This is an optimization exercise on Yosys and OpenROAD, whose aim is small area, not a production implementation. Function was checked by simulation only, so behaviour that the tests miss may differ from the original. Not every run is shown, and edits may drop behaviour that the tests do not exercise.

--- design/flow/config.mk ---
export PLATFORM = sky130hd
export DESIGN_NAME = top
export DESIGN_NICKNAME = top
export VERILOG_FILES = /design/flow/design.v
export SDC_FILE = /design/flow/constraint.sdc
export NUM_CORES = 4
export LEC_CHECK = 0
export CAP_MARGIN = 20
export CORE_MARGIN = 2
export CORE_UTILIZATION = 40
export SLEW_MARGIN = 20
--- design/flow/constraint.sdc ---
create_clock -name core_clock -period 10.0 [get_ports {clk}]
set_input_delay 2.0000 -clock core_clock [delete_from_list [all_inputs] [get_ports {clk}]]
set_output_delay 2.0000 -clock core_clock [all_outputs]
set_load 0.01 [all_outputs]
--- design/flow/design.v ---
`timescale 1ns / 1ps
module debouncer #(
    parameter HOLD_BITS = 20
)(
    input  clk,
    input  rst,
    input  raw,         
    output reg db       
);
    reg [HOLD_BITS-1:0] cnt;
    reg raw_prev;
    always @(posedge clk or posedge rst) begin
        if (rst) begin
            cnt <= 0; db <= 0; raw_prev <= 0;
        end else begin
            raw_prev <= raw;
            if (raw != raw_prev)
                cnt <= 0;                           
            else if (&cnt)                          
                db <= raw;                          
            else
                cnt <= cnt + 1;
        end
    end
endmodule
module debouncer_top (
    input        clk,
    input        rst_raw,         
    input        confirm_raw,     
    input  [3:0] key_in,          
    input        valid_in,
    output       db_reset,
    output       db_confirm,
    output [3:0] db_key,
    output       db_valid
);
    debouncer #(.HOLD_BITS(10)) u_rst (
        .clk(clk), .rst(1'b0), .raw(rst_raw), .db(db_reset)
    );
    debouncer #(.HOLD_BITS(10)) u_confirm (
        .clk(clk), .rst(rst_raw), .raw(confirm_raw), .db(db_confirm)
    );
    reg [3:0] db_key_r;
    reg       db_valid_r;
    always @(posedge clk or posedge rst_raw) begin
        if (rst_raw) begin
            db_key_r <= 0; db_valid_r <= 0;
        end else begin
            db_key_r   <= key_in;
            db_valid_r <= valid_in;
        end
    end
    assign db_key   = db_key_r;
    assign db_valid = db_valid_r;
endmodule
`timescale 1ns / 1ps
module hex_keypad_scanner (
    input        clk,
    input        rst,
    input  [3:0] col,         
    output reg [3:0] row,     
    output reg [3:0] key,     
    output reg       valid    
);
    reg [1:0] scan_row;
    reg [19:0] debounce_cnt;
    reg [3:0] col_stable;
    reg scanning;
    always @(*) begin
        case (scan_row)
            2'd0: row = 4'b1110;
            2'd1: row = 4'b1101;
            2'd2: row = 4'b1011;
            2'd3: row = 4'b0111;
        endcase
    end
    localparam [19:0] DB_MAX = 20'h003FF;
    wire key_hit = scanning && (col != 4'b1111) && !(debounce_cnt < DB_MAX);
    always @(posedge clk) begin
        if (!rst && key_hit) begin
            col_stable <= col;
            case ({scan_row, col})
                {2'd0,4'b1110}: key <= 4'h1;
                {2'd0,4'b1101}: key <= 4'h2;
                {2'd0,4'b1011}: key <= 4'h3;
                {2'd0,4'b0111}: key <= 4'hA;
                {2'd1,4'b1110}: key <= 4'h4;
                {2'd1,4'b1101}: key <= 4'h5;
                {2'd1,4'b1011}: key <= 4'h6;
                {2'd1,4'b0111}: key <= 4'hB;
                {2'd2,4'b1110}: key <= 4'h7;
                {2'd2,4'b1101}: key <= 4'h8;
                {2'd2,4'b1011}: key <= 4'h9;
                {2'd2,4'b0111}: key <= 4'hC;
                {2'd3,4'b1110}: key <= 4'hE;
                {2'd3,4'b1101}: key <= 4'h0;
                {2'd3,4'b1011}: key <= 4'hF;
                {2'd3,4'b0111}: key <= 4'hD;
                default:        key <= 4'h0;
            endcase
        end
    end
    always @(posedge clk or posedge rst) begin
        if (rst) begin
            scan_row <= 0; debounce_cnt <= 0;
            valid <= 0; scanning <= 1;
        end else begin
            valid <= 0;
            if (scanning) begin
                if (col != 4'b1111) begin
                    if (debounce_cnt < DB_MAX)
                        debounce_cnt <= debounce_cnt + 1;
                    else begin
                        debounce_cnt <= 0;
                        valid    <= 1;
                        scanning <= 0;  
                    end
                end else begin
                    debounce_cnt <= 0;
                    scan_row <= scan_row + 1;
                end
            end else begin
                if (col == 4'b1111)
                    scanning <= 1;
            end
        end
    end
endmodule
`timescale 1ns / 1ps
module input_buffer (
    input        clk,
    input        rst,            
    input  [3:0] db_key,         
    input        db_valid,       
    input        db_confirm,     
    output reg [7:0] snack_code,    
    output reg       snack_valid,   
    output reg [3:0] digit_l,
    output reg [3:0] digit_r
);
    localparam IDLE      = 3'd0,
               GOT_ONE   = 3'd1,
               GOT_TWO   = 3'd2,
               CONFIRMED = 3'd3,
               WAIT_RST  = 3'd4;
    reg [2:0] state;
    reg [3:0] buf_l, buf_r;
    localparam BLANK = 4'hF;  
    always @(posedge clk or posedge rst) begin
        if (rst) begin
            state       <= IDLE;
            buf_l       <= BLANK;
            buf_r       <= BLANK;
            snack_code  <= 8'h00;
            snack_valid <= 1'b0;
            digit_l     <= BLANK;
            digit_r     <= BLANK;
        end else begin
            snack_valid <= 1'b0;    
            case (state)
                IDLE: begin
                    buf_l <= BLANK;
                    buf_r <= BLANK;
                    if (db_valid) begin
                        buf_r  <= db_key;
                        state  <= GOT_ONE;
                    end
                end
                GOT_ONE: begin
                    digit_l <= BLANK;
                    digit_r <= buf_r;
                    if (db_valid) begin
                        buf_l  <= buf_r;      
                        buf_r  <= db_key;
                        state  <= GOT_TWO;
                    end
                end
                GOT_TWO: begin
                    digit_l <= buf_l;
                    digit_r <= buf_r;
                    if (db_valid) begin
                        buf_l <= buf_r;
                        buf_r <= db_key;
                    end else if (db_confirm) begin
                        snack_code  <= {buf_l, buf_r};
                        snack_valid <= 1'b1;
                        state       <= CONFIRMED;
                    end
                end
                CONFIRMED: begin
                    state <= WAIT_RST;
                end
                WAIT_RST: begin
                end
                default: state <= IDLE;
            endcase
        end
    end
endmodule
`timescale 1ns / 1ps
module cycle_2dig (
    input        clk,
    input        rst,
    input  [3:0] digit_l,     
    input  [3:0] digit_r,    
    output [6:0] seg,
    output reg   dig_sel,      
    output [1:0] anode
);
    reg [15:0] cnt;
    reg [3:0]  disp_val;
    always @(posedge clk or posedge rst) begin
        if (rst) cnt <= 0;
        else cnt <= cnt + 1;
    end
    always @(*) begin
        dig_sel  = cnt[15];
        disp_val = dig_sel ? digit_r : digit_l;
    end
    assign anode = dig_sel ? 2'b10 : 2'b01;
    seg7_encoder enc (.hex(disp_val), .seg(seg));
endmodule
module seg7_encoder (
    input  [3:0] hex,
    output reg [6:0] seg   
);
    always @(*) begin
        case (hex)
            4'h0: seg = 7'b0111111;
            4'h1: seg = 7'b0000110;
            4'h2: seg = 7'b1011011;
            4'h3: seg = 7'b1001111;
            4'h4: seg = 7'b1100110;
            4'h5: seg = 7'b1101101;
            4'h6: seg = 7'b1111101;
            4'h7: seg = 7'b0000111;
            4'h8: seg = 7'b1111111;
            4'h9: seg = 7'b1101111;
            4'hA: seg = 7'b1110111;
            4'hB: seg = 7'b1111100;
            4'hC: seg = 7'b0111001;
            4'hD: seg = 7'b1011110;
            4'hE: seg = 7'b1111001;
            4'hF: seg = 7'b1110001;
            default: seg = 7'b0000000;
        endcase
    end
endmodule
`timescale 1ns / 1ps
module keypad (
    input        clk,
    input        rst,
    input  [7:0] snack_code,     
    input        snack_valid,    
    output reg [5:0] ch0, ch1, ch2, ch3,   
    output reg       is_valid,
    output reg       is_invalid   
);
    localparam [5:0] A=0,B=1,C=2,D=3,E=4,F=5,G=6,H=7,I=8,J=9,
               K=10,L=11,M=12,N=13,O=14,P=15,Q=16,R=17,S=18,
               T=19,U=20,V=21,W=22,X=23,Y=24,Z=25,SPC=26;
    always @(posedge clk or posedge rst) begin
        if (rst) begin
            ch0 <= SPC; ch1 <= SPC; ch2 <= SPC; ch3 <= SPC;
            is_valid <= 0; is_invalid <= 0;
        end else begin
            is_valid   <= 1'b0;
            is_invalid <= 1'b0;
            if (snack_valid) begin
                case (snack_code)
                    8'h1A: begin {ch0,ch1,ch2,ch3} <= {C,H,I,P}; is_valid <= 1; end
                    8'h2A: begin {ch0,ch1,ch2,ch3} <= {B,A,R,SPC}; is_valid <= 1; end
                    8'h3A: begin {ch0,ch1,ch2,ch3} <= {C,H,O,C}; is_valid <= 1; end
                    8'h4B: begin {ch0,ch1,ch2,ch3} <= {N,U,T,S}; is_valid <= 1; end
                    8'h5B: begin {ch0,ch1,ch2,ch3} <= {C,A,K,E}; is_valid <= 1; end
                    8'h6B: begin {ch0,ch1,ch2,ch3} <= {O,R,E,O}; is_valid <= 1; end
                    8'h7C: begin {ch0,ch1,ch2,ch3} <= {C,A,F,E}; is_valid <= 1; end
                    8'h8C: begin {ch0,ch1,ch2,ch3} <= {A,C,A,I}; is_valid <= 1; end
                    8'h9C: begin {ch0,ch1,ch2,ch3} <= {R,A,N,D}; is_valid <= 1; end  
                    default: begin
                        {ch0,ch1,ch2,ch3} <= {SPC,SPC,SPC,SPC};
                        is_invalid <= 1;
                    end
                endcase
            end
        end
    end
endmodule
`timescale 1ns / 1ps
module cycle_4dig (
    input        clk,
    input        rst,
    input  [6:0] seg0,    
    input  [6:0] seg1,
    input  [6:0] seg2,
    input  [6:0] seg3,    
    output reg [6:0] seg,
    output reg [3:0] anode    
);
    reg [15:0] cnt;
    always @(posedge clk or posedge rst) begin
        if (rst) cnt <= 0;
        else     cnt <= cnt + 1;
    end
    always @(*) begin
        case (cnt[15:14])
            2'd0: begin seg = seg0; anode = 4'b1110; end
            2'd1: begin seg = seg1; anode = 4'b1101; end
            2'd2: begin seg = seg2; anode = 4'b1011; end
            2'd3: begin seg = seg3; anode = 4'b0111; end
        endcase
    end
endmodule
module letter_encoder (
    input  [5:0] ch,       
    output reg [6:0] seg
);
    always @(*) begin
        case (ch)
            6'd0:  seg = 7'b1110111;  
            6'd1:  seg = 7'b1111100;  
            6'd2:  seg = 7'b0111001;  
            6'd3:  seg = 7'b1011110;  
            6'd4:  seg = 7'b1111001;  
            6'd5:  seg = 7'b1110001;  
            6'd6:  seg = 7'b0111101;  
            6'd7:  seg = 7'b1110110;  
            6'd8:  seg = 7'b0000110;  
            6'd9:  seg = 7'b0011110;  
            6'd10: seg = 7'b1110101;  
            6'd11: seg = 7'b0111000;  
            6'd12: seg = 7'b0010101;  
            6'd13: seg = 7'b1010100;  
            6'd14: seg = 7'b0111111;  
            6'd15: seg = 7'b1110011;  
            6'd16: seg = 7'b1100111;  
            6'd17: seg = 7'b1010000;  
            6'd18: seg = 7'b1101101;  
            6'd19: seg = 7'b0000111;  
            6'd20: seg = 7'b0111110;  
            6'd21: seg = 7'b0111110;  
            6'd22: seg = 7'b0101010;  
            6'd23: seg = 7'b1110110;  
            6'd24: seg = 7'b1101110;  
            6'd25: seg = 7'b1011011;  
            6'd26: seg = 7'b0000000;  
            6'd27: seg = 7'b1000000;  
            default: seg = 7'b0000000;
        endcase
    end
endmodule
`timescale 1ns / 1ps
module dispenser #(
    parameter CLK_FREQ         = 50_000,
    parameter DISP_HOLD_CYCLES = 50_000,
    parameter SCROLL_STEP      = 12_500
)(
    input        clk,
    input        rst,
    input  [5:0] ch0_in, ch1_in, ch2_in, ch3_in,
    input        is_valid,       
    output [6:0] seg0, seg1, seg2, seg3,   
    output reg   done            
);
    localparam SPC = 26;
    reg [5:0] disp [0:3];    
    reg [5:0] ch0_r, ch1_r, ch2_r, ch3_r;
    wire [6:0] sego [0:3];
    letter_encoder le0 (.ch(disp[0]), .seg(sego[0]));
    letter_encoder le1 (.ch(disp[1]), .seg(sego[1]));
    letter_encoder le2 (.ch(disp[2]), .seg(sego[2]));
    letter_encoder le3 (.ch(disp[3]), .seg(sego[3]));
    assign seg0 = sego[0];
    assign seg1 = sego[1];
    assign seg2 = sego[2];
    assign seg3 = sego[3];
    localparam S_IDLE   = 2'd0,
               S_HOLD   = 2'd1,
               S_SCROLL = 2'd2,
               S_DONE   = 2'd3;
    reg [1:0] state;
    reg [25:0] timer;
    reg [1:0]  scroll_step;
    always @(posedge clk or posedge rst) begin
        if (rst) begin
            state       <= S_IDLE;
            timer       <= 0;
            scroll_step <= 0;
            done        <= 0;
            disp[0] <= SPC; disp[1] <= SPC;
            disp[2] <= SPC; disp[3] <= SPC;
        end else begin
            done <= 0;
            case (state)
                S_IDLE: begin
                    if (is_valid) begin
                        ch0_r <= ch0_in; ch1_r <= ch1_in;
                        ch2_r <= ch2_in; ch3_r <= ch3_in;
                        disp[0] <= ch0_in; disp[1] <= ch1_in;
                        disp[2] <= ch2_in; disp[3] <= ch3_in;
                        timer   <= 0;
                        state   <= S_HOLD;
                    end
                end
                S_HOLD: begin
                    if (timer == DISP_HOLD_CYCLES - 1) begin
                        timer       <= 0;
                        scroll_step <= 0;
                        state       <= S_SCROLL;
                    end else
                        timer <= timer + 1;
                end
                S_SCROLL: begin
                    if (timer == SCROLL_STEP - 1) begin
                        timer <= 0;
                        disp[0] <= disp[1];
                        disp[1] <= disp[2];
                        disp[2] <= disp[3];
                        disp[3] <= SPC;
                        if (scroll_step == 2'd3) begin
                            state <= S_DONE;
                        end else
                            scroll_step <= scroll_step + 1;
                    end else
                        timer <= timer + 1;
                end
                S_DONE: begin
                    disp[0] <= SPC; disp[1] <= SPC;
                    disp[2] <= SPC; disp[3] <= SPC;
                    done  <= 1;
                    state <= S_IDLE;
                end
            endcase
        end
    end
endmodule
module sfx #(
    parameter CLK_FREQ = 50_000
)(
    input  clk,
    input  rst,
    input  is_valid,       
    input  is_invalid,     
    output reg ain,        
    output     gain,       
    output     shutdown_n  
);
    assign gain       = 1'b0;    
    assign shutdown_n = ~rst;    
    reg [7:0] duty;
    reg       tone_active;
    always @(*) begin
        if (!tone_active)
            duty = 8'h80;                            
        else
            duty = phase_acc[23] ? 8'hC0 : 8'h40;   
    end
    reg [7:0] pwm_cnt;
    always @(posedge clk or posedge rst) begin
        if (rst) begin
            pwm_cnt <= 0;
            ain     <= 0;
        end else begin
            pwm_cnt <= pwm_cnt + 1;
            ain     <= (pwm_cnt < duty);
        end
    end
    reg [23:0] phase_acc;
    reg [23:0] phase_step;
    localparam STEP_C6 = 24'd352_187;    
    localparam STEP_G5 = 24'd263_314;    
    localparam STEP_A3 = 24'd73_819;     
    localparam STEP_E4 = 24'd110_728;    
    localparam DUR_SHORT  = CLK_FREQ / 4;    
    localparam DUR_MEDIUM = CLK_FREQ / 2;    
    localparam DUR_RATTLE = CLK_FREQ / 8;    
    localparam S_IDLE     = 3'd0,
               S_VALID_HI = 3'd1,
               S_VALID_LO = 3'd2,
               S_DISPENSE = 3'd3,
               S_INVALID  = 3'd4;
    reg [2:0]  state;
    reg [25:0] dur_cnt;
    reg [1:0]  rattle_cnt;
    always @(posedge clk or posedge rst) begin
        if (rst) begin
            state      <= S_IDLE;
            dur_cnt    <= 0;
            rattle_cnt <= 0;
            phase_step <= 0;
            tone_active <= 0;
            phase_acc  <= 0;
        end else begin
            phase_acc <= phase_acc + phase_step;
            case (state)
                S_IDLE: begin
                    tone_active <= 0;
                    phase_acc   <= 0;
                    dur_cnt     <= 0;
                    rattle_cnt  <= 0;
                    if (is_valid) begin
                        phase_step  <= STEP_C6;
                        tone_active <= 1;
                        state       <= S_VALID_HI;
                    end else if (is_invalid) begin
                        phase_step  <= STEP_E4;
                        tone_active <= 1;
                        state       <= S_INVALID;
                    end
                end
                S_VALID_HI: begin
                    if (dur_cnt == DUR_SHORT - 1) begin
                        dur_cnt     <= 0;
                        phase_step  <= STEP_G5;
                        phase_acc   <= 0;    
                        state       <= S_VALID_LO;
                    end else
                        dur_cnt <= dur_cnt + 1;
                end
                S_VALID_LO: begin
                    if (dur_cnt == DUR_SHORT - 1) begin
                        dur_cnt    <= 0;
                        phase_step <= STEP_A3;
                        phase_acc  <= 0;
                        rattle_cnt <= 0;
                        state      <= S_DISPENSE;
                    end else
                        dur_cnt <= dur_cnt + 1;
                end
                S_DISPENSE: begin
                    tone_active <= ~rattle_cnt[0];
                    if (dur_cnt == DUR_RATTLE - 1) begin
                        dur_cnt <= 0;
                        if (rattle_cnt == 2'd3) begin
                            tone_active <= 0;
                            state       <= S_IDLE;
                        end else begin
                            rattle_cnt <= rattle_cnt + 1;
                            phase_acc  <= 0;
                        end
                    end else
                        dur_cnt <= dur_cnt + 1;
                end
                S_INVALID: begin
                    if (dur_cnt[10:0] == 11'd0 && dur_cnt != 0)
                        phase_step <= phase_step - 24'd800;
                    if (dur_cnt == DUR_MEDIUM - 1) begin
                        tone_active <= 0;
                        state       <= S_IDLE;
                    end else
                        dur_cnt <= dur_cnt + 1;
                end
                default: state <= S_IDLE;
            endcase
        end
    end
endmodule
`timescale 1ns / 1ps
module top (
    input        clk,
    input        rst_raw,  
    input        confirm_raw,  
    input  [3:0] col,
    output [3:0] row,
    output [6:0] seg2,
    output [1:0] anode2,
    output [6:0] seg4,
    output [3:0] anode4,
    output       ain,
    output       gain,
    output       shutdown_n
);
    wire       db_reset, db_confirm;
    wire [3:0] db_key;
    wire       db_valid;
    wire [3:0] key_raw;
    wire       valid_raw;
    hex_keypad_scanner scanner (
        .clk(clk), .rst(db_reset),
        .col(col), .row(row),
        .key(key_raw), .valid(valid_raw)
    );
    debouncer_top deb (
        .clk(clk), .rst_raw(rst_raw), .confirm_raw(confirm_raw),
        .key_in(key_raw), .valid_in(valid_raw),
        .db_reset(db_reset), .db_confirm(db_confirm),
        .db_key(db_key), .db_valid(db_valid)
    );
    wire [7:0] snack_code;
    wire       snack_valid;
    wire [3:0] ibuf_digit_l, ibuf_digit_r;
    input_buffer ibuf (
        .clk(clk), .rst(db_reset),
        .db_key(db_key), .db_valid(db_valid),
        .db_confirm(db_confirm),
        .snack_code(snack_code), .snack_valid(snack_valid),
        .digit_l(ibuf_digit_l), .digit_r(ibuf_digit_r)
    );
    cycle_2dig c2d (
        .clk(clk), .rst(db_reset),
        .digit_l(ibuf_digit_l), .digit_r(ibuf_digit_r),
        .seg(seg2), .anode(anode2)
    );
    wire [5:0] ch0, ch1, ch2, ch3;
    wire       is_valid, is_invalid;
    keypad kp (
        .clk(clk), .rst(db_reset),
        .snack_code(snack_code), .snack_valid(snack_valid),
        .ch0(ch0), .ch1(ch1), .ch2(ch2), .ch3(ch3),
        .is_valid(is_valid), .is_invalid(is_invalid)
    );
    wire [6:0] dseg0, dseg1, dseg2, dseg3;
    wire       disp_done;
    dispenser disp (
        .clk(clk), .rst(db_reset),
        .ch0_in(ch0), .ch1_in(ch1), .ch2_in(ch2), .ch3_in(ch3),
        .is_valid(is_valid),
        .seg0(dseg0), .seg1(dseg1), .seg2(dseg2), .seg3(dseg3),
        .done(disp_done)
    );
    cycle_4dig c4d (
        .clk(clk), .rst(db_reset),
        .seg0(dseg0), .seg1(dseg1), .seg2(dseg2), .seg3(dseg3),
        .seg(seg4), .anode(anode4)
    );
    sfx sound (
        .clk(clk), .rst(db_reset),
        .is_valid(is_valid), .is_invalid(is_invalid),
        .ain(ain), .gain(gain), .shutdown_n(shutdown_n)
    );
endmodule
--- design/flow/run.sh ---
#!/bin/bash
# synth_recipe.tcl (not shown) runs the flow's synth.tcl, then flattens the netlist and writes it again
# the make line also repeats each setting of config.mk as NAME=value (left out here)
make -C /OpenROAD-flow-scripts/flow DESIGN_CONFIG=/design/flow/config.mk WORK_HOME=/design/flow/orfs CLKGATE_MAP_FILE= SYNTH_SCRIPT=/design/flow/synth_recipe.tcl finish
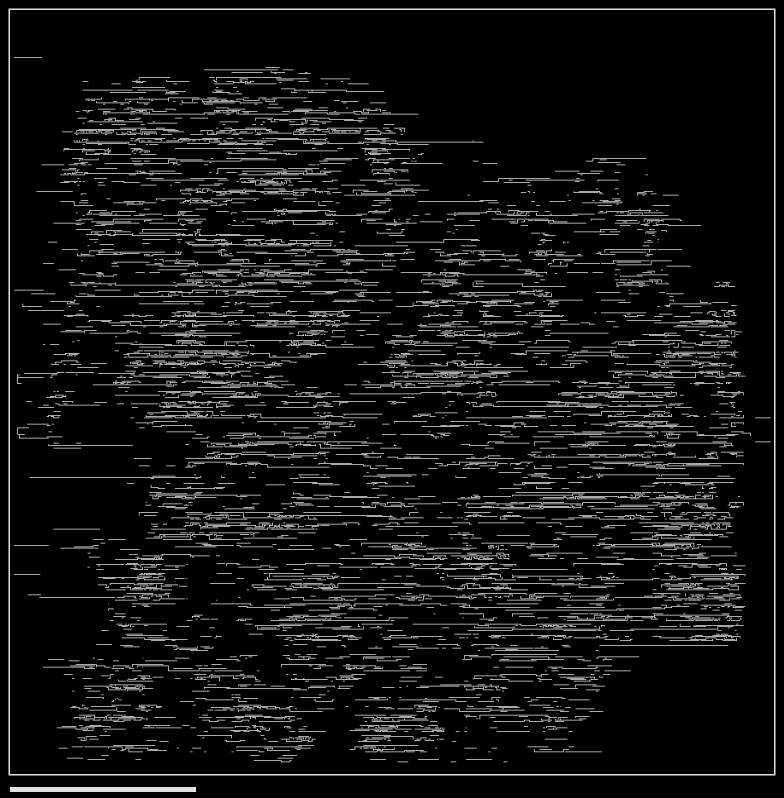
Fig. 1. Met1 routing (run 1).
Bar = 50 um.
main direction = horizontal
nets with wire on the layer = 1,684
wire length on this layer = 16,600 um
longest straight run = 46.0 um
share of all routed wire = 49%

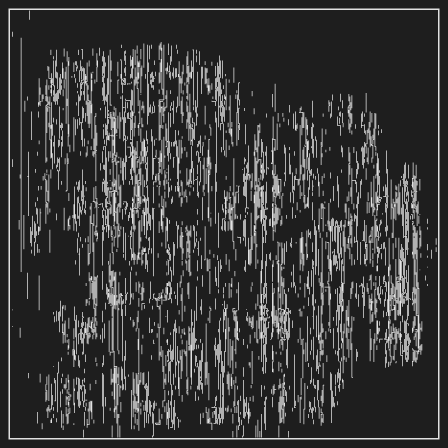
Fig. 2. Signal wires on met2 (run 1).
nets with wire on the layer = 1,487
wire length on this layer = 15,400 um

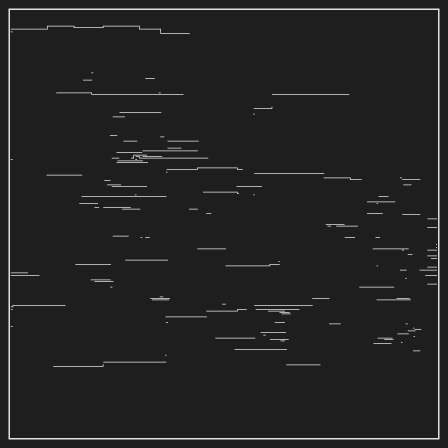
Fig. 3. M3 wires (run 1).
nets with wire on the layer = 86
longest straight run = 43.9 um
wire length on this layer = 1,280 um

==> results.yml, run 1 <==
global_routing:
  grt_max_degree: 110
detailed_routing:
  drtIter0Drc: 842
  vias_per_cell: 5.511
  drt_wl_total_mm: 33.86
timing:
  min_period_ns: 5.085
  finalHoldViolCount: 0
  fin_setup_tns_ns: 0
  period_share_pct: 50.85
  slew_headroom_pct: 35.25
  worst_pin_slew_ns: 0.9442
min_path:
  hold_path_class: "reg2reg"
  min_path_cells: 0
synth:
  yosys_warnings: 13
  syn_area_per_cell_um2: 9.317
  synth.area.mux_share_pct: 3.743
  ys_seq_area_share_pct: 42.73
  yosys_most_used_dff: "dfrtp_1"
  ys_ff_latch: 276
run_status:
  status: "no timing/DRC/antenna violations"
clock_tree:
  cts_root_buffer: "clkbuf_16"
  insertion_delay_ns: 0.50
place:
  gp_congestion: 0.8375
critical_path:
  path_class: "reg2out"
floorplanning:
  fp.dieArea_mm2: 0.04216
  start_util_pct: 40.62
run 1: synth_stat cells (all sizes together) (5+ instances only):
| master | instances | area (um^2) |
|---|---|---|
| or4 | 5 | 45.04 |
| nand2b | 15 | 93.84 |
| o22a | 22 | 192.7 |
| mux4 | 6 | 135.1 |
| nor2b | 45 | 281.5 |
| xor2 | 53 | 464.2 |
| clkbuf | 70 | 262.8 |
| mux2i | 22 | 220.2 |
| a221oi | 10 | 87.58 |
| o31ai | 11 | 96.34 |
| o211ai | 8 | 60.06 |
| a22o | 5 | 43.79 |
| a2111oi | 6 | 58.80 |
| dfxtp | 11 | 220.2 |
| buf | 16 | 77.57 |
| a21oi | 99 | 495.5 |
| nand2 | 130 | 490.5 |
| and4 | 8 | 70.07 |
| nor3b | 9 | 67.56 |
| mux2 | 22 | 251.5 |
| a31oi | 18 | 112.6 |
| dfrtp | 219 | 5480 |
| a211oi | 37 | 287.8 |
| nand3 | 68 | 340.3 |
| o21ai | 111 | 555.5 |
| or3 | 14 | 87.58 |
| xnor2 | 69 | 604.3 |
| nor2 | 187 | 701.9 |
| dfstp | 41 | 1077 |
| o21bai | 7 | 52.55 |
| and2 | 10 | 62.56 |
| and3 | 29 | 181.4 |
| inv | 71 | 266.5 |
| a21o | 15 | 112.6 |
| ha | 90 | 1126 |
| nor4b | 5 | 56.31 |
| nor4 | 15 | 118.9 |
| or2 | 6 | 37.54 |
| nand4 | 41 | 262.8 |
| o22ai | 10 | 62.56 |
| nor3 | 37 | 196.4 |
| edfxtp | 5 | 150.1 |
run 1: final timing paths:
path | start | endpoint | slack, ns
worst min-delay path | scanner.valid | deb.db_valid_r | 0.35
worst max-delay path | disp.disp[3][1] | seg4[0] | 4.91
worst min register to register | scanner.valid | deb.db_valid_r | 0.35
max in group asynchronous | deb.u_rst.db | sound.phase_acc[2] | 7.57
worst max register to register | sound.state[1] | sound.phase_step[7] | 6.87
min in group asynchronous | deb.u_rst.db | scanner.scan_row[1] | 0.54
run 1: kinds of logic after synthesis:
group | count (synthesis)
adders and majority gates | 92
muxes | 50
buffers and inverters | 158
AOI/OAI and AO/OA | 407
xor gates and xnor gates | 122
DFF | 276
other | 1
and+or+nand+nor | 634
run 1: flip-flops by register name, summed over array words and instances (netlist names), 4 cells and up:
signal / count
sound.pwm_cnt: 8
scanner.debounce_cnt: 20
sound.phase_acc: 24
deb.u_confirm.cnt: 10
ibuf.digit_l: 4
deb.db_key_r: 4
ibuf.digit_r: 4
kp.ch3: 5
c4d.cnt: 16
c2d.cnt: 16
sound.dur_cnt: 26
kp.ch1: 5
ibuf.snack_code: 8
ibuf.buf_r: 4
sound.phase_step: 22
deb.u_rst.cnt: 10
disp.disp: 20
scanner.key: 4
disp.timer: 26
kp.ch2: 5
ibuf.buf_l: 4
kp.ch0: 5
run 1: stage by stage:
step	hold WS [ns]	std cells	setup WS [ns]	utilization, %
after global placement	0.3336	2220	5.457	42.40
after CTS	0.3518	2281	4.894	45.23
final	0.3491	2281	4.915	45.24
after floorplan	0.3306	1740	2.612	-
after detailed placement	0.3347	2220	5.424	42.40
after global routing	0.3684	2281	4.747	45.24
run 1: critical path, delay by kind of cell, from the launching register on:
family | cells | cell delay [ns]
mux | 2 | 0.75
buf+inv | 2 | 0.69
flops | 1 | 0.61
compound gates | 1 | 0.31
fa+ha+maj | 1 | 0.24
run 1: layout make-up:
cell class	instances	share of cell area, %
repair buffers	41	2.169
flip-flops and latches	276	38.36
clock inverters	6	0.3187
inverters	72	1.538
multi-input cells	1306	48.03
clock buffers	55	5.945
well taps	525	3.637
run 1: layer usage:
metal / GRT usage [%] / wire length [um] / vias to the layer above / part of all wire (%)
met5: 0 / 0 / - / 0
met4: 4.137 / 609 / 0 / 1.8
met1: 23.57 / 16620 / 6094 / 49
li1: - / - / 6213 / -
met3: 2.502 / 1279 / 48 / 3.8
met2: 26.30 / 15350 / 215 / 45
==> run 2: a larger rewrite; changed files in full <==
==> design/flow/design.v <==
module top (
    input        clk,
    input        rst_raw,
    input        confirm_raw,
    input  [3:0] col,
    output [3:0] row,
    output [6:0] seg2,
    output [1:0] anode2,
    output [6:0] seg4,
    output [3:0] anode4,
    output       ain,
    output       gain,
    output       shutdown_n
);
    reg [9:0] rcnt;
    reg       rprev;
    reg       db_reset;
    always @(posedge clk) begin
        rprev <= rst_raw;
        if (rst_raw != rprev)
            rcnt <= 0;
        else if (&rcnt)
            db_reset <= rst_raw;
        else
            rcnt <= rcnt + 1;
    end
    reg [9:0] ccnt;
    reg       cprev;
    reg       db_confirm;
    always @(posedge clk or posedge rst_raw) begin
        if (rst_raw) begin
            ccnt <= 0; cprev <= 0; db_confirm <= 0;
        end else begin
            cprev <= confirm_raw;
            if (confirm_raw != cprev)
                ccnt <= 0;
            else if (&ccnt)
                db_confirm <= confirm_raw;
            else
                ccnt <= ccnt + 1;
        end
    end
    reg [15:0] cnt;
    always @(posedge clk or posedge db_reset) begin
        if (db_reset) cnt <= 0;
        else          cnt <= cnt + 1;
    end
    reg [1:0] scan_row;
    reg [9:0] dcnt;
    reg       scanning;
    wire dfull   = &dcnt;
    wire colany  = (col != 4'b1111);
    wire key_hit = scanning & colany & dfull;
    wire valid   = ~scanning & dfull;
    always @(posedge clk or posedge db_reset) begin
        if (db_reset) begin
            scan_row <= 0; dcnt <= 0; scanning <= 1;
        end else if (scanning) begin
            if (colany) begin
                if (dfull) scanning <= 0;
                else       dcnt <= dcnt + 1;
            end else begin
                dcnt <= 0;
                scan_row <= scan_row + 1;
            end
        end else begin
            dcnt <= 0;
            if (!colany) scanning <= 1;
        end
    end
    assign row = ~(4'b0001 << scan_row);
    reg [3:0] key;
    always @(posedge clk) begin
        if (key_hit) begin
            case ({scan_row, col})
                {2'd0,4'b1110}: key <= 4'h1;
                {2'd0,4'b1101}: key <= 4'h2;
                {2'd0,4'b1011}: key <= 4'h3;
                {2'd0,4'b0111}: key <= 4'hA;
                {2'd1,4'b1110}: key <= 4'h4;
                {2'd1,4'b1101}: key <= 4'h5;
                {2'd1,4'b1011}: key <= 4'h6;
                {2'd1,4'b0111}: key <= 4'hB;
                {2'd2,4'b1110}: key <= 4'h7;
                {2'd2,4'b1101}: key <= 4'h8;
                {2'd2,4'b1011}: key <= 4'h9;
                {2'd2,4'b0111}: key <= 4'hC;
                {2'd3,4'b1110}: key <= 4'hE;
                {2'd3,4'b1101}: key <= 4'h0;
                {2'd3,4'b1011}: key <= 4'hF;
                {2'd3,4'b0111}: key <= 4'hD;
                default:        key <= 4'h0;
            endcase
        end
    end
    reg db_valid;
    always @(posedge clk or posedge rst_raw) begin
        if (rst_raw) db_valid <= 0;
        else         db_valid <= valid;
    end
    reg [1:0] st;
    reg       pend;
    reg [3:0] dl, dr;
    wire post = (st == 2'd3);
    always @(posedge clk or posedge db_reset) begin
        if (db_reset) begin
            st <= 0; pend <= 0; dl <= 4'hF; dr <= 4'hF;
        end else begin
            pend <= db_valid & ~post;
            if (pend) begin
                dl <= dr; dr <= key;
            end
            if (!post) begin
                if (db_valid) begin
                    if (st != 2'd2) st <= st + 1;
                end else if (st == 2'd2 && db_confirm)
                    st <= 2'd3;
            end
        end
    end
    wire [7:0] code = {dl, dr};
    reg        vcode;
    always @(*) begin
        case (code)
            8'h1A, 8'h2A, 8'h3A, 8'h4B, 8'h5B, 8'h6B, 8'h7C, 8'h8C, 8'h9C: vcode = 1'b1;
            default: vcode = 1'b0;
        endcase
    end
    reg [4:0]  H;
    reg [12:0] L;
    wire term = (&L) | (vcode & (L == 13'd6249));
    always @(posedge clk) begin
        if (!post) begin
            H <= 5'd31; L <= 13'd8190;
        end else begin
            L <= term ? 13'd0 : L + 1;
            if (term & ~(H[4] & ~H[0])) H <= H + 1;
        end
    end
    wire [3:0] dsel = cnt[15] ? dr : dl;
    reg  [6:0] s2;
    always @(*) begin
        case (dsel)
            4'h0: s2 = 7'b0111111;
            4'h1: s2 = 7'b0000110;
            4'h2: s2 = 7'b1011011;
            4'h3: s2 = 7'b1001111;
            4'h4: s2 = 7'b1100110;
            4'h5: s2 = 7'b1101101;
            4'h6: s2 = 7'b1111101;
            4'h7: s2 = 7'b0000111;
            4'h8: s2 = 7'b1111111;
            4'h9: s2 = 7'b1101111;
            4'hA: s2 = 7'b1110111;
            4'hB: s2 = 7'b1111100;
            4'hC: s2 = 7'b0111001;
            4'hD: s2 = 7'b1011110;
            4'hE: s2 = 7'b1111001;
            default: s2 = 7'b1110001;
        endcase
    end
    assign seg2   = s2;
    assign anode2 = cnt[15] ? 2'b10 : 2'b01;
    localparam [6:0] LA = 7'b1110111, LB = 7'b1111100, LC = 7'b0111001,
                     LD = 7'b1011110, LE = 7'b1111001, LF = 7'b1110001,
                     LH = 7'b1110110, LI = 7'b0000110, LK = 7'b1110101,
                     LN = 7'b1010100, LO = 7'b0111111, LP = 7'b1110011,
                     LR = 7'b1010000, LS = 7'b1101101, LT = 7'b0000111,
                     LU = 7'b0111110, SP = 7'b0000000;
    wire [1:0] pos   = cnt[15:14];
    wire [1:0] shift = {H[3] & H[2], H[3] & H[1]};
    wire [2:0] idx   = {1'b0, pos} + {1'b0, shift};
    wire       dact  = post & vcode & ~H[4];
    reg  [27:0] name;
    always @(*) begin
        case (code)
            8'h1A: name = {LC, LH, LI, LP};
            8'h2A: name = {LB, LA, LR, SP};
            8'h3A: name = {LC, LH, LO, LC};
            8'h4B: name = {LN, LU, LT, LS};
            8'h5B: name = {LC, LA, LK, LE};
            8'h6B: name = {LO, LR, LE, LO};
            8'h7C: name = {LC, LA, LF, LE};
            8'h8C: name = {LA, LC, LA, LI};
            8'h9C: name = {LR, LA, LN, LD};
            default: name = {SP, SP, SP, SP};
        endcase
    end
    reg [6:0] s4;
    always @(*) begin
        case (idx)
            3'd0: s4 = name[27:21];
            3'd1: s4 = name[20:14];
            3'd2: s4 = name[13:7];
            3'd3: s4 = name[6:0];
            default: s4 = SP;
        endcase
    end
    assign seg4   = dact ? s4 : SP;
    assign anode4 = ~(4'b0001 << pos);
    localparam [23:0] STEP_C6 = 24'd352_187,
                      STEP_G5 = 24'd263_314,
                      STEP_A3 = 24'd73_819;
    wire [3:0] cbase = {H[1:0], L[12:11]};
    wire       bdec  = (L[10:0] == 11'd0) & (cbase != 4'd0);
    wire [3:0] chirp = cbase - {3'd0, bdec};
    reg  [23:0] istep;
    always @(*) begin
        case (chirp)
            4'd0:  istep = 24'd110728;
            4'd1:  istep = 24'd109928;
            4'd2:  istep = 24'd109128;
            4'd3:  istep = 24'd108328;
            4'd4:  istep = 24'd107528;
            4'd5:  istep = 24'd106728;
            4'd6:  istep = 24'd105928;
            4'd7:  istep = 24'd105128;
            4'd8:  istep = 24'd104328;
            4'd9:  istep = 24'd103528;
            4'd10: istep = 24'd102728;
            4'd11: istep = 24'd101928;
            default: istep = 24'd101128;
        endcase
    end
    wire [23:0] vstep = H[2] ? STEP_A3 : (H[1] ? STEP_G5 : STEP_C6);
    wire [23:0] step  = vcode ? vstep : istep;
    reg [23:0] acc;
    wire clr = term & ((H == 5'd31) |
                       (vcode & ((H == 5'd1) | (H == 5'd3) | (H == 5'd4) |
                                 (H == 5'd5) | (H == 5'd6))));
    always @(posedge clk)
        acc <= clr ? 24'd0 : acc + step;
    reg tone;
    wire tone_next = post & (((H == 5'd31) & L[0]) |
                             (vcode ? ((H <= 5'd4) | (H == 5'd6))
                                    : ((H <= 5'd2) | ((H == 5'd3) & (L < 13'd423)))));
    reg ain_r;
    always @(posedge clk or posedge db_reset) begin
        if (db_reset) begin
            tone <= 0; ain_r <= 0;
        end else begin
            tone  <= tone_next;
            ain_r <= tone ? (acc[23] ? ~(cnt[7] & cnt[6]) : ~(cnt[7] | cnt[6]))
                          : ~cnt[7];
        end
    end
    assign ain        = ain_r;
    assign gain       = 1'b0;
    assign shutdown_n = ~db_reset;
endmodule
==> design/flow/config.mk <==
export PLATFORM = sky130hd
export DESIGN_NAME = top
export DESIGN_NICKNAME = top
export VERILOG_FILES = /design/flow/design.v
export SDC_FILE = /design/flow/constraint.sdc
export NUM_CORES = 4
export LEC_CHECK = 0
export CAP_MARGIN = 20
export CORE_MARGIN = 2
export CORE_UTILIZATION = 40
export CTS_BUF_LIST = sky130_fd_sc_hd__clkbuf_4 sky130_fd_sc_hd__clkbuf_8
export CTS_CLUSTER_DIAMETER = 100
export CTS_CLUSTER_SIZE = 30
export SLEW_MARGIN = 20
==> run 2 against run 1 <==
Non-clock buffer count shrank 7. Count of clock-buffer cells in the layout shrank 36. Critical endpoint is now seg4[3].
==> results.yml, run 2 <==
run_status:
  status: "no timing/DRC/antenna violations"
detailed_routing:
  drt_wl_total_mm: 14.49
  postRouteAntennaNets: 0
  wl_per_cell_um: 13.05
  vias_per_cell: 5.251
  drtIter0Drc: 323
cells_and_area:
  largestRegisters: "acc x24, cnt x16, L x13"
  mostFrequentLayoutCell: "nor2_1"
  n_antenna_cell: 0
  fin_area_mm2: 0.008143
  largest_register_ff_count: 24
  fin_cells: 1110
  area_delta_synth_final_pct: 12.60
  top_register: "acc"
synth:
  yosys_most_used_dff: "dfxtp_1"
  ys_top_cells_by_count: "nor2_1 (99), nand2_1 (89), ha_1 (54), a21oi_1 (53), dfxtp_1 (53)"
  async_flop_share_pct: 48.67
  ys_ff_latch: 113
  synth.area.mux_share_pct: 2.976
  synth_top_area_share_pct: 15.92
  yosysTopAreaCell: "dfrtp_1"
  synthDistinctLibCells: 77
  synth_area_leaders: "dfrtp_1 (16%), dfxtp_1 (15%), ha_1 (9.3%), nor2_1 (5.1%), nand2_1 (4.6%)"
  ys_seq_area_share_pct: 35.93
  syn_area_per_cell_um2: 8.538
  yosys_warnings: 1
  synthMostInstantiatedCell: "nor2_1"
global_routing:
  top_usage_layer: "met2"
  grt_max_degree: 44
  grt.met1_usage_pct: 21.98
  met3_usage_pct: 3.360
timing:
  worst_pin_slew_ns: 0.8795
  min_period_ns: 5.363
  setup_slack_ns: 4.637
  fmax_mhz: 186.4
  slew_headroom_pct: 40.95
  period_share_pct: 53.63
  fin_setup_tns_ns: 0
  finalHoldViolCount: 0
critical_path:
  r2r-start: "L[0]"
  path_class: "reg2out"
  critPathRequiredTime_ns: 8.00
  crit_path_start: "dr[3]"
  startpoint_type: "flip-flop"
  crit_arrival_ns: 3.36
place:
  placed_cells: 1078
  gp_congestion: 0.8899
  place_ws_ns: 5.090
  place_area_mm2: 0.007701
clock_tree:
  cts_root_buffer: "clkbuf_8"
  post_cts_resized: 0
  insertion_delay_ns: 0.43
min_path:
  hold_path_class: "reg2async"
floorplanning:
  num_rows: 49
  fp.dieArea_mm2: 0.01917
  start_util_pct: 40.54
## run 2: kinds of logic (layout without fill, tap and decap cells)
group                      Yosys count  count (layout)
and+or+nand+nor                    330             330
AOI/OAI and AO/OA                  187             187
DFF                                113             113
buffers and inverters               74             108
xor gates and xnor gates            67              67
adders and majority gates           56              56
muxes                               19              19
other                                1               1
## run 2: area by class of cell
type | count | area (um^2)
clock buffers | 19 | 249.0
fillers | 1744 | 9698
well taps | 229 | 286.5
repair buffers | 34 | 335.3
multi-input cells | 660 | 4328
clock inverters | 13 | 187.7
inverters | 42 | 157.7
flip-flops and latches | 113 | 2599
## run 2: path summary, 6_finish.rpt
kind | to | slack [ns] | cells past startpoint
setup / recovery | seg4[3] | 4.64 | 7
hold / removal | ain_r | 0.42 | 2
setup reg to reg | acc[22] | 5.39 | 18
hold reg to reg | ain_r | 0.42 | 2
max in group asynchronous | ccnt[4] | 7.67 | 2
min in group core_clock | cnt[8] | 0.47 | 1
## run 2: layer usage
layer	routed length, um	share of wire (%)
met3	395	2.7
met5	0	0
met1	7626	53
met2	6335	44
met4	134	0.92
## run 2: worst max-delay path: stages, from the launching register on
cell,delay [ns]
dfstp_2,0.61
and4bb_1,0.42
nand2_1,0.19
a21o_1,0.26
nand3_2,0.28
nand4b_1,0.33
a211oi_1,0.28
clkdlybuf4s50_1,0.57
## run 2: stage by stage
stage | hold slack (ns) | utilization (%)
6_report | 0.4168 | 45.64
3_3_place_gp | 0.4480 | 43.17
3_5_place_dp | 0.4511 | 43.17
2_1_floorplan | 0.4342 | -
5_1_grt | 0.4847 | 45.64
4_1_cts | 0.4517 | 45.61
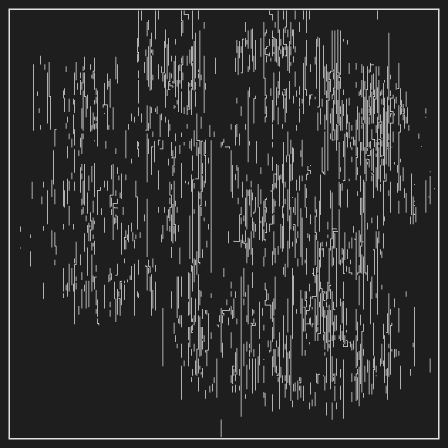
Fig. 4. Signal wires on met2 (run 2).
share of all routed wire = 44%
longest straight run = 45.2 um
nets with wire on the layer = 733

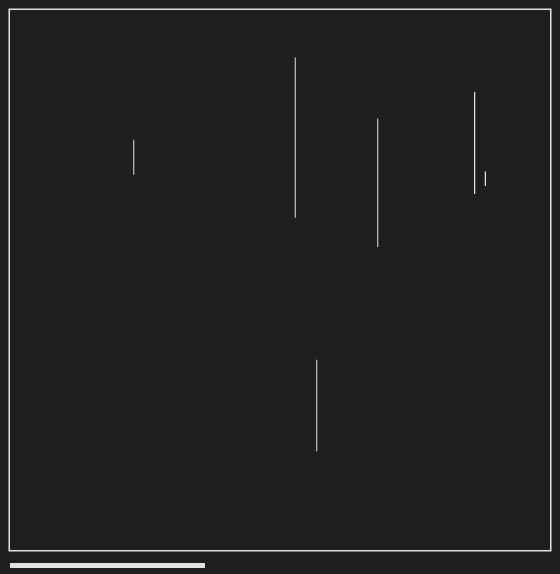
Fig. 5. Signal wires on met4 (run 2).
Bar = 50 um.
wire length on this layer = 135 um
share of all routed wire = 0.93%
longest straight run = 40.8 um
nets with wire on the layer = 4
main direction = vertical

## Run 3: what changed since run 2
--- a/design/flow/config.mk
+++ b/design/flow/config.mk
@@ -10,5 +10,2 @@
 export CORE_UTILIZATION = 40
-export CTS_BUF_LIST = sky130_fd_sc_hd__clkbuf_4 sky130_fd_sc_hd__clkbuf_8
-export CTS_CLUSTER_DIAMETER = 100
-export CTS_CLUSTER_SIZE = 30
 export SLEW_MARGIN = 20
==> run 3 against run 2 <==
Worst setup slack better by 0.029 ns. Critical path depth unchanged. Clock skew down 0.0059 ns. Critical endpoint unchanged.
==> results.yml, run 3 <==
run_status:
  status: "no timing/DRC/antenna violations"
synth:
  synth_top_area_share_pct: 15.92
  yosys_warnings: 1
  yosys_most_used_dff: "dfxtp_1"
  synthDistinctLibCells: 77
  synthMostInstantiatedCell: "nor2_1"
  ys_ff_latch: 113
  ys_top_cells_by_count: "nor2_1 (99), nand2_1 (89), ha_1 (54), a21oi_1 (53), dfxtp_1 (53)"
  yosysTopAreaCell: "dfrtp_1"
  ys_seq_area_share_pct: 35.93
critical_path:
  cp_top_family: "simple AND/OR/NAND/NOR gates"
  cp_cell_sequence: "and4bb_1 > nand2_1 > a21o_1 > nand3_2 > nand4b_1 > a211oi_1 > clkdlybuf4s50_1"
  reg2reg_setup_slack_ns: 5.38
  rr_endpoint: "acc[22]"
  crit_path_max_incr_delay_ns: 0.60
  path_class: "reg2out"
  crit_cells: 7
  crit_arrival_ns: 3.33
  worst-path-buf-inv: 1
  critPathRequiredTime_ns: 8.00
  r2r-start: "L[0]"
detailed_routing:
  postRouteAntennaNets: 0
  vias_per_cell: 5.263
  drt_wl_total_mm: 14.73
  drtIter0Drc: 328
timing:
  setup_slack_ns: 4.665
  period_share_pct: 53.35
  fmax_mhz: 187.5
  finalHoldViolCount: 0
cells_and_area:
  fillCellCount: 1709
  top_register: "acc"
  multi_input_area_mm2: 0.004328
  fin_util_pct: 46.67
  area_delta_synth_final_pct: 15.14
  largest_register_ff_count: 24
  n_antenna_cell: 0
  mostFrequentLayoutCell: "nor2_1"
  largestRegisters: "acc x24, cnt x16, L x13"
global_routing:
  grt_max_degree: 44
floorplanning:
  fp.dieArea_mm2: 0.01917
  start_util_pct: 40.54
place:
  gp_congestion: 0.8899
  place_ws_ns: 5.090
clock_tree:
  post_cts_resized: 0
min_path:
  hold_path_class: "reg2async"
run 3: changes by cell type in the layout (fill, tap and decap cells not counted):
| cell | previous run | this run |
|---|---|---|
| clkbuf_1 | 0 | 2 |
| clkbuf_8 | 17 | 0 |
| clkbuf_4 | 2 | 0 |
| clkbuf_16 | 0 | 17 |
run 3: worst max-delay path by stage:
stage / startpoint / to
3_5_place_dp: dr[3] / seg4[3]
2_1_floorplan: L[0] / acc[15]
3_3_place_gp: dr[3] / seg4[3]
4_1_cts: dr[3] / seg4[3]
6_report: dr[3] / seg4[3]
5_1_grt: dr[3] / seg4[3]
run 3: area by class of cell:
class / instances / area share (%)
Sequential cell: 113 / 31.21
Clock inverter: 13 / 2.254
Timing Repair Buffer: 34 / 4.027
Multi-Input combinational cell: 660 / 51.98
Clock buffer: 19 / 5.199
Inverter: 42 / 1.893
Tap cell: 229 / 3.441
run 3: cell families (layout without fill, tap and decap cells):
family                   count (synthesis)  in the layout  share of synthesized area (%)
other                                    1              1                        0.05185
AO/OA/AOI/OAI                          187            187                          16.42
flip-flops                             113            113                          35.93
adder cells (fa/ha/maj)                 56             56                          9.896
XOR/XNOR                                67             67                          8.114
multiplexers                            19             19                          2.976
AND/OR/NAND/NOR                        330            330                          22.32
buffers and inverters                   74            108                          4.290
run 3: layer usage:
metal,part of all wire [%],track usage (%),up-vias
met5,0,0,-
met4,1.4,5.371,0
met3,3.0,3.879,17
met2,44,24.41,74
met1,52,22.09,2733
li1,-,-,3018
run 3: worst reg2reg max path: cells and delay by family, from the launching register on:
family,cells,cell delay (ns)
xor+xnor,2,0.52
flops,1,0.35
fa+ha+maj,4,0.88
simple gates,4,0.97
buf+inv,1,0.08
compound gates,7,1.67
run 3: stage by stage:
stage	hold slack [ns]	cells
after floorplan	0.4342	847
after detailed placement	0.4511	1078
after global routing	0.4815	1110
final	0.4158	1110
after global placement	0.4480	1078
after CTS	0.4537	1110
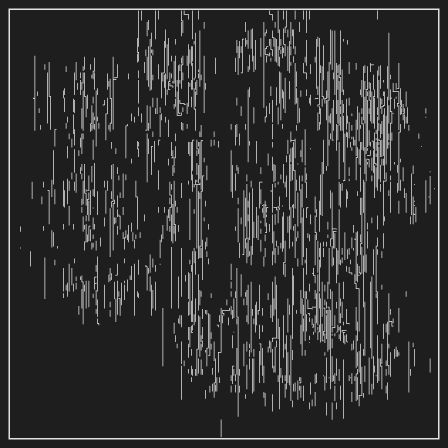
Fig. 6. Signal wires on met2 (run 3).
wire length on this layer = 6,480 um
main direction = vertical
longest straight run = 32.1 um
share of all routed wire = 44%
nets with wire on the layer = 729

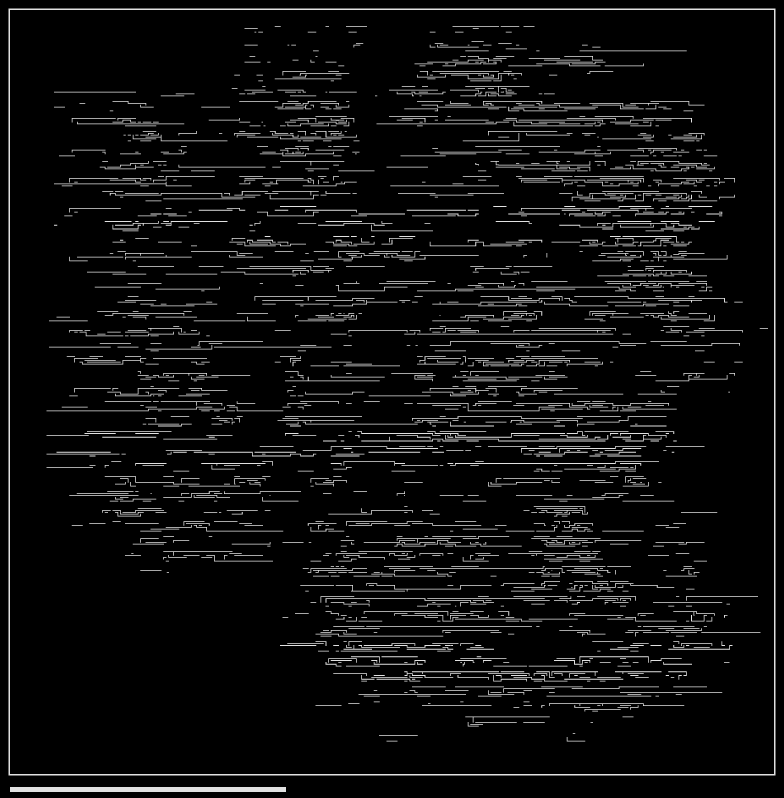
Fig. 7. Met1 routing (run 3).
Bar = 50 um.
main direction = horizontal
share of all routed wire = 52%
longest straight run = 35.4 um
nets with wire on the layer = 855

## Run 4: what changed since run 3
--- a/design/flow/config.mk
+++ b/design/flow/config.mk
@@ -10,2 +10,5 @@
 export CORE_UTILIZATION = 40
+export CTS_BUF_LIST = sky130_fd_sc_hd__clkbuf_2 sky130_fd_sc_hd__clkbuf_4
+export CTS_CLUSTER_DIAMETER = 60
+export CTS_CLUSTER_SIZE = 20
 export SLEW_MARGIN = 20
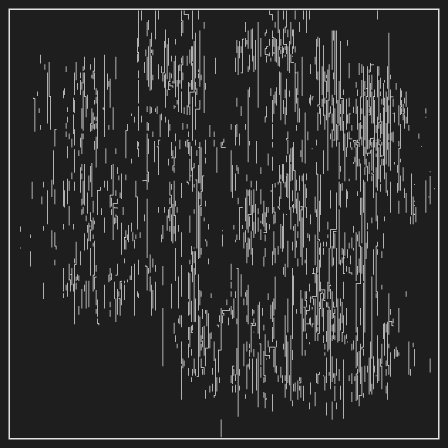
Fig. 8. Signal wires on met2 (run 4).
share of all routed wire = 44%
nets with wire on the layer = 730
longest straight run = 48.6 um
main direction = vertical
wire length on this layer = 6,380 um

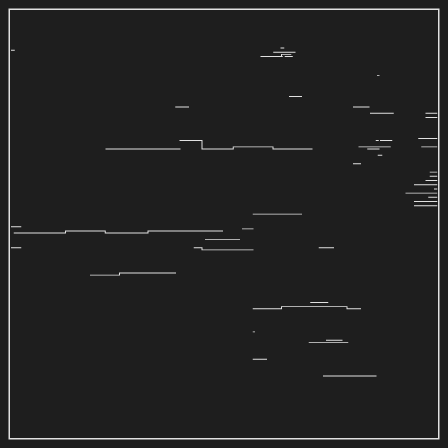
Fig. 9. M3 wires (run 4).
nets with wire on the layer = 34
main direction = horizontal
wire length on this layer = 434 um
longest straight run = 24.2 um

==> run 4 against run 3 <==
Still clean. Via count shrank 0.26%. Cell count about the same. Critical path depth unchanged. Register-to-register slack barely moved. Worst setup slack lost 0.15 ns. Critical path type unchanged.
==> results.yml, run 4 <==
critical_path:
  crit_arrival_ns: 3.48
  crit_path_max_incr_delay_ns: 0.63
  critPathRequiredTime_ns: 8.00
  worst-path-buf-inv: 1
  path_class: "reg2out"
cells_and_area:
  largest_register_ff_count: 24
  fin_util_pct: 45.06
  nNetsFinal: 931
  area_delta_synth_final_pct: 11.16
  fillCellCount: 1749
  multi_input_area_mm2: 0.004328
  mostFrequentLayoutCell: "nor2_1"
  largestRegisters: "acc x24, cnt x16, L x13"
  top_register: "acc"
place:
  gp_congestion: 0.8899
synth:
  yosysTopAreaCell: "dfrtp_1"
  ys_top_cells_by_count: "nor2_1 (99), nand2_1 (89), ha_1 (54), a21oi_1 (53), dfxtp_1 (53)"
  synthDistinctLibCells: 77
  synth_top_area_share_pct: 15.92
  ys_ff_latch: 113
  ys_seq_area_share_pct: 35.93
  yosys_most_used_dff: "dfxtp_1"
  yosys_warnings: 1
run_status:
  status: "no timing/DRC/antenna violations"
floorplanning:
  ios: 34
  start_util_pct: 40.54
  fp.dieArea_mm2: 0.01917
detailed_routing:
  vias_per_cell: 5.245
  postRouteAntennaNets: 0
  drc_errors: 0
  drt_wl_total_mm: 14.48
global_routing:
  grt_max_degree: 44
min_path:
  hold_path_class: "reg2async"
timing:
  period_share_pct: 54.82
  fmax_mhz: 182.4
  finalHoldViolCount: 0
clock_tree:
  post_cts_resized: 0
run 4: final timing paths:
| kind | start | to | slack, ns | depth (start not counted) |
|---|---|---|---|---|
| max in group asynchronous | rst_raw | ccnt[4] | 7.78 | 2 |
| setup reg to reg | L[0] | acc[22] | 5.37 | 18 |
| hold / removal | db_reset | cnt[1] | 0.41 | 2 |
| hold reg to reg | db_reset | cnt[1] | 0.41 | 2 |
| min in group core_clock | cnt[5] | cnt[5] | 0.47 | 1 |
| setup / recovery | dr[3] | seg4[3] | 4.52 | 7 |
run 4: cell type report:
| cell class | instances | area share, % |
|---|---|---|
| flip-flops and latches | 113 | 32.33 |
| inverters | 42 | 1.961 |
| clock buffers | 19 | 1.774 |
| repair buffers | 34 | 4.171 |
| multi-input cells | 660 | 53.84 |
| diodes | 1 | 0.03113 |
| well taps | 229 | 3.564 |
| clock inverters | 13 | 2.335 |
run 4: per-stage QoR:
stage,std cells,setup slack (ns)
after floorplan,847,5.820
after global placement,1078,5.182
after detailed placement,1078,5.090
after CTS,1110,4.464
after global routing,1111,4.173
final,1111,4.518
run 4: logic make-up (layout without fill, tap and decap cells):
family          after synthesis  count (layout)  share of synthesized area (%)
compound gates              187             187                          16.42
xor+xnor                     67              67                          8.114
fa+ha+maj                    56              56                          9.896
buf+inv                      74             108                          4.290
flops                       113             113                          35.93
mux                          19              19                          2.976
other cells                   1               2                        0.05185
simple gates                330             330                          22.32
run 4: tightest hold or removal path, cell delays in order, from the launching register on:
cell and delay (ns):
edfxtp_1 0.39, inv_2 0.05, buf_4 0.45
run 4: metal layers:
metal	wire [um]	global-route usage, %	share of wire [%]	vias to the layer above
li1	-	-	-	3028
met1	7493	21.78	52	2712
met2	6378	24.10	44	73
met3	433	3.879	3.0	14
met4	170	4.780	1.2	0
met5	0	0	0	-
==> run 5: a larger rewrite; changed files in full <==
removed: design/flow/run.sh
==> design/flow/design.v <==
module top (
    input        clk,
    input        rst_raw,
    input        confirm_raw,
    input  [3:0] col,
    output [3:0] row,
    output [6:0] seg2,
    output [1:0] anode2,
    output [6:0] seg4,
    output [3:0] anode4,
    output       ain,
    output       gain,
    output       shutdown_n
);
    function [9:0] lf10(input [9:0] q);
        lf10 = {q[8:0], (q[9] ^ q[2]) & (|q[8:0])};
    endfunction
    function [12:0] lf13(input [12:0] q);
        lf13 = {q[11:0], q[12] ^ q[2]};
    endfunction
    localparam [12:0] S_0    = 13'd1,
                      S_4202 = 13'd6930,
                      S_4625 = 13'd2502,
                      S_6248 = 13'd1377,
                      S_6249 = 13'd2754;
    reg [9:0] rcnt;
    reg       rprev;
    reg       db_reset;
    always @(posedge clk) begin
        rprev <= rst_raw;
        rcnt  <= (rst_raw != rprev) ? 10'd1 : lf10(rcnt);
        if (rst_raw == rprev && rcnt == 10'd0)
            db_reset <= rst_raw;
    end
    reg [9:0] ccnt;
    reg       cprev;
    reg       db_confirm;
    always @(posedge clk) begin
        cprev <= confirm_raw & ~rst_raw;
        ccnt  <= (rst_raw || confirm_raw != cprev) ? 10'd1 : lf10(ccnt);
    end
    always @(posedge clk or posedge rst_raw) begin
        if (rst_raw)
            db_confirm <= 0;
        else if (confirm_raw == cprev && ccnt == 10'd0)
            db_confirm <= confirm_raw;
    end
    reg [5:0] cnt_lo;
    reg [9:0] cnt_hi;
    always @(posedge clk or posedge db_reset) begin
        if (db_reset) begin
            cnt_lo <= 0; cnt_hi <= 0;
        end else begin
            cnt_lo <= {cnt_lo[4:0], cnt_lo[5] ^ cnt_lo[4] ^ (cnt_lo[4:0] == 5'd0)};
            cnt_hi <= cnt_hi + (cnt_lo == 6'b100000);
        end
    end
    reg [1:0] scan_row;
    reg [9:0] dcnt;        
    reg       scanning;
    wire dfull   = (dcnt == 10'd0);
    wire colany  = (col != 4'b1111);
    wire valid   = ~scanning & dfull;
    always @(posedge clk or posedge db_reset) begin
        if (db_reset)
            scan_row <= 0;
        else if (scanning & ~colany)
            scan_row <= scan_row + 1;
    end
    always @(posedge clk) begin
        dcnt     <= (db_reset | ~scanning | ~colany) ? 10'd1 : lf10(dcnt);
        scanning <= db_reset | (scanning ? ~(colany & dfull) : ~colany);
    end
    assign row = ~(4'b0001 << scan_row);
    reg [3:0] key;
    always @(posedge clk) begin
        if (scanning & dfull) begin
            case ({scan_row, col})
                {2'd0,4'b1110}: key <= 4'h1;
                {2'd0,4'b1101}: key <= 4'h2;
                {2'd0,4'b1011}: key <= 4'h3;
                {2'd0,4'b0111}: key <= 4'hA;
                {2'd1,4'b1110}: key <= 4'h4;
                {2'd1,4'b1101}: key <= 4'h5;
                {2'd1,4'b1011}: key <= 4'h6;
                {2'd1,4'b0111}: key <= 4'hB;
                {2'd2,4'b1110}: key <= 4'h7;
                {2'd2,4'b1101}: key <= 4'h8;
                {2'd2,4'b1011}: key <= 4'h9;
                {2'd2,4'b0111}: key <= 4'hC;
                {2'd3,4'b1110}: key <= 4'hE;
                {2'd3,4'b1101}: key <= 4'h0;
                {2'd3,4'b1011}: key <= 4'hF;
                {2'd3,4'b0111}: key <= 4'hD;
                default:        key <= 4'h0;
            endcase
        end
    end
    reg db_valid;
    always @(posedge clk or posedge rst_raw) begin
        if (rst_raw) db_valid <= 0;
        else         db_valid <= valid;
    end
    reg [1:0] st;
    reg       pend;
    reg [3:0] dl, dr;
    wire post = (st == 2'd3);
    always @(posedge clk)
        pend <= db_valid & ~post;
    always @(posedge clk or posedge db_reset) begin
        if (db_reset) begin
            st <= 0; dl <= 4'hF; dr <= 4'hF;
        end else begin
            if (pend) begin
                dl <= dr; dr <= key;
            end
            if (!post) begin
                if (db_valid) begin
                    if (st != 2'd2) st <= st + 1;
                end else if (st == 2'd2 && db_confirm)
                    st <= 2'd3;
            end
        end
    end
    wire [7:0] code = {dl, dr};
    reg        vcode;
    always @(*) begin
        case (code)
            8'h1A, 8'h2A, 8'h3A, 8'h4B, 8'h5B, 8'h6B, 8'h7C, 8'h8C, 8'h9C: vcode = 1'b1;
            default: vcode = 1'b0;
        endcase
    end
    reg [4:0]  H;
    reg [12:0] L;
    wire term = (L == S_6249);
    always @(posedge clk) begin
        if (!post) begin
            H <= 5'd31; L <= S_6248;
        end else begin
            L <= term ? (vcode ? S_0 : S_4202) : lf13(L);
            if (term & ~(H[4] & ~H[0])) H <= H + 1;
        end
    end
    wire [3:0] dsel = cnt_hi[9] ? dr : dl;
    reg  [6:0] s2;
    always @(*) begin
        case (dsel)
            4'h0: s2 = 7'b0111111;
            4'h1: s2 = 7'b0000110;
            4'h2: s2 = 7'b1011011;
            4'h3: s2 = 7'b1001111;
            4'h4: s2 = 7'b1100110;
            4'h5: s2 = 7'b1101101;
            4'h6: s2 = 7'b1111101;
            4'h7: s2 = 7'b0000111;
            4'h8: s2 = 7'b1111111;
            4'h9: s2 = 7'b1101111;
            4'hA: s2 = 7'b1110111;
            4'hB: s2 = 7'b1111100;
            4'hC: s2 = 7'b0111001;
            4'hD: s2 = 7'b1011110;
            4'hE: s2 = 7'b1111001;
            default: s2 = 7'b1110001;
        endcase
    end
    assign seg2   = s2;
    assign anode2 = cnt_hi[9] ? 2'b10 : 2'b01;
    localparam [6:0] LA = 7'b1110111, LB = 7'b1111100, LC = 7'b0111001,
                     LD = 7'b1011110, LE = 7'b1111001, LF = 7'b1110001,
                     LH = 7'b1110110, LI = 7'b0000110, LK = 7'b1110101,
                     LN = 7'b1010100, LO = 7'b0111111, LP = 7'b1110011,
                     LR = 7'b1010000, LS = 7'b1101101, LT = 7'b0000111,
                     LU = 7'b0111110, SP = 7'b0000000;
    wire [1:0] pos   = cnt_hi[9:8];
    wire [1:0] shift = {H[3] & H[2], H[3] & H[1]};
    wire [2:0] idx   = {1'b0, pos} + {1'b0, shift};
    wire       dact  = post & vcode & ~H[4];
    reg  [27:0] name;
    always @(*) begin
        case (code)
            8'h1A: name = {LC, LH, LI, LP};
            8'h2A: name = {LB, LA, LR, SP};
            8'h3A: name = {LC, LH, LO, LC};
            8'h4B: name = {LN, LU, LT, LS};
            8'h5B: name = {LC, LA, LK, LE};
            8'h6B: name = {LO, LR, LE, LO};
            8'h7C: name = {LC, LA, LF, LE};
            8'h8C: name = {LA, LC, LA, LI};
            8'h9C: name = {LR, LA, LN, LD};
            default: name = {SP, SP, SP, SP};
        endcase
    end
    reg [6:0] s4;
    always @(*) begin
        case (idx)
            3'd0: s4 = name[27:21];
            3'd1: s4 = name[20:14];
            3'd2: s4 = name[13:7];
            3'd3: s4 = name[6:0];
            default: s4 = SP;
        endcase
    end
    assign seg4   = dact ? s4 : SP;
    assign anode4 = ~(4'b0001 << pos);
    wire chirp_edge = (L == S_4202);
    reg [23:0] step;
    always @(*) begin
        case ({vcode, chirp_edge, H[3:0]})
            6'd0: step = 24'd110728;
            6'd1: step = 24'd109928;
            6'd2: step = 24'd109128;
            6'd3: step = 24'd108328;
            6'd4: step = 24'd107528;
            6'd5: step = 24'd106728;
            6'd6: step = 24'd105928;
            6'd7: step = 24'd105128;
            6'd8: step = 24'd104328;
            6'd9: step = 24'd103528;
            6'd10: step = 24'd102728;
            6'd11: step = 24'd101928;
            6'd12: step = 24'd101128;
            6'd13: step = 24'd101128;
            6'd14: step = 24'd101128;
            6'd15: step = 24'd101128;
            6'd16: step = 24'd110728;
            6'd17: step = 24'd110728;
            6'd18: step = 24'd109928;
            6'd19: step = 24'd109128;
            6'd20: step = 24'd108328;
            6'd21: step = 24'd107528;
            6'd22: step = 24'd106728;
            6'd23: step = 24'd105928;
            6'd24: step = 24'd105128;
            6'd25: step = 24'd104328;
            6'd26: step = 24'd103528;
            6'd27: step = 24'd102728;
            6'd28: step = 24'd101928;
            6'd29: step = 24'd101128;
            6'd30: step = 24'd101128;
            6'd31: step = 24'd101128;
            6'd32: step = 24'd352187;
            6'd33: step = 24'd352187;
            6'd34: step = 24'd263314;
            6'd35: step = 24'd263314;
            6'd36: step = 24'd73819;
            6'd37: step = 24'd73819;
            6'd38: step = 24'd73819;
            6'd39: step = 24'd73819;
            6'd40: step = 24'd73819;
            6'd41: step = 24'd73819;
            6'd42: step = 24'd73819;
            6'd43: step = 24'd73819;
            6'd44: step = 24'd73819;
            6'd45: step = 24'd73819;
            6'd46: step = 24'd73819;
            6'd47: step = 24'd73819;
            6'd48: step = 24'd352187;
            6'd49: step = 24'd352187;
            6'd50: step = 24'd263314;
            6'd51: step = 24'd263314;
            6'd52: step = 24'd73819;
            6'd53: step = 24'd73819;
            6'd54: step = 24'd73819;
            6'd55: step = 24'd73819;
            6'd56: step = 24'd73819;
            6'd57: step = 24'd73819;
            6'd58: step = 24'd73819;
            6'd59: step = 24'd73819;
            6'd60: step = 24'd73819;
            6'd61: step = 24'd73819;
            6'd62: step = 24'd73819;
            6'd63: step = 24'd73819;
            default: step = 24'd0;
        endcase
    end
    reg  [23:0] acc;
    wire [23:0] sum;
    wire [24:0] cy;
    assign cy[0] = 1'b0;
    genvar gi;
    generate
        for (gi = 0; gi < 24; gi = gi + 1) begin : g_add
            assign sum[gi]  = acc[gi] ^ step[gi] ^ cy[gi];
            assign cy[gi+1] = (acc[gi] & step[gi]) | (cy[gi] & (acc[gi] ^ step[gi]));
        end
    endgenerate
    wire clr = term & ((H == 5'd31) |
                       (vcode & ((H == 5'd1) | (H == 5'd3) | (H == 5'd4) |
                                 (H == 5'd5) | (H == 5'd6))));
    always @(posedge clk)
        acc <= clr ? 24'd0 : sum;
    reg tone;
    always @(posedge clk)
        tone <= post & (((H == 5'd31) & term) |
                        (vcode ? ((H <= 5'd4) | (H == 5'd6))
                               : ((H <= 5'd11) | ((H == 5'd12) & tone & (L != S_4625)))));
    reg ain_r;
    always @(posedge clk or posedge db_reset) begin
        if (db_reset)
            ain_r <= 0;
        else
            ain_r <= tone ? (acc[23] ? ~(cnt_hi[1] & cnt_hi[0]) : ~(cnt_hi[1] | cnt_hi[0]))
                          : ~cnt_hi[1];
    end
    assign ain        = ain_r;
    assign gain       = 1'b0;
    assign shutdown_n = ~db_reset;
endmodule
==> design/flow/flow/run.sh <==
#!/bin/bash
# Standard layout, with plain buf_1 cells as port buffers and a clock tree
# without dummy loads. Each tool's output goes to its own log here.
set -euo pipefail
cat >> config.mk <<'EOC'
export BUFFER_PORTS_ARGS = -buffer_cell sky130_fd_sc_hd__buf_1
export CTS_ARGS = -sink_clustering_enable -repair_clock_nets -dont_use_dummy_load -buf_list {sky130_fd_sc_hd__clkbuf_4 sky130_fd_sc_hd__clkbuf_8}
EOC
bash standard.sh > make_flow.log 2>&1
==> design/flow/standard.sh <==
#!/bin/bash
# synth_recipe.tcl (not shown) runs the flow's synth.tcl, then flattens the netlist and writes it again
# the make line also repeats each setting of config.mk as NAME=value (left out here)
make -C /OpenROAD-flow-scripts/flow DESIGN_CONFIG=/design/flow/config.mk WORK_HOME=/design/flow/orfs CLKGATE_MAP_FILE= SYNTH_SCRIPT=/design/flow/synth_recipe.tcl "${@:-finish}"
==> design/flow/config.mk <==
export PLATFORM = sky130hd
export DESIGN_NAME = top
export DESIGN_NICKNAME = top
export VERILOG_FILES = /design/flow/design.v
export SDC_FILE = /design/flow/constraint.sdc
export NUM_CORES = 4
export LEC_CHECK = 0
export CAP_MARGIN = 20
export CORE_MARGIN = 2
export CORE_UTILIZATION = 40
export CTS_BUF_LIST = sky130_fd_sc_hd__clkbuf_4 sky130_fd_sc_hd__clkbuf_8
export CTS_CLUSTER_DIAMETER = 100
export CTS_CLUSTER_SIZE = 30
export SLEW_MARGIN = 20
export BUFFER_PORTS_ARGS = -buffer_cell sky130_fd_sc_hd__buf_1
export CTS_ARGS = -sink_clustering_enable -repair_clock_nets -dont_use_dummy_load -buf_list {sky130_fd_sc_hd__clkbuf_4 sky130_fd_sc_hd__clkbuf_8}
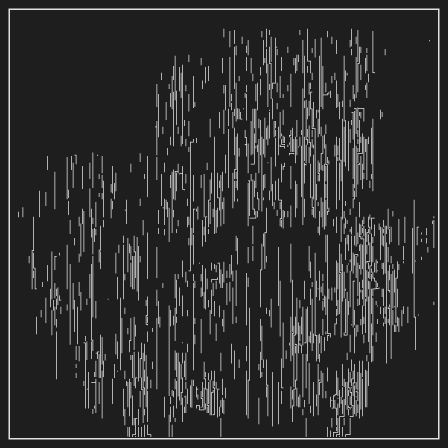
Fig. 10. Signal wires on met2 (run 5).
main direction = vertical
longest straight run = 41.1 um
share of all routed wire = 48%
nets with wire on the layer = 631
wire length on this layer = 5,970 um

==> run 5 against run 4 <==
Critical path depth is 29 higher. Synthesized cell count is 20% lower. Clock skew is 0.0094 ns higher. Flip-flop and latch count stayed put. Critical path type is now reg2reg.
==> results.yml, run 5 <==
synth:
  synth_xor_area_share_pct: 2.508
  synth_top_area_share_pct: 24.52
  synthAdderAreaFrac_pct: 14.17
  ys_ff_latch: 113
  yosys_warnings: 1
  synth_top_family_by_area: "simple AND/OR/NAND/NOR gates"
  ys_seq_area_share_pct: 39.41
  synth_simple_gate_area_share_pct: 20.42
  yosysTopAreaCell: "dfxtp_1"
cells_and_area:
  fin_cells: 908
  fillCellCount: 1491
  largest_register_ff_count: 24
  largestRegisters: "acc x24, L x13"
  nNetsFinal: 767
place:
  gp_congestion: 0.8669
  place_ws_ns: 0.9079
timing:
  finalHoldViolCount: 0
clock_tree:
  post_cts_resized: 0
floorplanning:
  ios: 34
  start_util_pct: 41.20
  fp.dieArea_mm2: 0.01673
critical_path:
  critPathRequiredTime_ns: 10.26
  worst-path-buf-inv: 7
  path_class: "reg2reg"
  crit_arrival_ns: 9.31
min_path:
  hold_path_class: "reg2reg"
detailed_routing:
  drt_wl_total_mm: 12.48
run_status:
  status: "no timing/DRC/antenna violations"
global_routing:
  grt_max_degree: 31
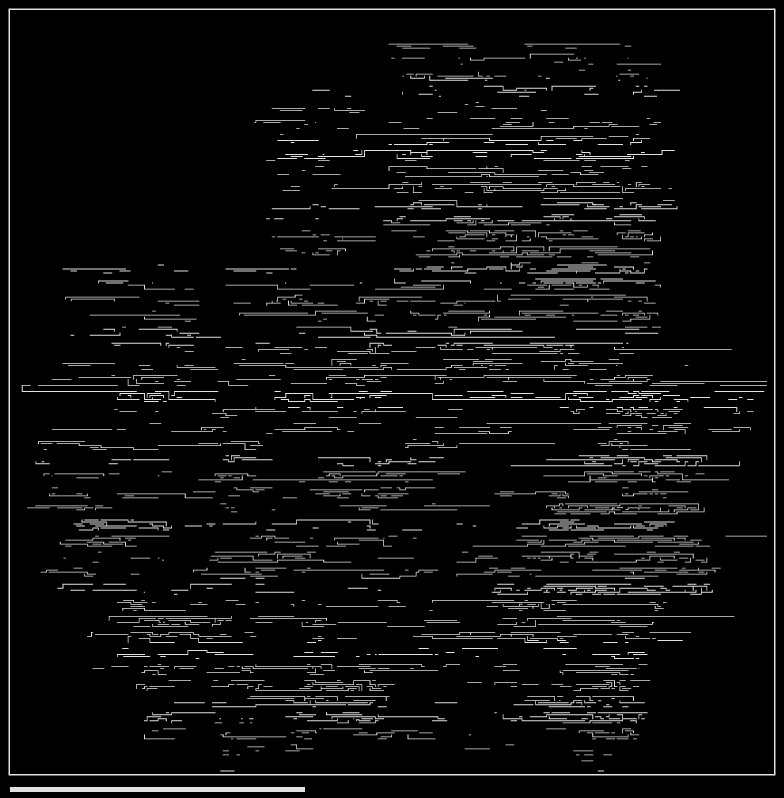
Fig. 11. Met1 routing (run 5).
Bar = 50 um.
nets with wire on the layer = 699
share of all routed wire = 47%

==> run 5: cell type report <==
type                    instances  area share [%]
clock buffers                  17           3.451
inverters                      49           2.750
multi-input cells             483           51.26
flip-flops and latches        113           36.54
well taps                     211           3.894
repair buffers                 35           2.104
==> run 5: worst paths after layout <==
kind                            depth (start not counted)     endpoint      start  slack, ns
worst max-delay path                                   36      acc[22]      dl[1]       0.95
worst max register to register                         36      acc[22]      dl[1]       0.95
worst min-delay path                                    0    cnt_lo[5]  cnt_lo[4]       0.37
worst min register to register                          0    cnt_lo[5]  cnt_lo[4]       0.37
min in group asynchronous                               1  scan_row[1]   db_reset       0.41
max in group asynchronous                               2     db_valid    rst_raw       8.36
==> run 5: metal layers <==
layer  vias to the layer above  part of all wire (%)  global-route usage [%]  wire length, um
li1                       2367                     -                       -                -
met1                      2302                    47                   20.97             5926
met2                        91                    48                   25.73             5966
met3                        18                   3.1                   4.005              389
met4                         0                   1.6                   6.202              197
met5                         -                     0                       0                0
==> run 5: per-stage QoR <==
step / area, um^2 / utilization, %
2_1_floorplan: 6286 / -
3_3_place_gp: 6539 / 42.85
3_5_place_dp: 6539 / 42.85
4_1_cts: 6773 / 44.39
5_1_grt: 6780 / 44.44
6_report: 6780 / 44.44
==> run 5: cells by family after synthesis <==
| kind of cell | after synthesis |
|---|---|
| buffers and inverters | 82 |
| DFF | 113 |
| other | 1 |
| muxes | 20 |
| adders and majority gates | 61 |
| xor gates and xnor gates | 18 |
| AOI/OAI and AO/OA | 141 |
| and+or+nand+nor | 242 |
## Run 6: what changed since run 5
==> design/flow/run.sh (new file) <==
#!/bin/bash
# synth_recipe.tcl (not shown) runs the flow's synth.tcl, then flattens the netlist and writes it again
# the make line also repeats each setting of config.mk as NAME=value (left out here)
make -C /OpenROAD-flow-scripts/flow DESIGN_CONFIG=/design/flow/config.mk WORK_HOME=/design/flow/orfs CLKGATE_MAP_FILE= SYNTH_SCRIPT=/design/flow/synth_recipe.tcl finish
--- a/design/flow/config.mk
+++ b/design/flow/config.mk
@@ -14,3 +14 @@
 export SLEW_MARGIN = 20
-export BUFFER_PORTS_ARGS = -buffer_cell sky130_fd_sc_hd__buf_1
-export CTS_ARGS = -sink_clustering_enable -repair_clock_nets -dont_use_dummy_load -buf_list {sky130_fd_sc_hd__clkbuf_4 sky130_fd_sc_hd__clkbuf_8}
removed: design/flow/flow/run.sh
removed: design/flow/standard.sh
==> run 6 against run 5 <==
Synthesized area is the same. Fmax fell by 0.60%. Global-route usage increased by 0.15 points. Sequential share of layout area fell by 2.0 points. Hold slack better by 0.0037 ns. Clock skew down 0.018 ns. Synthesized cell count did not move. Worst setup slack got worse by 0.055 ns. Largest cell class unchanged.
==> results.yml, run 6 <==
run_status:
  status: "no timing/DRC/antenna violations"
clock_tree:
  post_cts_resized: 0
  clock_sinks: 113
  htreeDepth: 4
synth:
  synth_top_area_share_pct: 24.52
  ys_seq_area_share_pct: 39.41
  ys_ff_latch: 113
  syn-num-nets: 746
  yosys_warnings: 1
  async_flop_share_pct: 27.43
  yosysTopAreaCell: "dfxtp_1"
cells_and_area:
  fin_cells: 923
  fin_area_mm2: 0.007168
  fin_util_pct: 46.98
  nNetsFinal: 767
  largestRegisters: "acc x24, L x13"
  fillCellCount: 1468
  largest_register_ff_count: 24
floorplanning:
  core_mm2: 0.01526
  fp.dieArea_mm2: 0.01673
  start_util_pct: 41.20
  ios: 34
timing:
  finalHoldViolCount: 0
  slew_headroom_pct: 37.70
place:
  place_area_mm2: 0.006739
  port_buffers: 32
  gp_congestion: 0.8921
  place_ws_ns: 0.8966
global_routing:
  grt.met1_usage_pct: 21.02
  antenna_found_initial: 0
  met3_usage_pct: 4.377
  grt_max_degree: 31
  top_usage_layer: "met2"
  globalRouteMet2Util_pct: 26.28
critical_path:
  crit_cells: 36
  worst-path-buf-inv: 7
  rr_worst_depth: 36
  crit_arrival_ns: 9.40
  path_class: "reg2reg"
  critPathRequiredTime_ns: 10.30
detailed_routing:
  drtIter0Drc: 367
min_path:
  hold_path_class: "reg2reg"
  min_path_cells: 0
run 6: final timing paths:
path	startpoint	to	slack [ns]
worst max register to register	dl[1]	acc[22]	0.89
min in group asynchronous	db_reset	cnt_hi[9]	0.42
worst max-delay path	dl[1]	acc[22]	0.89
worst min register to register	cnt_lo[3]	cnt_lo[4]	0.38
max in group asynchronous	rst_raw	db_valid	8.01
worst min-delay path	cnt_lo[3]	cnt_lo[4]	0.38
run 6: worst register-to-register path, delay by kind of cell, from the launching register on:
family                   cells  cell delay (ns)
flip-flops                   1             0.71
AND/OR/NAND/NOR              4             0.90
adder cells (fa/ha/maj)     23             6.55
buffers and inverters        7             0.47
AO/OA/AOI/OAI                2             0.35
run 6: area by class of cell:
class                   count  share of cell area [%]
multi-input cells         483                   48.49
well taps                 211                   3.683
clock buffers              20                   3.666
inverters                  49                   2.601
repair buffers             35                   4.783
clock inverters            12                   2.217
flip-flops and latches    113                   34.56
run 6: kinds of logic (layout without fill, tap and decap cells):
group	after synthesis	in the layout	share of synthesized area [%]
AOI/OAI and AO/OA	141	141	14.45
buffers and inverters	82	116	5.414
other	1	1	0.05966
and+or+nand+nor	242	242	20.42
DFF	113	113	39.41
muxes	20	20	3.563
adders and majority gates	61	61	14.17
xor gates and xnor gates	18	18	2.508
run 6: layer usage:
layer  vias to the layer above  routed length [um]
met5                         -                   0
met4                         0                 184
met3                        20                 455
met2                        86                5963
met1                      2300                5976
li1                       2381                   -
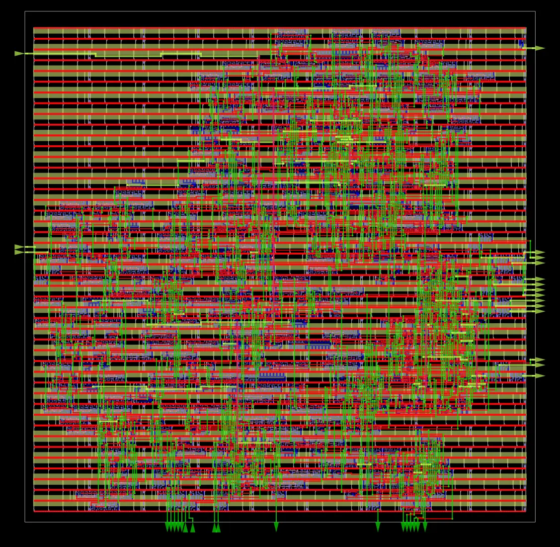
Fig. 12. Routing view (run 6).
wirelength, routed: 12.58 mm
Top Layer Used: met4
via count: 4,787

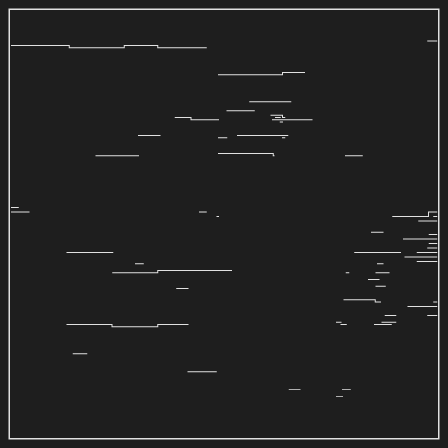
Fig. 13. M3 wires (run 6).
wire length on this layer = 456 um
share of all routed wire = 3.6%
nets with wire on the layer = 41

## Run 7: what changed since run 6
--- a/design/flow/design.v
+++ b/design/flow/design.v
@@ -34,9 +34,8 @@
     end
-    reg [9:0] ccnt;
-    reg       cprev;
-    reg       db_confirm;
-    always @(posedge clk) begin
+    reg        cprev;
+    reg        db_confirm;
+    reg [12:0] tl;
+    wire       csat = (tl[9:0] == 10'd0);
+    always @(posedge clk)
         cprev <= confirm_raw & ~rst_raw;
-        ccnt  <= (rst_raw || confirm_raw != cprev) ? 10'd1 : lf10(ccnt);
-    end
     always @(posedge clk or posedge rst_raw) begin
@@ -44,3 +43,3 @@
             db_confirm <= 0;
-        else if (confirm_raw == cprev && ccnt == 10'd0)
+        else if (confirm_raw == cprev && csat)
             db_confirm <= confirm_raw;
@@ -105,4 +104,6 @@
     reg       pend;
-    reg [3:0] dl, dr;
+    reg [3:0] dln, drn;    
+    wire [3:0] dl = ~dln, dr = ~drn;
     wire post = (st == 2'd3);
+    wire confirm_ev = ~post & (st == 2'd2) & ~db_valid & db_confirm;
     always @(posedge clk)
@@ -111,6 +112,6 @@
         if (db_reset) begin
-            st <= 0; dl <= 4'hF; dr <= 4'hF;
+            st <= 0; dln <= 4'h0; drn <= 4'h0;
         end else begin
             if (pend) begin
-                dl <= dr; dr <= key;
+                dln <= drn; drn <= ~key;
             end
@@ -119,3 +120,3 @@
                     if (st != 2'd2) st <= st + 1;
-                end else if (st == 2'd2 && db_confirm)
+                end else if (confirm_ev)
                     st <= 2'd3;
@@ -133,11 +134,23 @@
     reg [4:0]  H;
-    reg [12:0] L;
-    wire term = (L == S_6249);
+    wire [12:0] L = tl;
+    wire term    = (L == S_6249);
+    wire db_rise = rst_raw & rprev & (rcnt == 10'd0);
     always @(posedge clk) begin
-        if (!post) begin
-            H <= 5'd31; L <= S_6248;
-        end else begin
-            L <= term ? (vcode ? S_0 : S_4202) : lf13(L);
-            if (term & ~(H[4] & ~H[0])) H <= H + 1;
-        end
+        if (rst_raw & (~post | db_rise))
+            tl <= 13'd1;
+        else if (~post) begin
+            if (confirm_ev)
+                tl <= S_6248;
+            else if (confirm_raw != cprev)
+                tl <= 13'd1;
+            else
+                tl <= {tl[11:0], (tl[9] ^ tl[2]) & (|tl[8:0])};
+        end else
+            tl <= term ? (vcode ? S_0 : S_4202) : lf13(tl);
+    end
+    always @(posedge clk) begin
+        if (!post)
+            H <= 5'd31;
+        else if (term & ~(H[4] & ~H[0]))
+            H <= H + 1;
     end
@@ -177,24 +190,41 @@
     wire       dact  = post & vcode & ~H[4];
-    reg  [27:0] name;
-    always @(*) begin
-        case (code)
-            8'h1A: name = {LC, LH, LI, LP};
-            8'h2A: name = {LB, LA, LR, SP};
-            8'h3A: name = {LC, LH, LO, LC};
-            8'h4B: name = {LN, LU, LT, LS};
-            8'h5B: name = {LC, LA, LK, LE};
-            8'h6B: name = {LO, LR, LE, LO};
-            8'h7C: name = {LC, LA, LF, LE};
-            8'h8C: name = {LA, LC, LA, LI};
-            8'h9C: name = {LR, LA, LN, LD};
-            default: name = {SP, SP, SP, SP};
-        endcase
-    end
     reg [6:0] s4;
     always @(*) begin
-        case (idx)
-            3'd0: s4 = name[27:21];
-            3'd1: s4 = name[20:14];
-            3'd2: s4 = name[13:7];
-            3'd3: s4 = name[6:0];
+        case ({code, idx})
+            {8'h1A, 3'd0}: s4 = LC;
+            {8'h1A, 3'd1}: s4 = LH;
+            {8'h1A, 3'd2}: s4 = LI;
+            {8'h1A, 3'd3}: s4 = LP;
+            {8'h2A, 3'd0}: s4 = LB;
+            {8'h2A, 3'd1}: s4 = LA;
+            {8'h2A, 3'd2}: s4 = LR;
+            {8'h2A, 3'd3}: s4 = SP;
+            {8'h3A, 3'd0}: s4 = LC;
+            {8'h3A, 3'd1}: s4 = LH;
+            {8'h3A, 3'd2}: s4 = LO;
+            {8'h3A, 3'd3}: s4 = LC;
+            {8'h4B, 3'd0}: s4 = LN;
+            {8'h4B, 3'd1}: s4 = LU;
+            {8'h4B, 3'd2}: s4 = LT;
+            {8'h4B, 3'd3}: s4 = LS;
+            {8'h5B, 3'd0}: s4 = LC;
+            {8'h5B, 3'd1}: s4 = LA;
+            {8'h5B, 3'd2}: s4 = LK;
+            {8'h5B, 3'd3}: s4 = LE;
+            {8'h6B, 3'd0}: s4 = LO;
+            {8'h6B, 3'd1}: s4 = LR;
+            {8'h6B, 3'd2}: s4 = LE;
+            {8'h6B, 3'd3}: s4 = LO;
+            {8'h7C, 3'd0}: s4 = LC;
+            {8'h7C, 3'd1}: s4 = LA;
+            {8'h7C, 3'd2}: s4 = LF;
+            {8'h7C, 3'd3}: s4 = LE;
+            {8'h8C, 3'd0}: s4 = LA;
+            {8'h8C, 3'd1}: s4 = LC;
+            {8'h8C, 3'd2}: s4 = LA;
+            {8'h8C, 3'd3}: s4 = LI;
+            {8'h9C, 3'd0}: s4 = LR;
+            {8'h9C, 3'd1}: s4 = LA;
+            {8'h9C, 3'd2}: s4 = LN;
+            {8'h9C, 3'd3}: s4 = LD;
             default: s4 = SP;
==> design/flow/flow/run.sh (new file) <==
#!/bin/bash
# Standard synthesis, then the combinational logic re-mapped for area by
# yosys/abc (registers untouched), then the standard layout with plain buf_1
# port buffers and a clock tree without dummy loads.
set -euo pipefail
HERE=$(pwd)
cat >> config.mk <<'EOC'
export BUFFER_PORTS_ARGS = -buffer_cell sky130_fd_sc_hd__buf_1
export CTS_ARGS = -sink_clustering_enable -repair_clock_nets -dont_use_dummy_load -buf_list {sky130_fd_sc_hd__clkbuf_4 sky130_fd_sc_hd__clkbuf_8}
EOC
bash standard.sh synth > make_synth.log 2>&1
R=$HERE/orfs/results/$FLOW_PLATFORM/top/base
cp $R/1_2_yosys.v $HERE/1_2_yosys_standard.v
export REOPT_LIB=$FLOW_HOME/platforms/sky130hd/lib/sky130_fd_sc_hd__tt_025C_1v80.lib
export REOPT_IN=$HERE/1_2_yosys_standard.v
export REOPT_OUT=$HERE/1_2_yosys_reopt.v
export REOPT_SCRIPT=$HERE/flow/reopt.abc
export REOPT_DONT_USE=$(sed -n '/DONT_USE_CELLS/,/^$/p' $FLOW_HOME/platforms/sky130hd/config.mk | grep -o "sky130_fd_sc_hd__[a-z0-9_]*" | sed 's/^/-dont_use /' | tr '\n' ' ')
yosys -c $HERE/flow/reopt.tcl > $HERE/reopt_yosys.log 2>&1
cp $REOPT_OUT $R/1_2_yosys.v
rm -f $R/1_synth.odb
bash standard.sh > make_finish.log 2>&1
==> design/flow/flow/reopt.abc (new file) <==
strash
&get -n
&deepsyn -T 60
&put
dch
amap
==> design/flow/flow/reopt.tcl (new file) <==
# Re-map the combinational logic of the standard synthesis for area.
# Registers and the tie cell are kept as they are (same cells, same names).
yosys read_liberty -ignore_miss_func $::env(REOPT_LIB)
yosys read_verilog $::env(REOPT_IN)
yosys hierarchy -top $::env(FLOW_TOP)
yosys setattr -mod -set keep_hierarchy 1 sky130_fd_sc_hd__df* sky130_fd_sc_hd__edf* sky130_fd_sc_hd__conb_*
yosys flatten
yosys opt_clean
yosys stat -liberty $::env(REOPT_LIB)
yosys abc -liberty $::env(REOPT_LIB) {*}$::env(REOPT_DONT_USE) -script $::env(REOPT_SCRIPT) $::env(FLOW_TOP)
yosys opt_clean -purge
yosys delete t:\$scopeinfo
yosys rename -enumerate -pattern reopt_%_
yosys stat -liberty $::env(REOPT_LIB)
yosys select $::env(FLOW_TOP)
yosys write_verilog -noattr -nohex -nodec -selected $::env(REOPT_OUT)
==> design/flow/standard.sh (new file) <==
#!/bin/bash
# synth_recipe.tcl (not shown) runs the flow's synth.tcl, then flattens the netlist and writes it again
# the make line also repeats each setting of config.mk as NAME=value (left out here)
make -C /OpenROAD-flow-scripts/flow DESIGN_CONFIG=/design/flow/config.mk WORK_HOME=/design/flow/orfs CLKGATE_MAP_FILE= SYNTH_SCRIPT=/design/flow/synth_recipe.tcl "${@:-finish}"
--- a/design/flow/config.mk
+++ b/design/flow/config.mk
@@ -14 +14,3 @@
 export SLEW_MARGIN = 20
+export BUFFER_PORTS_ARGS = -buffer_cell sky130_fd_sc_hd__buf_1
+export CTS_ARGS = -sink_clustering_enable -repair_clock_nets -dont_use_dummy_load -buf_list {sky130_fd_sc_hd__clkbuf_4 sky130_fd_sc_hd__clkbuf_8}
removed: design/flow/run.sh
==> run 7 against run 6 <==
Synthesized area is 24% lower. Clock skew grew 0.024 ns. Wire length shrank 19%. Die area fell by 23%. Hold slack improved by 0.014 ns. Via count decreased by 10%. Count of clock-buffer cells in the layout shrank 11. Cell area down 27%.
==> results.yml, run 7 <==
run_status:
  status: "no timing/DRC/antenna violations"
floorplanning:
  fp.dieArea_mm2: 0.01289
  start_util_pct: 40.46
  core_mm2: 0.01186
  ios: 34
cells_and_area:
  largestRegisters: "acc x24, tl x13"
  fillCellCount: 1227
  largest_register_ff_count: 24
critical_path:
  crit_end: "acc[23]"
  critPathRequiredTime_ns: 10.27
  rr_endpoint: "acc[23]"
  reg2reg_setup_slack_ns: 2.87
  crit_arrival_ns: 7.40
  crit_path_start: "dln[3]"
  rr_worst_depth: 44
  r2r-start: "dln[3]"
global_routing:
  antenna_found_initial: 0
  met3_usage_pct: 3.932
  grt_max_degree: 30
  grt.met1_usage_pct: 22.21
  globalRouteMet2Util_pct: 26.67
detailed_routing:
  drt_wl_total_mm: 10.18
  via_count: 4301
  drtIter0Drc: 226
synth:
  yosys_warnings: 1
  syn-num-nets: 632
place:
  port_buffers: 32
  gp_congestion: 0.9146
clock_tree:
  post_cts_resized: 0
min_path:
  hold_path_class: "reg2reg"
[run 7: metal layers]
layer | vias to the layer above | wire [um]
li1 | 2239 | -
met1 | 1972 | 5016
met2 | 85 | 4656
met3 | 5 | 411
met4 | 0 | 97
met5 | - | 0
[run 7: worst max-delay path: cells and delay by family (launching register included)]
family	cells	cell delay (ns)
buffers and inverters	2	0.56
flip-flops	1	0.41
AO/OA/AOI/OAI	13	1.72
AND/OR/NAND/NOR	29	4.33
[run 7: worst min path at each step]
stage	depth (start not counted)	slack, ns	to	from
after global placement	0	0.36	cnt_lo[4]	cnt_lo[3]
final	0	0.39	cnt_lo[1]	cnt_lo[0]
after floorplan	0	0.35	cnt_lo[4]	cnt_lo[3]
after CTS	0	0.39	cnt_lo[4]	cnt_lo[3]
after global routing	0	0.40	cnt_lo[4]	cnt_lo[3]
after detailed placement	0	0.36	cnt_lo[2]	cnt_lo[1]
[run 7: layout make-up]
cell class / count / share of cell area, %
Sequential cell: 103 / 43.18
Inverter: 76 / 5.434
Clock buffer: 9 / 2.359
Tap cell: 147 / 3.503
Timing Repair Buffer: 34 / 2.574
Multi-Input combinational cell: 446 / 42.95
[run 7: per-stage QoR]
stage          instances  hold WS [ns]  setup slack (ns)  util [%]
2_1_floorplan        625        0.3540             3.798         -
3_3_place_gp         806        0.3586             3.237     43.22
3_5_place_dp         806        0.3646             2.933     43.22
4_1_cts              815        0.3921             2.875     44.26
5_1_grt              815        0.4027             1.781     44.26
6_report             815        0.3906             2.873     44.26
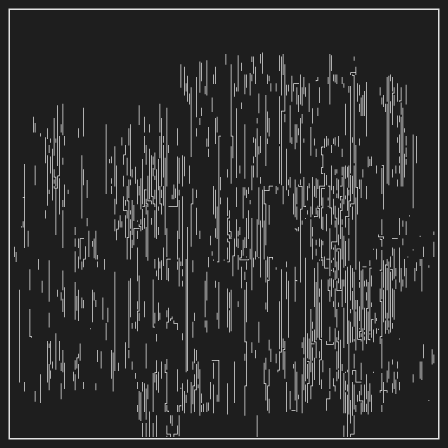
Fig. 14. Signal wires on met2 (run 7).
main direction = vertical
wire length on this layer = 4,660 um
longest straight run = 38.1 um
nets with wire on the layer = 575
share of all routed wire = 46%

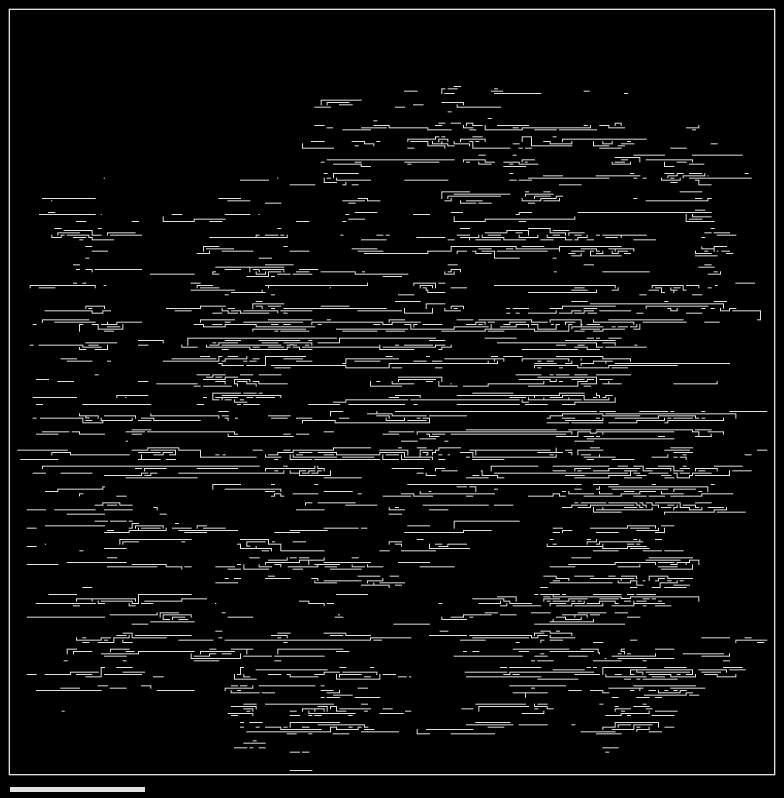
Fig. 15. Met1 routing (run 7).
Bar = 20 um.
share of all routed wire = 49%
main direction = horizontal
wire length on this layer = 5,020 um
nets with wire on the layer = 639

Fig. 16: run 7, routing view
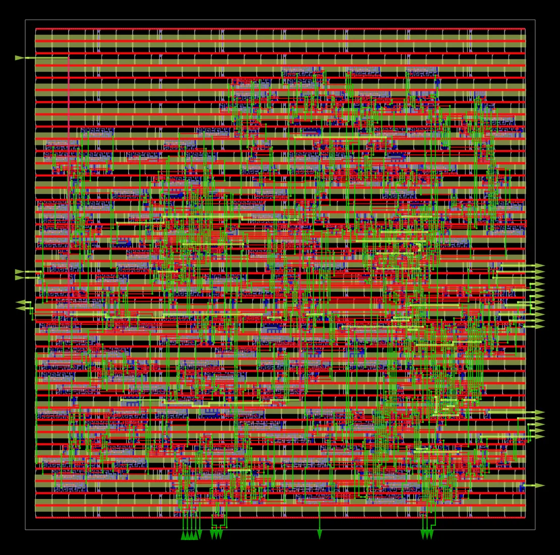

## Run 8: what changed since run 7
--- a/design/flow/design.v
+++ b/design/flow/design.v
@@ -22,3 +22,3 @@
                       S_4202 = 13'd6930,
-                      S_4625 = 13'd2502,
+                      S_4624 = 13'd1251,
                       S_6248 = 13'd1377,
@@ -31,5 +31,6 @@
         rcnt  <= (rst_raw != rprev) ? 10'd1 : lf10(rcnt);
-        if (rst_raw == rprev && rcnt == 10'd0)
-            db_reset <= rst_raw;
+        db_reset <= db_reset_next;
     end
+    wire db_reset_next = (rst_raw == rprev && rcnt == 10'd0) ? rst_raw : db_reset;
+    wire srst = db_reset | db_reset_next;
     reg        cprev;
@@ -48,4 +49,4 @@
     reg [9:0] cnt_hi;
-    always @(posedge clk or posedge db_reset) begin
-        if (db_reset) begin
+    always @(posedge clk) begin
+        if (srst) begin
             cnt_lo <= 0; cnt_hi <= 0;
@@ -62,4 +63,4 @@
     wire valid   = ~scanning & dfull;
-    always @(posedge clk or posedge db_reset) begin
-        if (db_reset)
+    always @(posedge clk) begin
+        if (srst)
             scan_row <= 0;
@@ -73,25 +74,23 @@
     assign row = ~(4'b0001 << scan_row);
-    reg [3:0] key;
-    always @(posedge clk) begin
-        if (scanning & dfull) begin
+    reg [3:0] keydec;
+    always @(*) begin
             case ({scan_row, col})
-                {2'd0,4'b1110}: key <= 4'h1;
-                {2'd0,4'b1101}: key <= 4'h2;
-                {2'd0,4'b1011}: key <= 4'h3;
-                {2'd0,4'b0111}: key <= 4'hA;
-                {2'd1,4'b1110}: key <= 4'h4;
-                {2'd1,4'b1101}: key <= 4'h5;
-                {2'd1,4'b1011}: key <= 4'h6;
-                {2'd1,4'b0111}: key <= 4'hB;
-                {2'd2,4'b1110}: key <= 4'h7;
-                {2'd2,4'b1101}: key <= 4'h8;
-                {2'd2,4'b1011}: key <= 4'h9;
-                {2'd2,4'b0111}: key <= 4'hC;
-                {2'd3,4'b1110}: key <= 4'hE;
-                {2'd3,4'b1101}: key <= 4'h0;
-                {2'd3,4'b1011}: key <= 4'hF;
-                {2'd3,4'b0111}: key <= 4'hD;
-                default:        key <= 4'h0;
+                {2'd0,4'b1110}: keydec = 4'h1;
+                {2'd0,4'b1101}: keydec = 4'h2;
+                {2'd0,4'b1011}: keydec = 4'h3;
+                {2'd0,4'b0111}: keydec = 4'hA;
+                {2'd1,4'b1110}: keydec = 4'h4;
+                {2'd1,4'b1101}: keydec = 4'h5;
+                {2'd1,4'b1011}: keydec = 4'h6;
+                {2'd1,4'b0111}: keydec = 4'hB;
+                {2'd2,4'b1110}: keydec = 4'h7;
+                {2'd2,4'b1101}: keydec = 4'h8;
+                {2'd2,4'b1011}: keydec = 4'h9;
+                {2'd2,4'b0111}: keydec = 4'hC;
+                {2'd3,4'b1110}: keydec = 4'hE;
+                {2'd3,4'b1101}: keydec = 4'h0;
+                {2'd3,4'b1011}: keydec = 4'hF;
+                {2'd3,4'b0111}: keydec = 4'hD;
+                default:        keydec = 4'h0;
             endcase
-        end
     end
@@ -110,4 +109,4 @@
         pend <= db_valid & ~post;
-    always @(posedge clk or posedge db_reset) begin
-        if (db_reset) begin
+    always @(posedge clk) begin
+        if (srst) begin
             st <= 0; dln <= 4'h0; drn <= 4'h0;
@@ -133,5 +132,9 @@
     end
-    reg [4:0]  H;
+    reg [4:0]  hk;
+    wire [4:0] H = hk;
+    wire [3:0] key = hk[3:0];
+    reg        tone;
     wire [12:0] L = tl;
     wire term    = (L == S_6249);
+    wire hold    = term & (H == 5'd31) & ~tone & ~vcode;
     wire db_rise = rst_raw & rprev & (rcnt == 10'd0);
@@ -147,3 +150,5 @@
                 tl <= {tl[11:0], (tl[9] ^ tl[2]) & (|tl[8:0])};
-        end else
+        end else if (hold)
+            tl <= S_6249;
+        else
             tl <= term ? (vcode ? S_0 : S_4202) : lf13(tl);
@@ -151,6 +156,9 @@
     always @(posedge clk) begin
-        if (!post)
-            H <= 5'd31;
-        else if (term & ~(H[4] & ~H[0]))
-            H <= H + 1;
+        if (post) begin
+            if (term & ~hold & ~(H[4] & ~H[0]))
+                hk <= hk + 1;
+        end else if (confirm_ev)
+            hk <= 5'd31;
+        else if (scanning & dfull)
+            hk[3:0] <= keydec;
     end
@@ -234,70 +242,37 @@
     assign anode4 = ~(4'b0001 << pos);
-    wire chirp_edge = (L == S_4202);
     reg [23:0] step;
     always @(*) begin
-        case ({vcode, chirp_edge, H[3:0]})
-            6'd0: step = 24'd110728;
-            6'd1: step = 24'd109928;
-            6'd2: step = 24'd109128;
-            6'd3: step = 24'd108328;
-            6'd4: step = 24'd107528;
-            6'd5: step = 24'd106728;
-            6'd6: step = 24'd105928;
-            6'd7: step = 24'd105128;
-            6'd8: step = 24'd104328;
-            6'd9: step = 24'd103528;
-            6'd10: step = 24'd102728;
-            6'd11: step = 24'd101928;
-            6'd12: step = 24'd101128;
-            6'd13: step = 24'd101128;
-            6'd14: step = 24'd101128;
-            6'd15: step = 24'd101128;
-            6'd16: step = 24'd110728;
-            6'd17: step = 24'd110728;
-            6'd18: step = 24'd109928;
-            6'd19: step = 24'd109128;
-            6'd20: step = 24'd108328;
-            6'd21: step = 24'd107528;
-            6'd22: step = 24'd106728;
-            6'd23: step = 24'd105928;
-            6'd24: step = 24'd105128;
-            6'd25: step = 24'd104328;
-            6'd26: step = 24'd103528;
-            6'd27: step = 24'd102728;
-            6'd28: step = 24'd101928;
-            6'd29: step = 24'd101128;
-            6'd30: step = 24'd101128;
-            6'd31: step = 24'd101128;
-            6'd32: step = 24'd352187;
-            6'd33: step = 24'd352187;
-            6'd34: step = 24'd263314;
-            6'd35: step = 24'd263314;
-            6'd36: step = 24'd73819;
-            6'd37: step = 24'd73819;
-            6'd38: step = 24'd73819;
-            6'd39: step = 24'd73819;
-            6'd40: step = 24'd73819;
-            6'd41: step = 24'd73819;
-            6'd42: step = 24'd73819;
-            6'd43: step = 24'd73819;
-            6'd44: step = 24'd73819;
-            6'd45: step = 24'd73819;
-            6'd46: step = 24'd73819;
-            6'd47: step = 24'd73819;
-            6'd48: step = 24'd352187;
-            6'd49: step = 24'd352187;
-            6'd50: step = 24'd263314;
-            6'd51: step = 24'd263314;
-            6'd52: step = 24'd73819;
-            6'd53: step = 24'd73819;
-            6'd54: step = 24'd73819;
-            6'd55: step = 24'd73819;
-            6'd56: step = 24'd73819;
-            6'd57: step = 24'd73819;
-            6'd58: step = 24'd73819;
-            6'd59: step = 24'd73819;
-            6'd60: step = 24'd73819;
-            6'd61: step = 24'd73819;
-            6'd62: step = 24'd73819;
-            6'd63: step = 24'd73819;
+        case ({vcode, H[3:0]})
+            5'd0: step = 24'd110728;
+            5'd1: step = 24'd109928;
+            5'd2: step = 24'd109128;
+            5'd3: step = 24'd108328;
+            5'd4: step = 24'd107528;
+            5'd5: step = 24'd106728;
+            5'd6: step = 24'd105928;
+            5'd7: step = 24'd105128;
+            5'd8: step = 24'd104328;
+            5'd9: step = 24'd103528;
+            5'd10: step = 24'd102728;
+            5'd11: step = 24'd101928;
+            5'd12: step = 24'd101128;
+            5'd13: step = 24'd101128;
+            5'd14: step = 24'd101128;
+            5'd15: step = 24'd110728;
+            5'd16: step = 24'd352187;
+            5'd17: step = 24'd352187;
+            5'd18: step = 24'd263314;
+            5'd19: step = 24'd263314;
+            5'd20: step = 24'd73819;
+            5'd21: step = 24'd73819;
+            5'd22: step = 24'd73819;
+            5'd23: step = 24'd73819;
+            5'd24: step = 24'd73819;
+            5'd25: step = 24'd73819;
+            5'd26: step = 24'd73819;
+            5'd27: step = 24'd73819;
+            5'd28: step = 24'd73819;
+            5'd29: step = 24'd73819;
+            5'd30: step = 24'd73819;
+            5'd31: step = 24'd73819;
             default: step = 24'd0;
@@ -316,3 +291,3 @@
     endgenerate
-    wire clr = term & ((H == 5'd31) |
+    wire clr = term & (((H == 5'd31) & ~tone) |
                        (vcode & ((H == 5'd1) | (H == 5'd3) | (H == 5'd4) |
@@ -321,3 +296,2 @@
         acc <= clr ? 24'd0 : sum;
-    reg tone;
     always @(posedge clk)
@@ -325,6 +299,6 @@
                         (vcode ? ((H <= 5'd4) | (H == 5'd6))
-                               : ((H <= 5'd11) | ((H == 5'd12) & tone & (L != S_4625)))));
+                               : ((H <= 5'd11) | ((H == 5'd12) & tone & (L != S_4624)))));
     reg ain_r;
-    always @(posedge clk or posedge db_reset) begin
-        if (db_reset)
+    always @(posedge clk) begin
+        if (srst)
             ain_r <= 0;
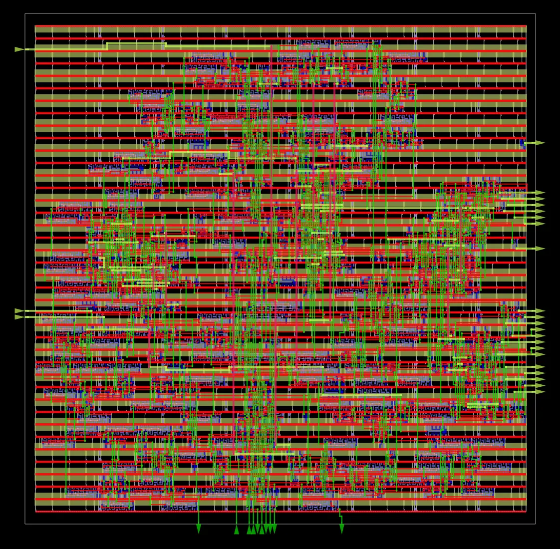
Fig. 17. Routing view (run 8).
via count: 4,303
met3 wire len: 548 um
Overall Global Routing Usage: 16.59%
met2 wire len: 4.424 mm

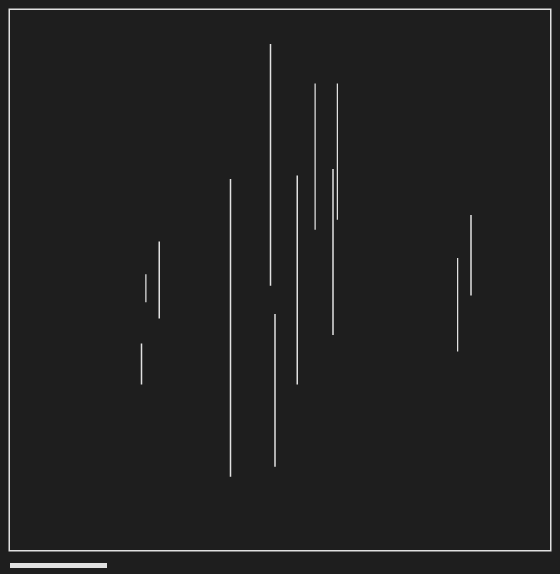
Fig. 18. Signal wires on met4 (run 8).
Bar = 20 um.
longest straight run = 61.2 um
share of all routed wire = 3.4%
main direction = vertical
nets with wire on the layer = 11
wire length on this layer = 341 um

==> run 8 against run 7 <==
Hold slack better by 0.028 ns. Non-clock buffer count is the same. Critical path depth down 21. Utilization is 0.32 points higher. Synthesized area fell by 3.6%. Synthesized cell count increased by 0.48%. Highest routed layer unchanged. Cell count is 0.12% lower. Via count hardly changed. Still clean on timing, DRC and antenna. Fmax grew 7.4%. Cell area fell by 3.5%. Worst setup slack gained 0.49 ns.
==> results.yml, run 8 <==
critical_path:
  r2r-start: "dln[0]"
  critPathRequiredTime_ns: 8.00
  cp_top_family: "simple AND/OR/NAND/NOR gates"
  reg2reg_setup_slack_ns: 3.42
  rr_worst_depth: 42
  worst-path-buf-inv: 6
  crit_arrival_ns: 4.64
global_routing:
  grt_max_degree: 25
  antenna_found_initial: 0
run_status:
  status: "no timing/DRC/antenna violations"
synth:
  yosys_warnings: 1
floorplanning:
  start_util_pct: 40.68
  core_mm2: 0.01137
  fp.dieArea_mm2: 0.01244
place:
  placed_cells: 805
  place_ws_ns: 3.498
cells_and_area:
  fin_cells: 814
  largestRegisters: "acc x24, tl x13"
min_path:
  hold_path_class: "reg2reg"
  worstHoldStart: "tl[4]"
  min_path_cells: 2
clock_tree:
  post_cts_resized: 0
[run 8: final cells by class]
type / instances / area, um^2
clock buffers: 9 / 123.9
fillers: 1145 / 6301
inverters: 81 / 304.0
multi-input cells: 448 / 2285
flip-flops and latches: 99 / 2042
well taps: 143 / 178.9
repair buffers: 34 / 135.1
[run 8: through the flow]
stage          util (%)  hold slack [ns]
6_report          44.58           0.4185
5_1_grt           44.58           0.4390
4_1_cts           44.58           0.4218
3_5_place_dp      43.49           0.4114
3_3_place_gp      43.49           0.4107
2_1_floorplan         -           0.4030
[run 8: worst max-delay path by stage]
stage / startpoint / end / slack, ns / cells past startpoint
floorplan: dln[0] / acc[23] / 3.74 / 42
global placement: dln[0] / acc[23] / 3.62 / 42
detailed placement: dln[0] / acc[23] / 3.50 / 42
CTS: dln[0] / acc[23] / 3.41 / 42
global route: dln[0] / acc[23] / 2.38 / 42
finish: hk[1] / seg4[2] / 3.36 / 23
[run 8: per-layer routing]
layer | up-vias | track usage [%] | share of wire (%)
met5 | - | 0 | 0
met4 | 0 | 8.148 | 3.4
met3 | 25 | 4.518 | 5.5
met2 | 127 | 26.95 | 44
met1 | 1908 | 20.39 | 47
li1 | 2243 | - | -
[run 8: worst min-delay path: cells and delay by family (launching register included)]
family,cells,cell delay [ns]
flip-flops,1,0.31
AND/OR/NAND/NOR,2,0.10
Fig. 19: run 8, met1 routing
Bar = 20 um.
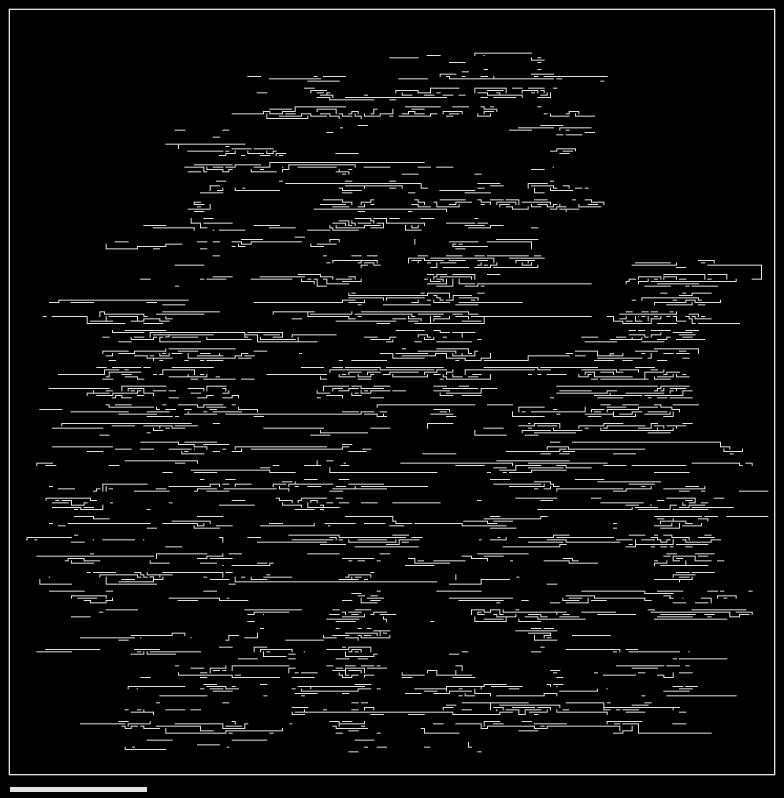

## Run 9: what changed since run 8
--- a/design/flow/design.v
+++ b/design/flow/design.v
@@ -74,23 +74,12 @@
     assign row = ~(4'b0001 << scan_row);
+    localparam [3:0] POS_0 = 4'b1101, POS_F = 4'b1110;
     reg [3:0] keydec;
     always @(*) begin
-            case ({scan_row, col})
-                {2'd0,4'b1110}: keydec = 4'h1;
-                {2'd0,4'b1101}: keydec = 4'h2;
-                {2'd0,4'b1011}: keydec = 4'h3;
-                {2'd0,4'b0111}: keydec = 4'hA;
-                {2'd1,4'b1110}: keydec = 4'h4;
-                {2'd1,4'b1101}: keydec = 4'h5;
-                {2'd1,4'b1011}: keydec = 4'h6;
-                {2'd1,4'b0111}: keydec = 4'hB;
-                {2'd2,4'b1110}: keydec = 4'h7;
-                {2'd2,4'b1101}: keydec = 4'h8;
-                {2'd2,4'b1011}: keydec = 4'h9;
-                {2'd2,4'b0111}: keydec = 4'hC;
-                {2'd3,4'b1110}: keydec = 4'hE;
-                {2'd3,4'b1101}: keydec = 4'h0;
-                {2'd3,4'b1011}: keydec = 4'hF;
-                {2'd3,4'b0111}: keydec = 4'hD;
-                default:        keydec = 4'h0;
-            endcase
+        case (col)
+            4'b1110: keydec = {scan_row, 2'd0};
+            4'b1101: keydec = {scan_row, 2'd1};
+            4'b1011: keydec = {scan_row, 2'd2};
+            4'b0111: keydec = {scan_row, 2'd3};
+            default: keydec = POS_0;
+        endcase
     end
@@ -103,4 +92,3 @@
     reg       pend;
-    reg [3:0] dln, drn;    
-    wire [3:0] dl = ~dln, dr = ~drn;
+    reg [3:0] dl, dr;      
     wire post = (st == 2'd3);
@@ -111,6 +99,6 @@
         if (srst) begin
-            st <= 0; dln <= 4'h0; drn <= 4'h0;
+            st <= 0; dl <= POS_F; dr <= POS_F;
         end else begin
             if (pend) begin
-                dln <= drn; drn <= ~key;
+                dl <= dr; dr <= key;
             end
@@ -124,10 +112,4 @@
     end
-    wire [7:0] code = {dl, dr};
-    reg        vcode;
-    always @(*) begin
-        case (code)
-            8'h1A, 8'h2A, 8'h3A, 8'h4B, 8'h5B, 8'h6B, 8'h7C, 8'h8C, 8'h9C: vcode = 1'b1;
-            default: vcode = 1'b0;
-        endcase
-    end
+    wire vcode = (dl[3:2] == dr[3:2]) & (dl[3:2] != 2'd3) &
+                 (dl[1:0] != 2'd3) & (dr[1:0] == 2'd3);
     reg [4:0]  hk;
@@ -168,18 +150,18 @@
         case (dsel)
-            4'h0: s2 = 7'b0111111;
-            4'h1: s2 = 7'b0000110;
-            4'h2: s2 = 7'b1011011;
-            4'h3: s2 = 7'b1001111;
-            4'h4: s2 = 7'b1100110;
-            4'h5: s2 = 7'b1101101;
-            4'h6: s2 = 7'b1111101;
-            4'h7: s2 = 7'b0000111;
-            4'h8: s2 = 7'b1111111;
-            4'h9: s2 = 7'b1101111;
-            4'hA: s2 = 7'b1110111;
-            4'hB: s2 = 7'b1111100;
-            4'hC: s2 = 7'b0111001;
-            4'hD: s2 = 7'b1011110;
-            4'hE: s2 = 7'b1111001;
-            default: s2 = 7'b1110001;
+            4'd0: s2 = 7'b0000110;  
+            4'd1: s2 = 7'b1011011;  
+            4'd2: s2 = 7'b1001111;  
+            4'd3: s2 = 7'b1110111;  
+            4'd4: s2 = 7'b1100110;  
+            4'd5: s2 = 7'b1101101;  
+            4'd6: s2 = 7'b1111101;  
+            4'd7: s2 = 7'b1111100;  
+            4'd8: s2 = 7'b0000111;  
+            4'd9: s2 = 7'b1111111;  
+            4'd10: s2 = 7'b1101111;  
+            4'd11: s2 = 7'b0111001;  
+            4'd12: s2 = 7'b1111001;  
+            4'd13: s2 = 7'b0111111;  
+            4'd14: s2 = 7'b1110001;  
+            4'd15: s2 = 7'b1011110;  
         endcase
@@ -200,39 +182,39 @@
     always @(*) begin
-        case ({code, idx})
-            {8'h1A, 3'd0}: s4 = LC;
-            {8'h1A, 3'd1}: s4 = LH;
-            {8'h1A, 3'd2}: s4 = LI;
-            {8'h1A, 3'd3}: s4 = LP;
-            {8'h2A, 3'd0}: s4 = LB;
-            {8'h2A, 3'd1}: s4 = LA;
-            {8'h2A, 3'd2}: s4 = LR;
-            {8'h2A, 3'd3}: s4 = SP;
-            {8'h3A, 3'd0}: s4 = LC;
-            {8'h3A, 3'd1}: s4 = LH;
-            {8'h3A, 3'd2}: s4 = LO;
-            {8'h3A, 3'd3}: s4 = LC;
-            {8'h4B, 3'd0}: s4 = LN;
-            {8'h4B, 3'd1}: s4 = LU;
-            {8'h4B, 3'd2}: s4 = LT;
-            {8'h4B, 3'd3}: s4 = LS;
-            {8'h5B, 3'd0}: s4 = LC;
-            {8'h5B, 3'd1}: s4 = LA;
-            {8'h5B, 3'd2}: s4 = LK;
-            {8'h5B, 3'd3}: s4 = LE;
-            {8'h6B, 3'd0}: s4 = LO;
-            {8'h6B, 3'd1}: s4 = LR;
-            {8'h6B, 3'd2}: s4 = LE;
-            {8'h6B, 3'd3}: s4 = LO;
-            {8'h7C, 3'd0}: s4 = LC;
-            {8'h7C, 3'd1}: s4 = LA;
-            {8'h7C, 3'd2}: s4 = LF;
-            {8'h7C, 3'd3}: s4 = LE;
-            {8'h8C, 3'd0}: s4 = LA;
-            {8'h8C, 3'd1}: s4 = LC;
-            {8'h8C, 3'd2}: s4 = LA;
-            {8'h8C, 3'd3}: s4 = LI;
-            {8'h9C, 3'd0}: s4 = LR;
-            {8'h9C, 3'd1}: s4 = LA;
-            {8'h9C, 3'd2}: s4 = LN;
-            {8'h9C, 3'd3}: s4 = LD;
+        case ({dl, idx})
+            {4'd0, 3'd0}: s4 = LC;
+            {4'd0, 3'd1}: s4 = LH;
+            {4'd0, 3'd2}: s4 = LI;
+            {4'd0, 3'd3}: s4 = LP;
+            {4'd1, 3'd0}: s4 = LB;
+            {4'd1, 3'd1}: s4 = LA;
+            {4'd1, 3'd2}: s4 = LR;
+            {4'd1, 3'd3}: s4 = SP;
+            {4'd2, 3'd0}: s4 = LC;
+            {4'd2, 3'd1}: s4 = LH;
+            {4'd2, 3'd2}: s4 = LO;
+            {4'd2, 3'd3}: s4 = LC;
+            {4'd4, 3'd0}: s4 = LN;
+            {4'd4, 3'd1}: s4 = LU;
+            {4'd4, 3'd2}: s4 = LT;
+            {4'd4, 3'd3}: s4 = LS;
+            {4'd5, 3'd0}: s4 = LC;
+            {4'd5, 3'd1}: s4 = LA;
+            {4'd5, 3'd2}: s4 = LK;
+            {4'd5, 3'd3}: s4 = LE;
+            {4'd6, 3'd0}: s4 = LO;
+            {4'd6, 3'd1}: s4 = LR;
+            {4'd6, 3'd2}: s4 = LE;
+            {4'd6, 3'd3}: s4 = LO;
+            {4'd8, 3'd0}: s4 = LC;
+            {4'd8, 3'd1}: s4 = LA;
+            {4'd8, 3'd2}: s4 = LF;
+            {4'd8, 3'd3}: s4 = LE;
+            {4'd9, 3'd0}: s4 = LA;
+            {4'd9, 3'd1}: s4 = LC;
+            {4'd9, 3'd2}: s4 = LA;
+            {4'd9, 3'd3}: s4 = LI;
+            {4'd10, 3'd0}: s4 = LR;
+            {4'd10, 3'd1}: s4 = LA;
+            {4'd10, 3'd2}: s4 = LN;
+            {4'd10, 3'd3}: s4 = LD;
             default: s4 = SP;
--- a/design/flow/flow/run.sh
+++ b/design/flow/flow/run.sh
@@ -8,3 +8,3 @@
 export BUFFER_PORTS_ARGS = -buffer_cell sky130_fd_sc_hd__buf_1
-export CTS_ARGS = -sink_clustering_enable -repair_clock_nets -dont_use_dummy_load -buf_list {sky130_fd_sc_hd__clkbuf_4 sky130_fd_sc_hd__clkbuf_8}
+export CTS_ARGS = -sink_clustering_enable -repair_clock_nets -dont_use_dummy_load -buf_list {sky130_fd_sc_hd__clkbuf_8 sky130_fd_sc_hd__clkbuf_16} -sink_clustering_size 50 -sink_clustering_max_diameter 200
 EOC
--- a/design/flow/config.mk
+++ b/design/flow/config.mk
@@ -15,2 +15,2 @@
 export BUFFER_PORTS_ARGS = -buffer_cell sky130_fd_sc_hd__buf_1
-export CTS_ARGS = -sink_clustering_enable -repair_clock_nets -dont_use_dummy_load -buf_list {sky130_fd_sc_hd__clkbuf_4 sky130_fd_sc_hd__clkbuf_8}
+export CTS_ARGS = -sink_clustering_enable -repair_clock_nets -dont_use_dummy_load -buf_list {sky130_fd_sc_hd__clkbuf_8 sky130_fd_sc_hd__clkbuf_16} -sink_clustering_size 50 -sink_clustering_max_diameter 200
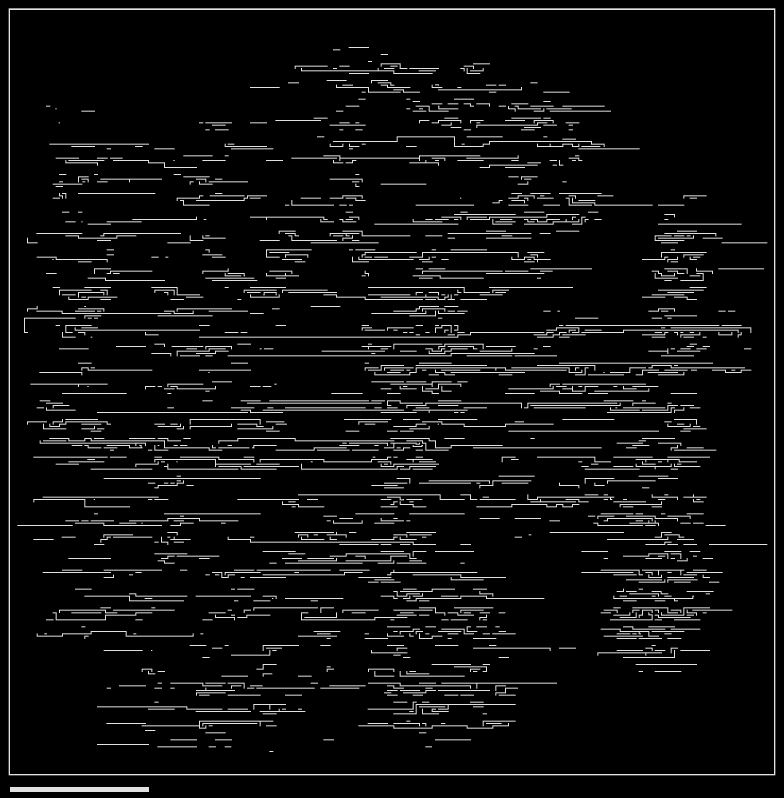
Fig. 20. Met1 routing (run 9).
Bar = 20 um.
longest straight run = 37.3 um
wire length on this layer = 4,940 um
main direction = horizontal
nets with wire on the layer = 609

==> run 9 against run 8 <==
Global-route usage is 1.9 points higher. Critical path type is now reg2reg. Flip-flop and latch count stayed put. Fmax is 2.0% lower. Synthesized cell count is 4.5% lower. Largest cell class unchanged. Sequential share of layout area is 0.060 points higher.
==> results.yml, run 9 <==
cells_and_area:
  seqCellArea_mm2: 0.002042
  biggestCellCategory: "multi-input gates"
  fillCellCount: 1107
  clk_share_pct: 4.450
  buffer_area_share_pct: 2.670
  n_all_inverters: 80
  clockBufferCount: 9
  seq_share_pct: 40.35
  n_sequential_cell: 99
  multi_input_area_share_pct: 43.14
critical_path:
  critPathRequiredTime_ns: 10.25
  rr_worst_depth: 41
  r2r-start: "dl[2]"
  worst-path-buf-inv: 4
floorplanning:
  tap_cells: 140
  fp.dieArea_mm2: 0.01217
  core_mm2: 0.01094
min_path:
  worstHoldStart: "rcnt[8]"
  min_path_cells: 2
synth:
  yosys_warnings: 1
run_status:
  status: "no timing/DRC/antenna violations"
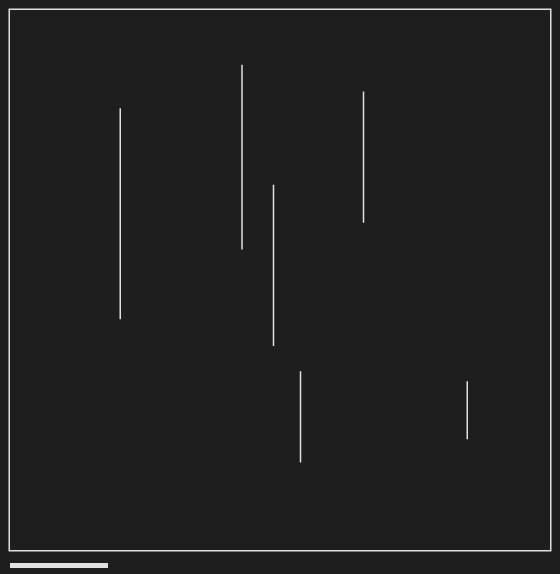
Fig. 21. Signal wires on met4 (run 9).
Bar = 20 um.
longest straight run = 42.8 um
main direction = vertical

-- run 9: per-layer routing --
metal	global-route usage, %	routed length [um]	vias to the layer above
met2	30.24	4802	122
li1	-	-	2176
met4	9.375	169	0
met3	2.998	443	15
met1	23.59	4939	1922
met5	0	0	-
-- run 9: how the worst max path moves through the flow --
stage               startpoint  endpoint  depth (start not counted)
floorplan                dl[2]   acc[23]                         40
global placement         dl[2]   acc[23]                         41
finish                   dl[2]   acc[23]                         41
CTS                      dl[2]   acc[23]                         41
global route             dl[2]   acc[23]                         41
detailed placement       dl[2]   acc[23]                         41
-- run 9: per-stage QoR --
stage,instances,area [um^2],setup slack [ns],utilization [%]
after floorplan,600,4519,2.198,-
after CTS,783,5061,3.260,46.28
after global routing,783,5061,2.222,46.28
after global placement,774,4836,3.635,44.22
final,783,5061,3.227,46.28
after detailed placement,774,4836,3.254,44.22

==> notes/layouts.md <==
Pictures saved along the way, in no particular order.

M3 wires.
Plate I
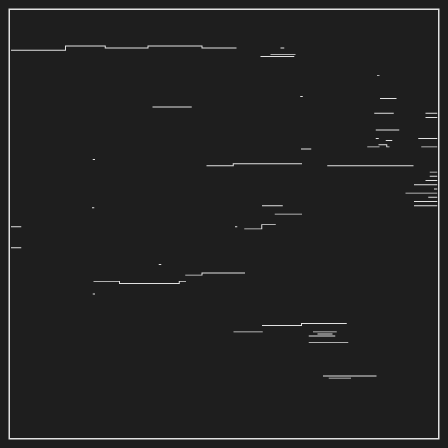
Plate II
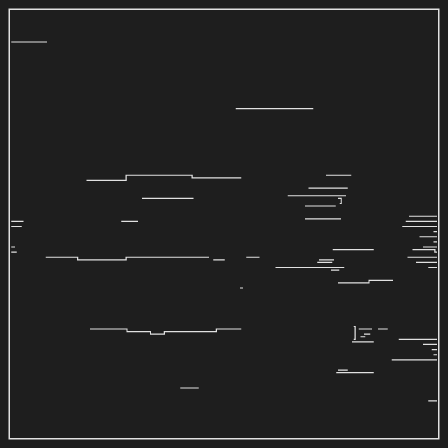
Plate III
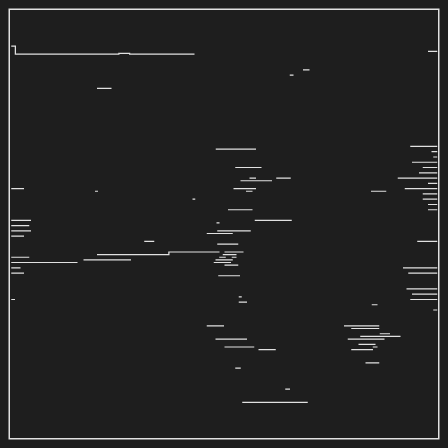
For run 3, see Plate I.
For run 9, see Plate III.
For run 7, see Plate II.

Key to Plate II:
main direction = horizontal
share of all routed wire = 4.0%
longest straight run = 21.8 um

## what the ideal ports hide
Ports are ideal in the flow. The routed layouts listed here were re-timed in OpenROAD. Step 1 sets driving cells, clkbuf_16 on the clock port and buf_2 on the other inputs (assumed; they add their load-dependent delay and slew). Step 2 moves the port delays by t, midway between the first and last clock arrival at a register: inputs arrive t later, outputs are due t later. That takes back most of the time a late clock gives input paths. Three values: ideal ports, drivers, drivers and shift; two values: the first two.
| run | t, ns | setup slack, ns | worst register clock-pin slew, ns | cell pins on the clock port's net |
|---|---|---|---|---|
| run 1 | 0.543 | 4.915 / 4.863 / 5.406 | 0.06 / 0.06 | 1 |
| run 2 | 0.464 | 4.637 / 4.601 / 5.065 | 0.08 / 0.08 | 1 |
| run 3 | 0.460 | 4.665 / 4.621 / 5.081 | 0.06 / 0.06 | 1 |
| run 4 | 0.569 | 4.518 / 4.483 / 5.052 | 0.12 / 0.12 | 1 |
| run 5 | 0.450 | 0.948 / 0.948 / 0.948 | 0.08 / 0.08 | 1 |
| run 6 | 0.462 | 0.893 / 0.893 / 0.893 | 0.08 / 0.08 | 1 |
| run 7 | 0.390 | 2.873 / 2.873 / 2.873 | 0.11 / 0.11 | 1 |
| run 8 | 0.393 | 3.362 / 3.328 / 3.417 | 0.10 / 0.10 | 1 |
| run 9 | 0.369 | 3.227 / 3.227 / 3.227 | 0.07 / 0.07 | 1 |
After both steps setup and hold are still met in every run listed.
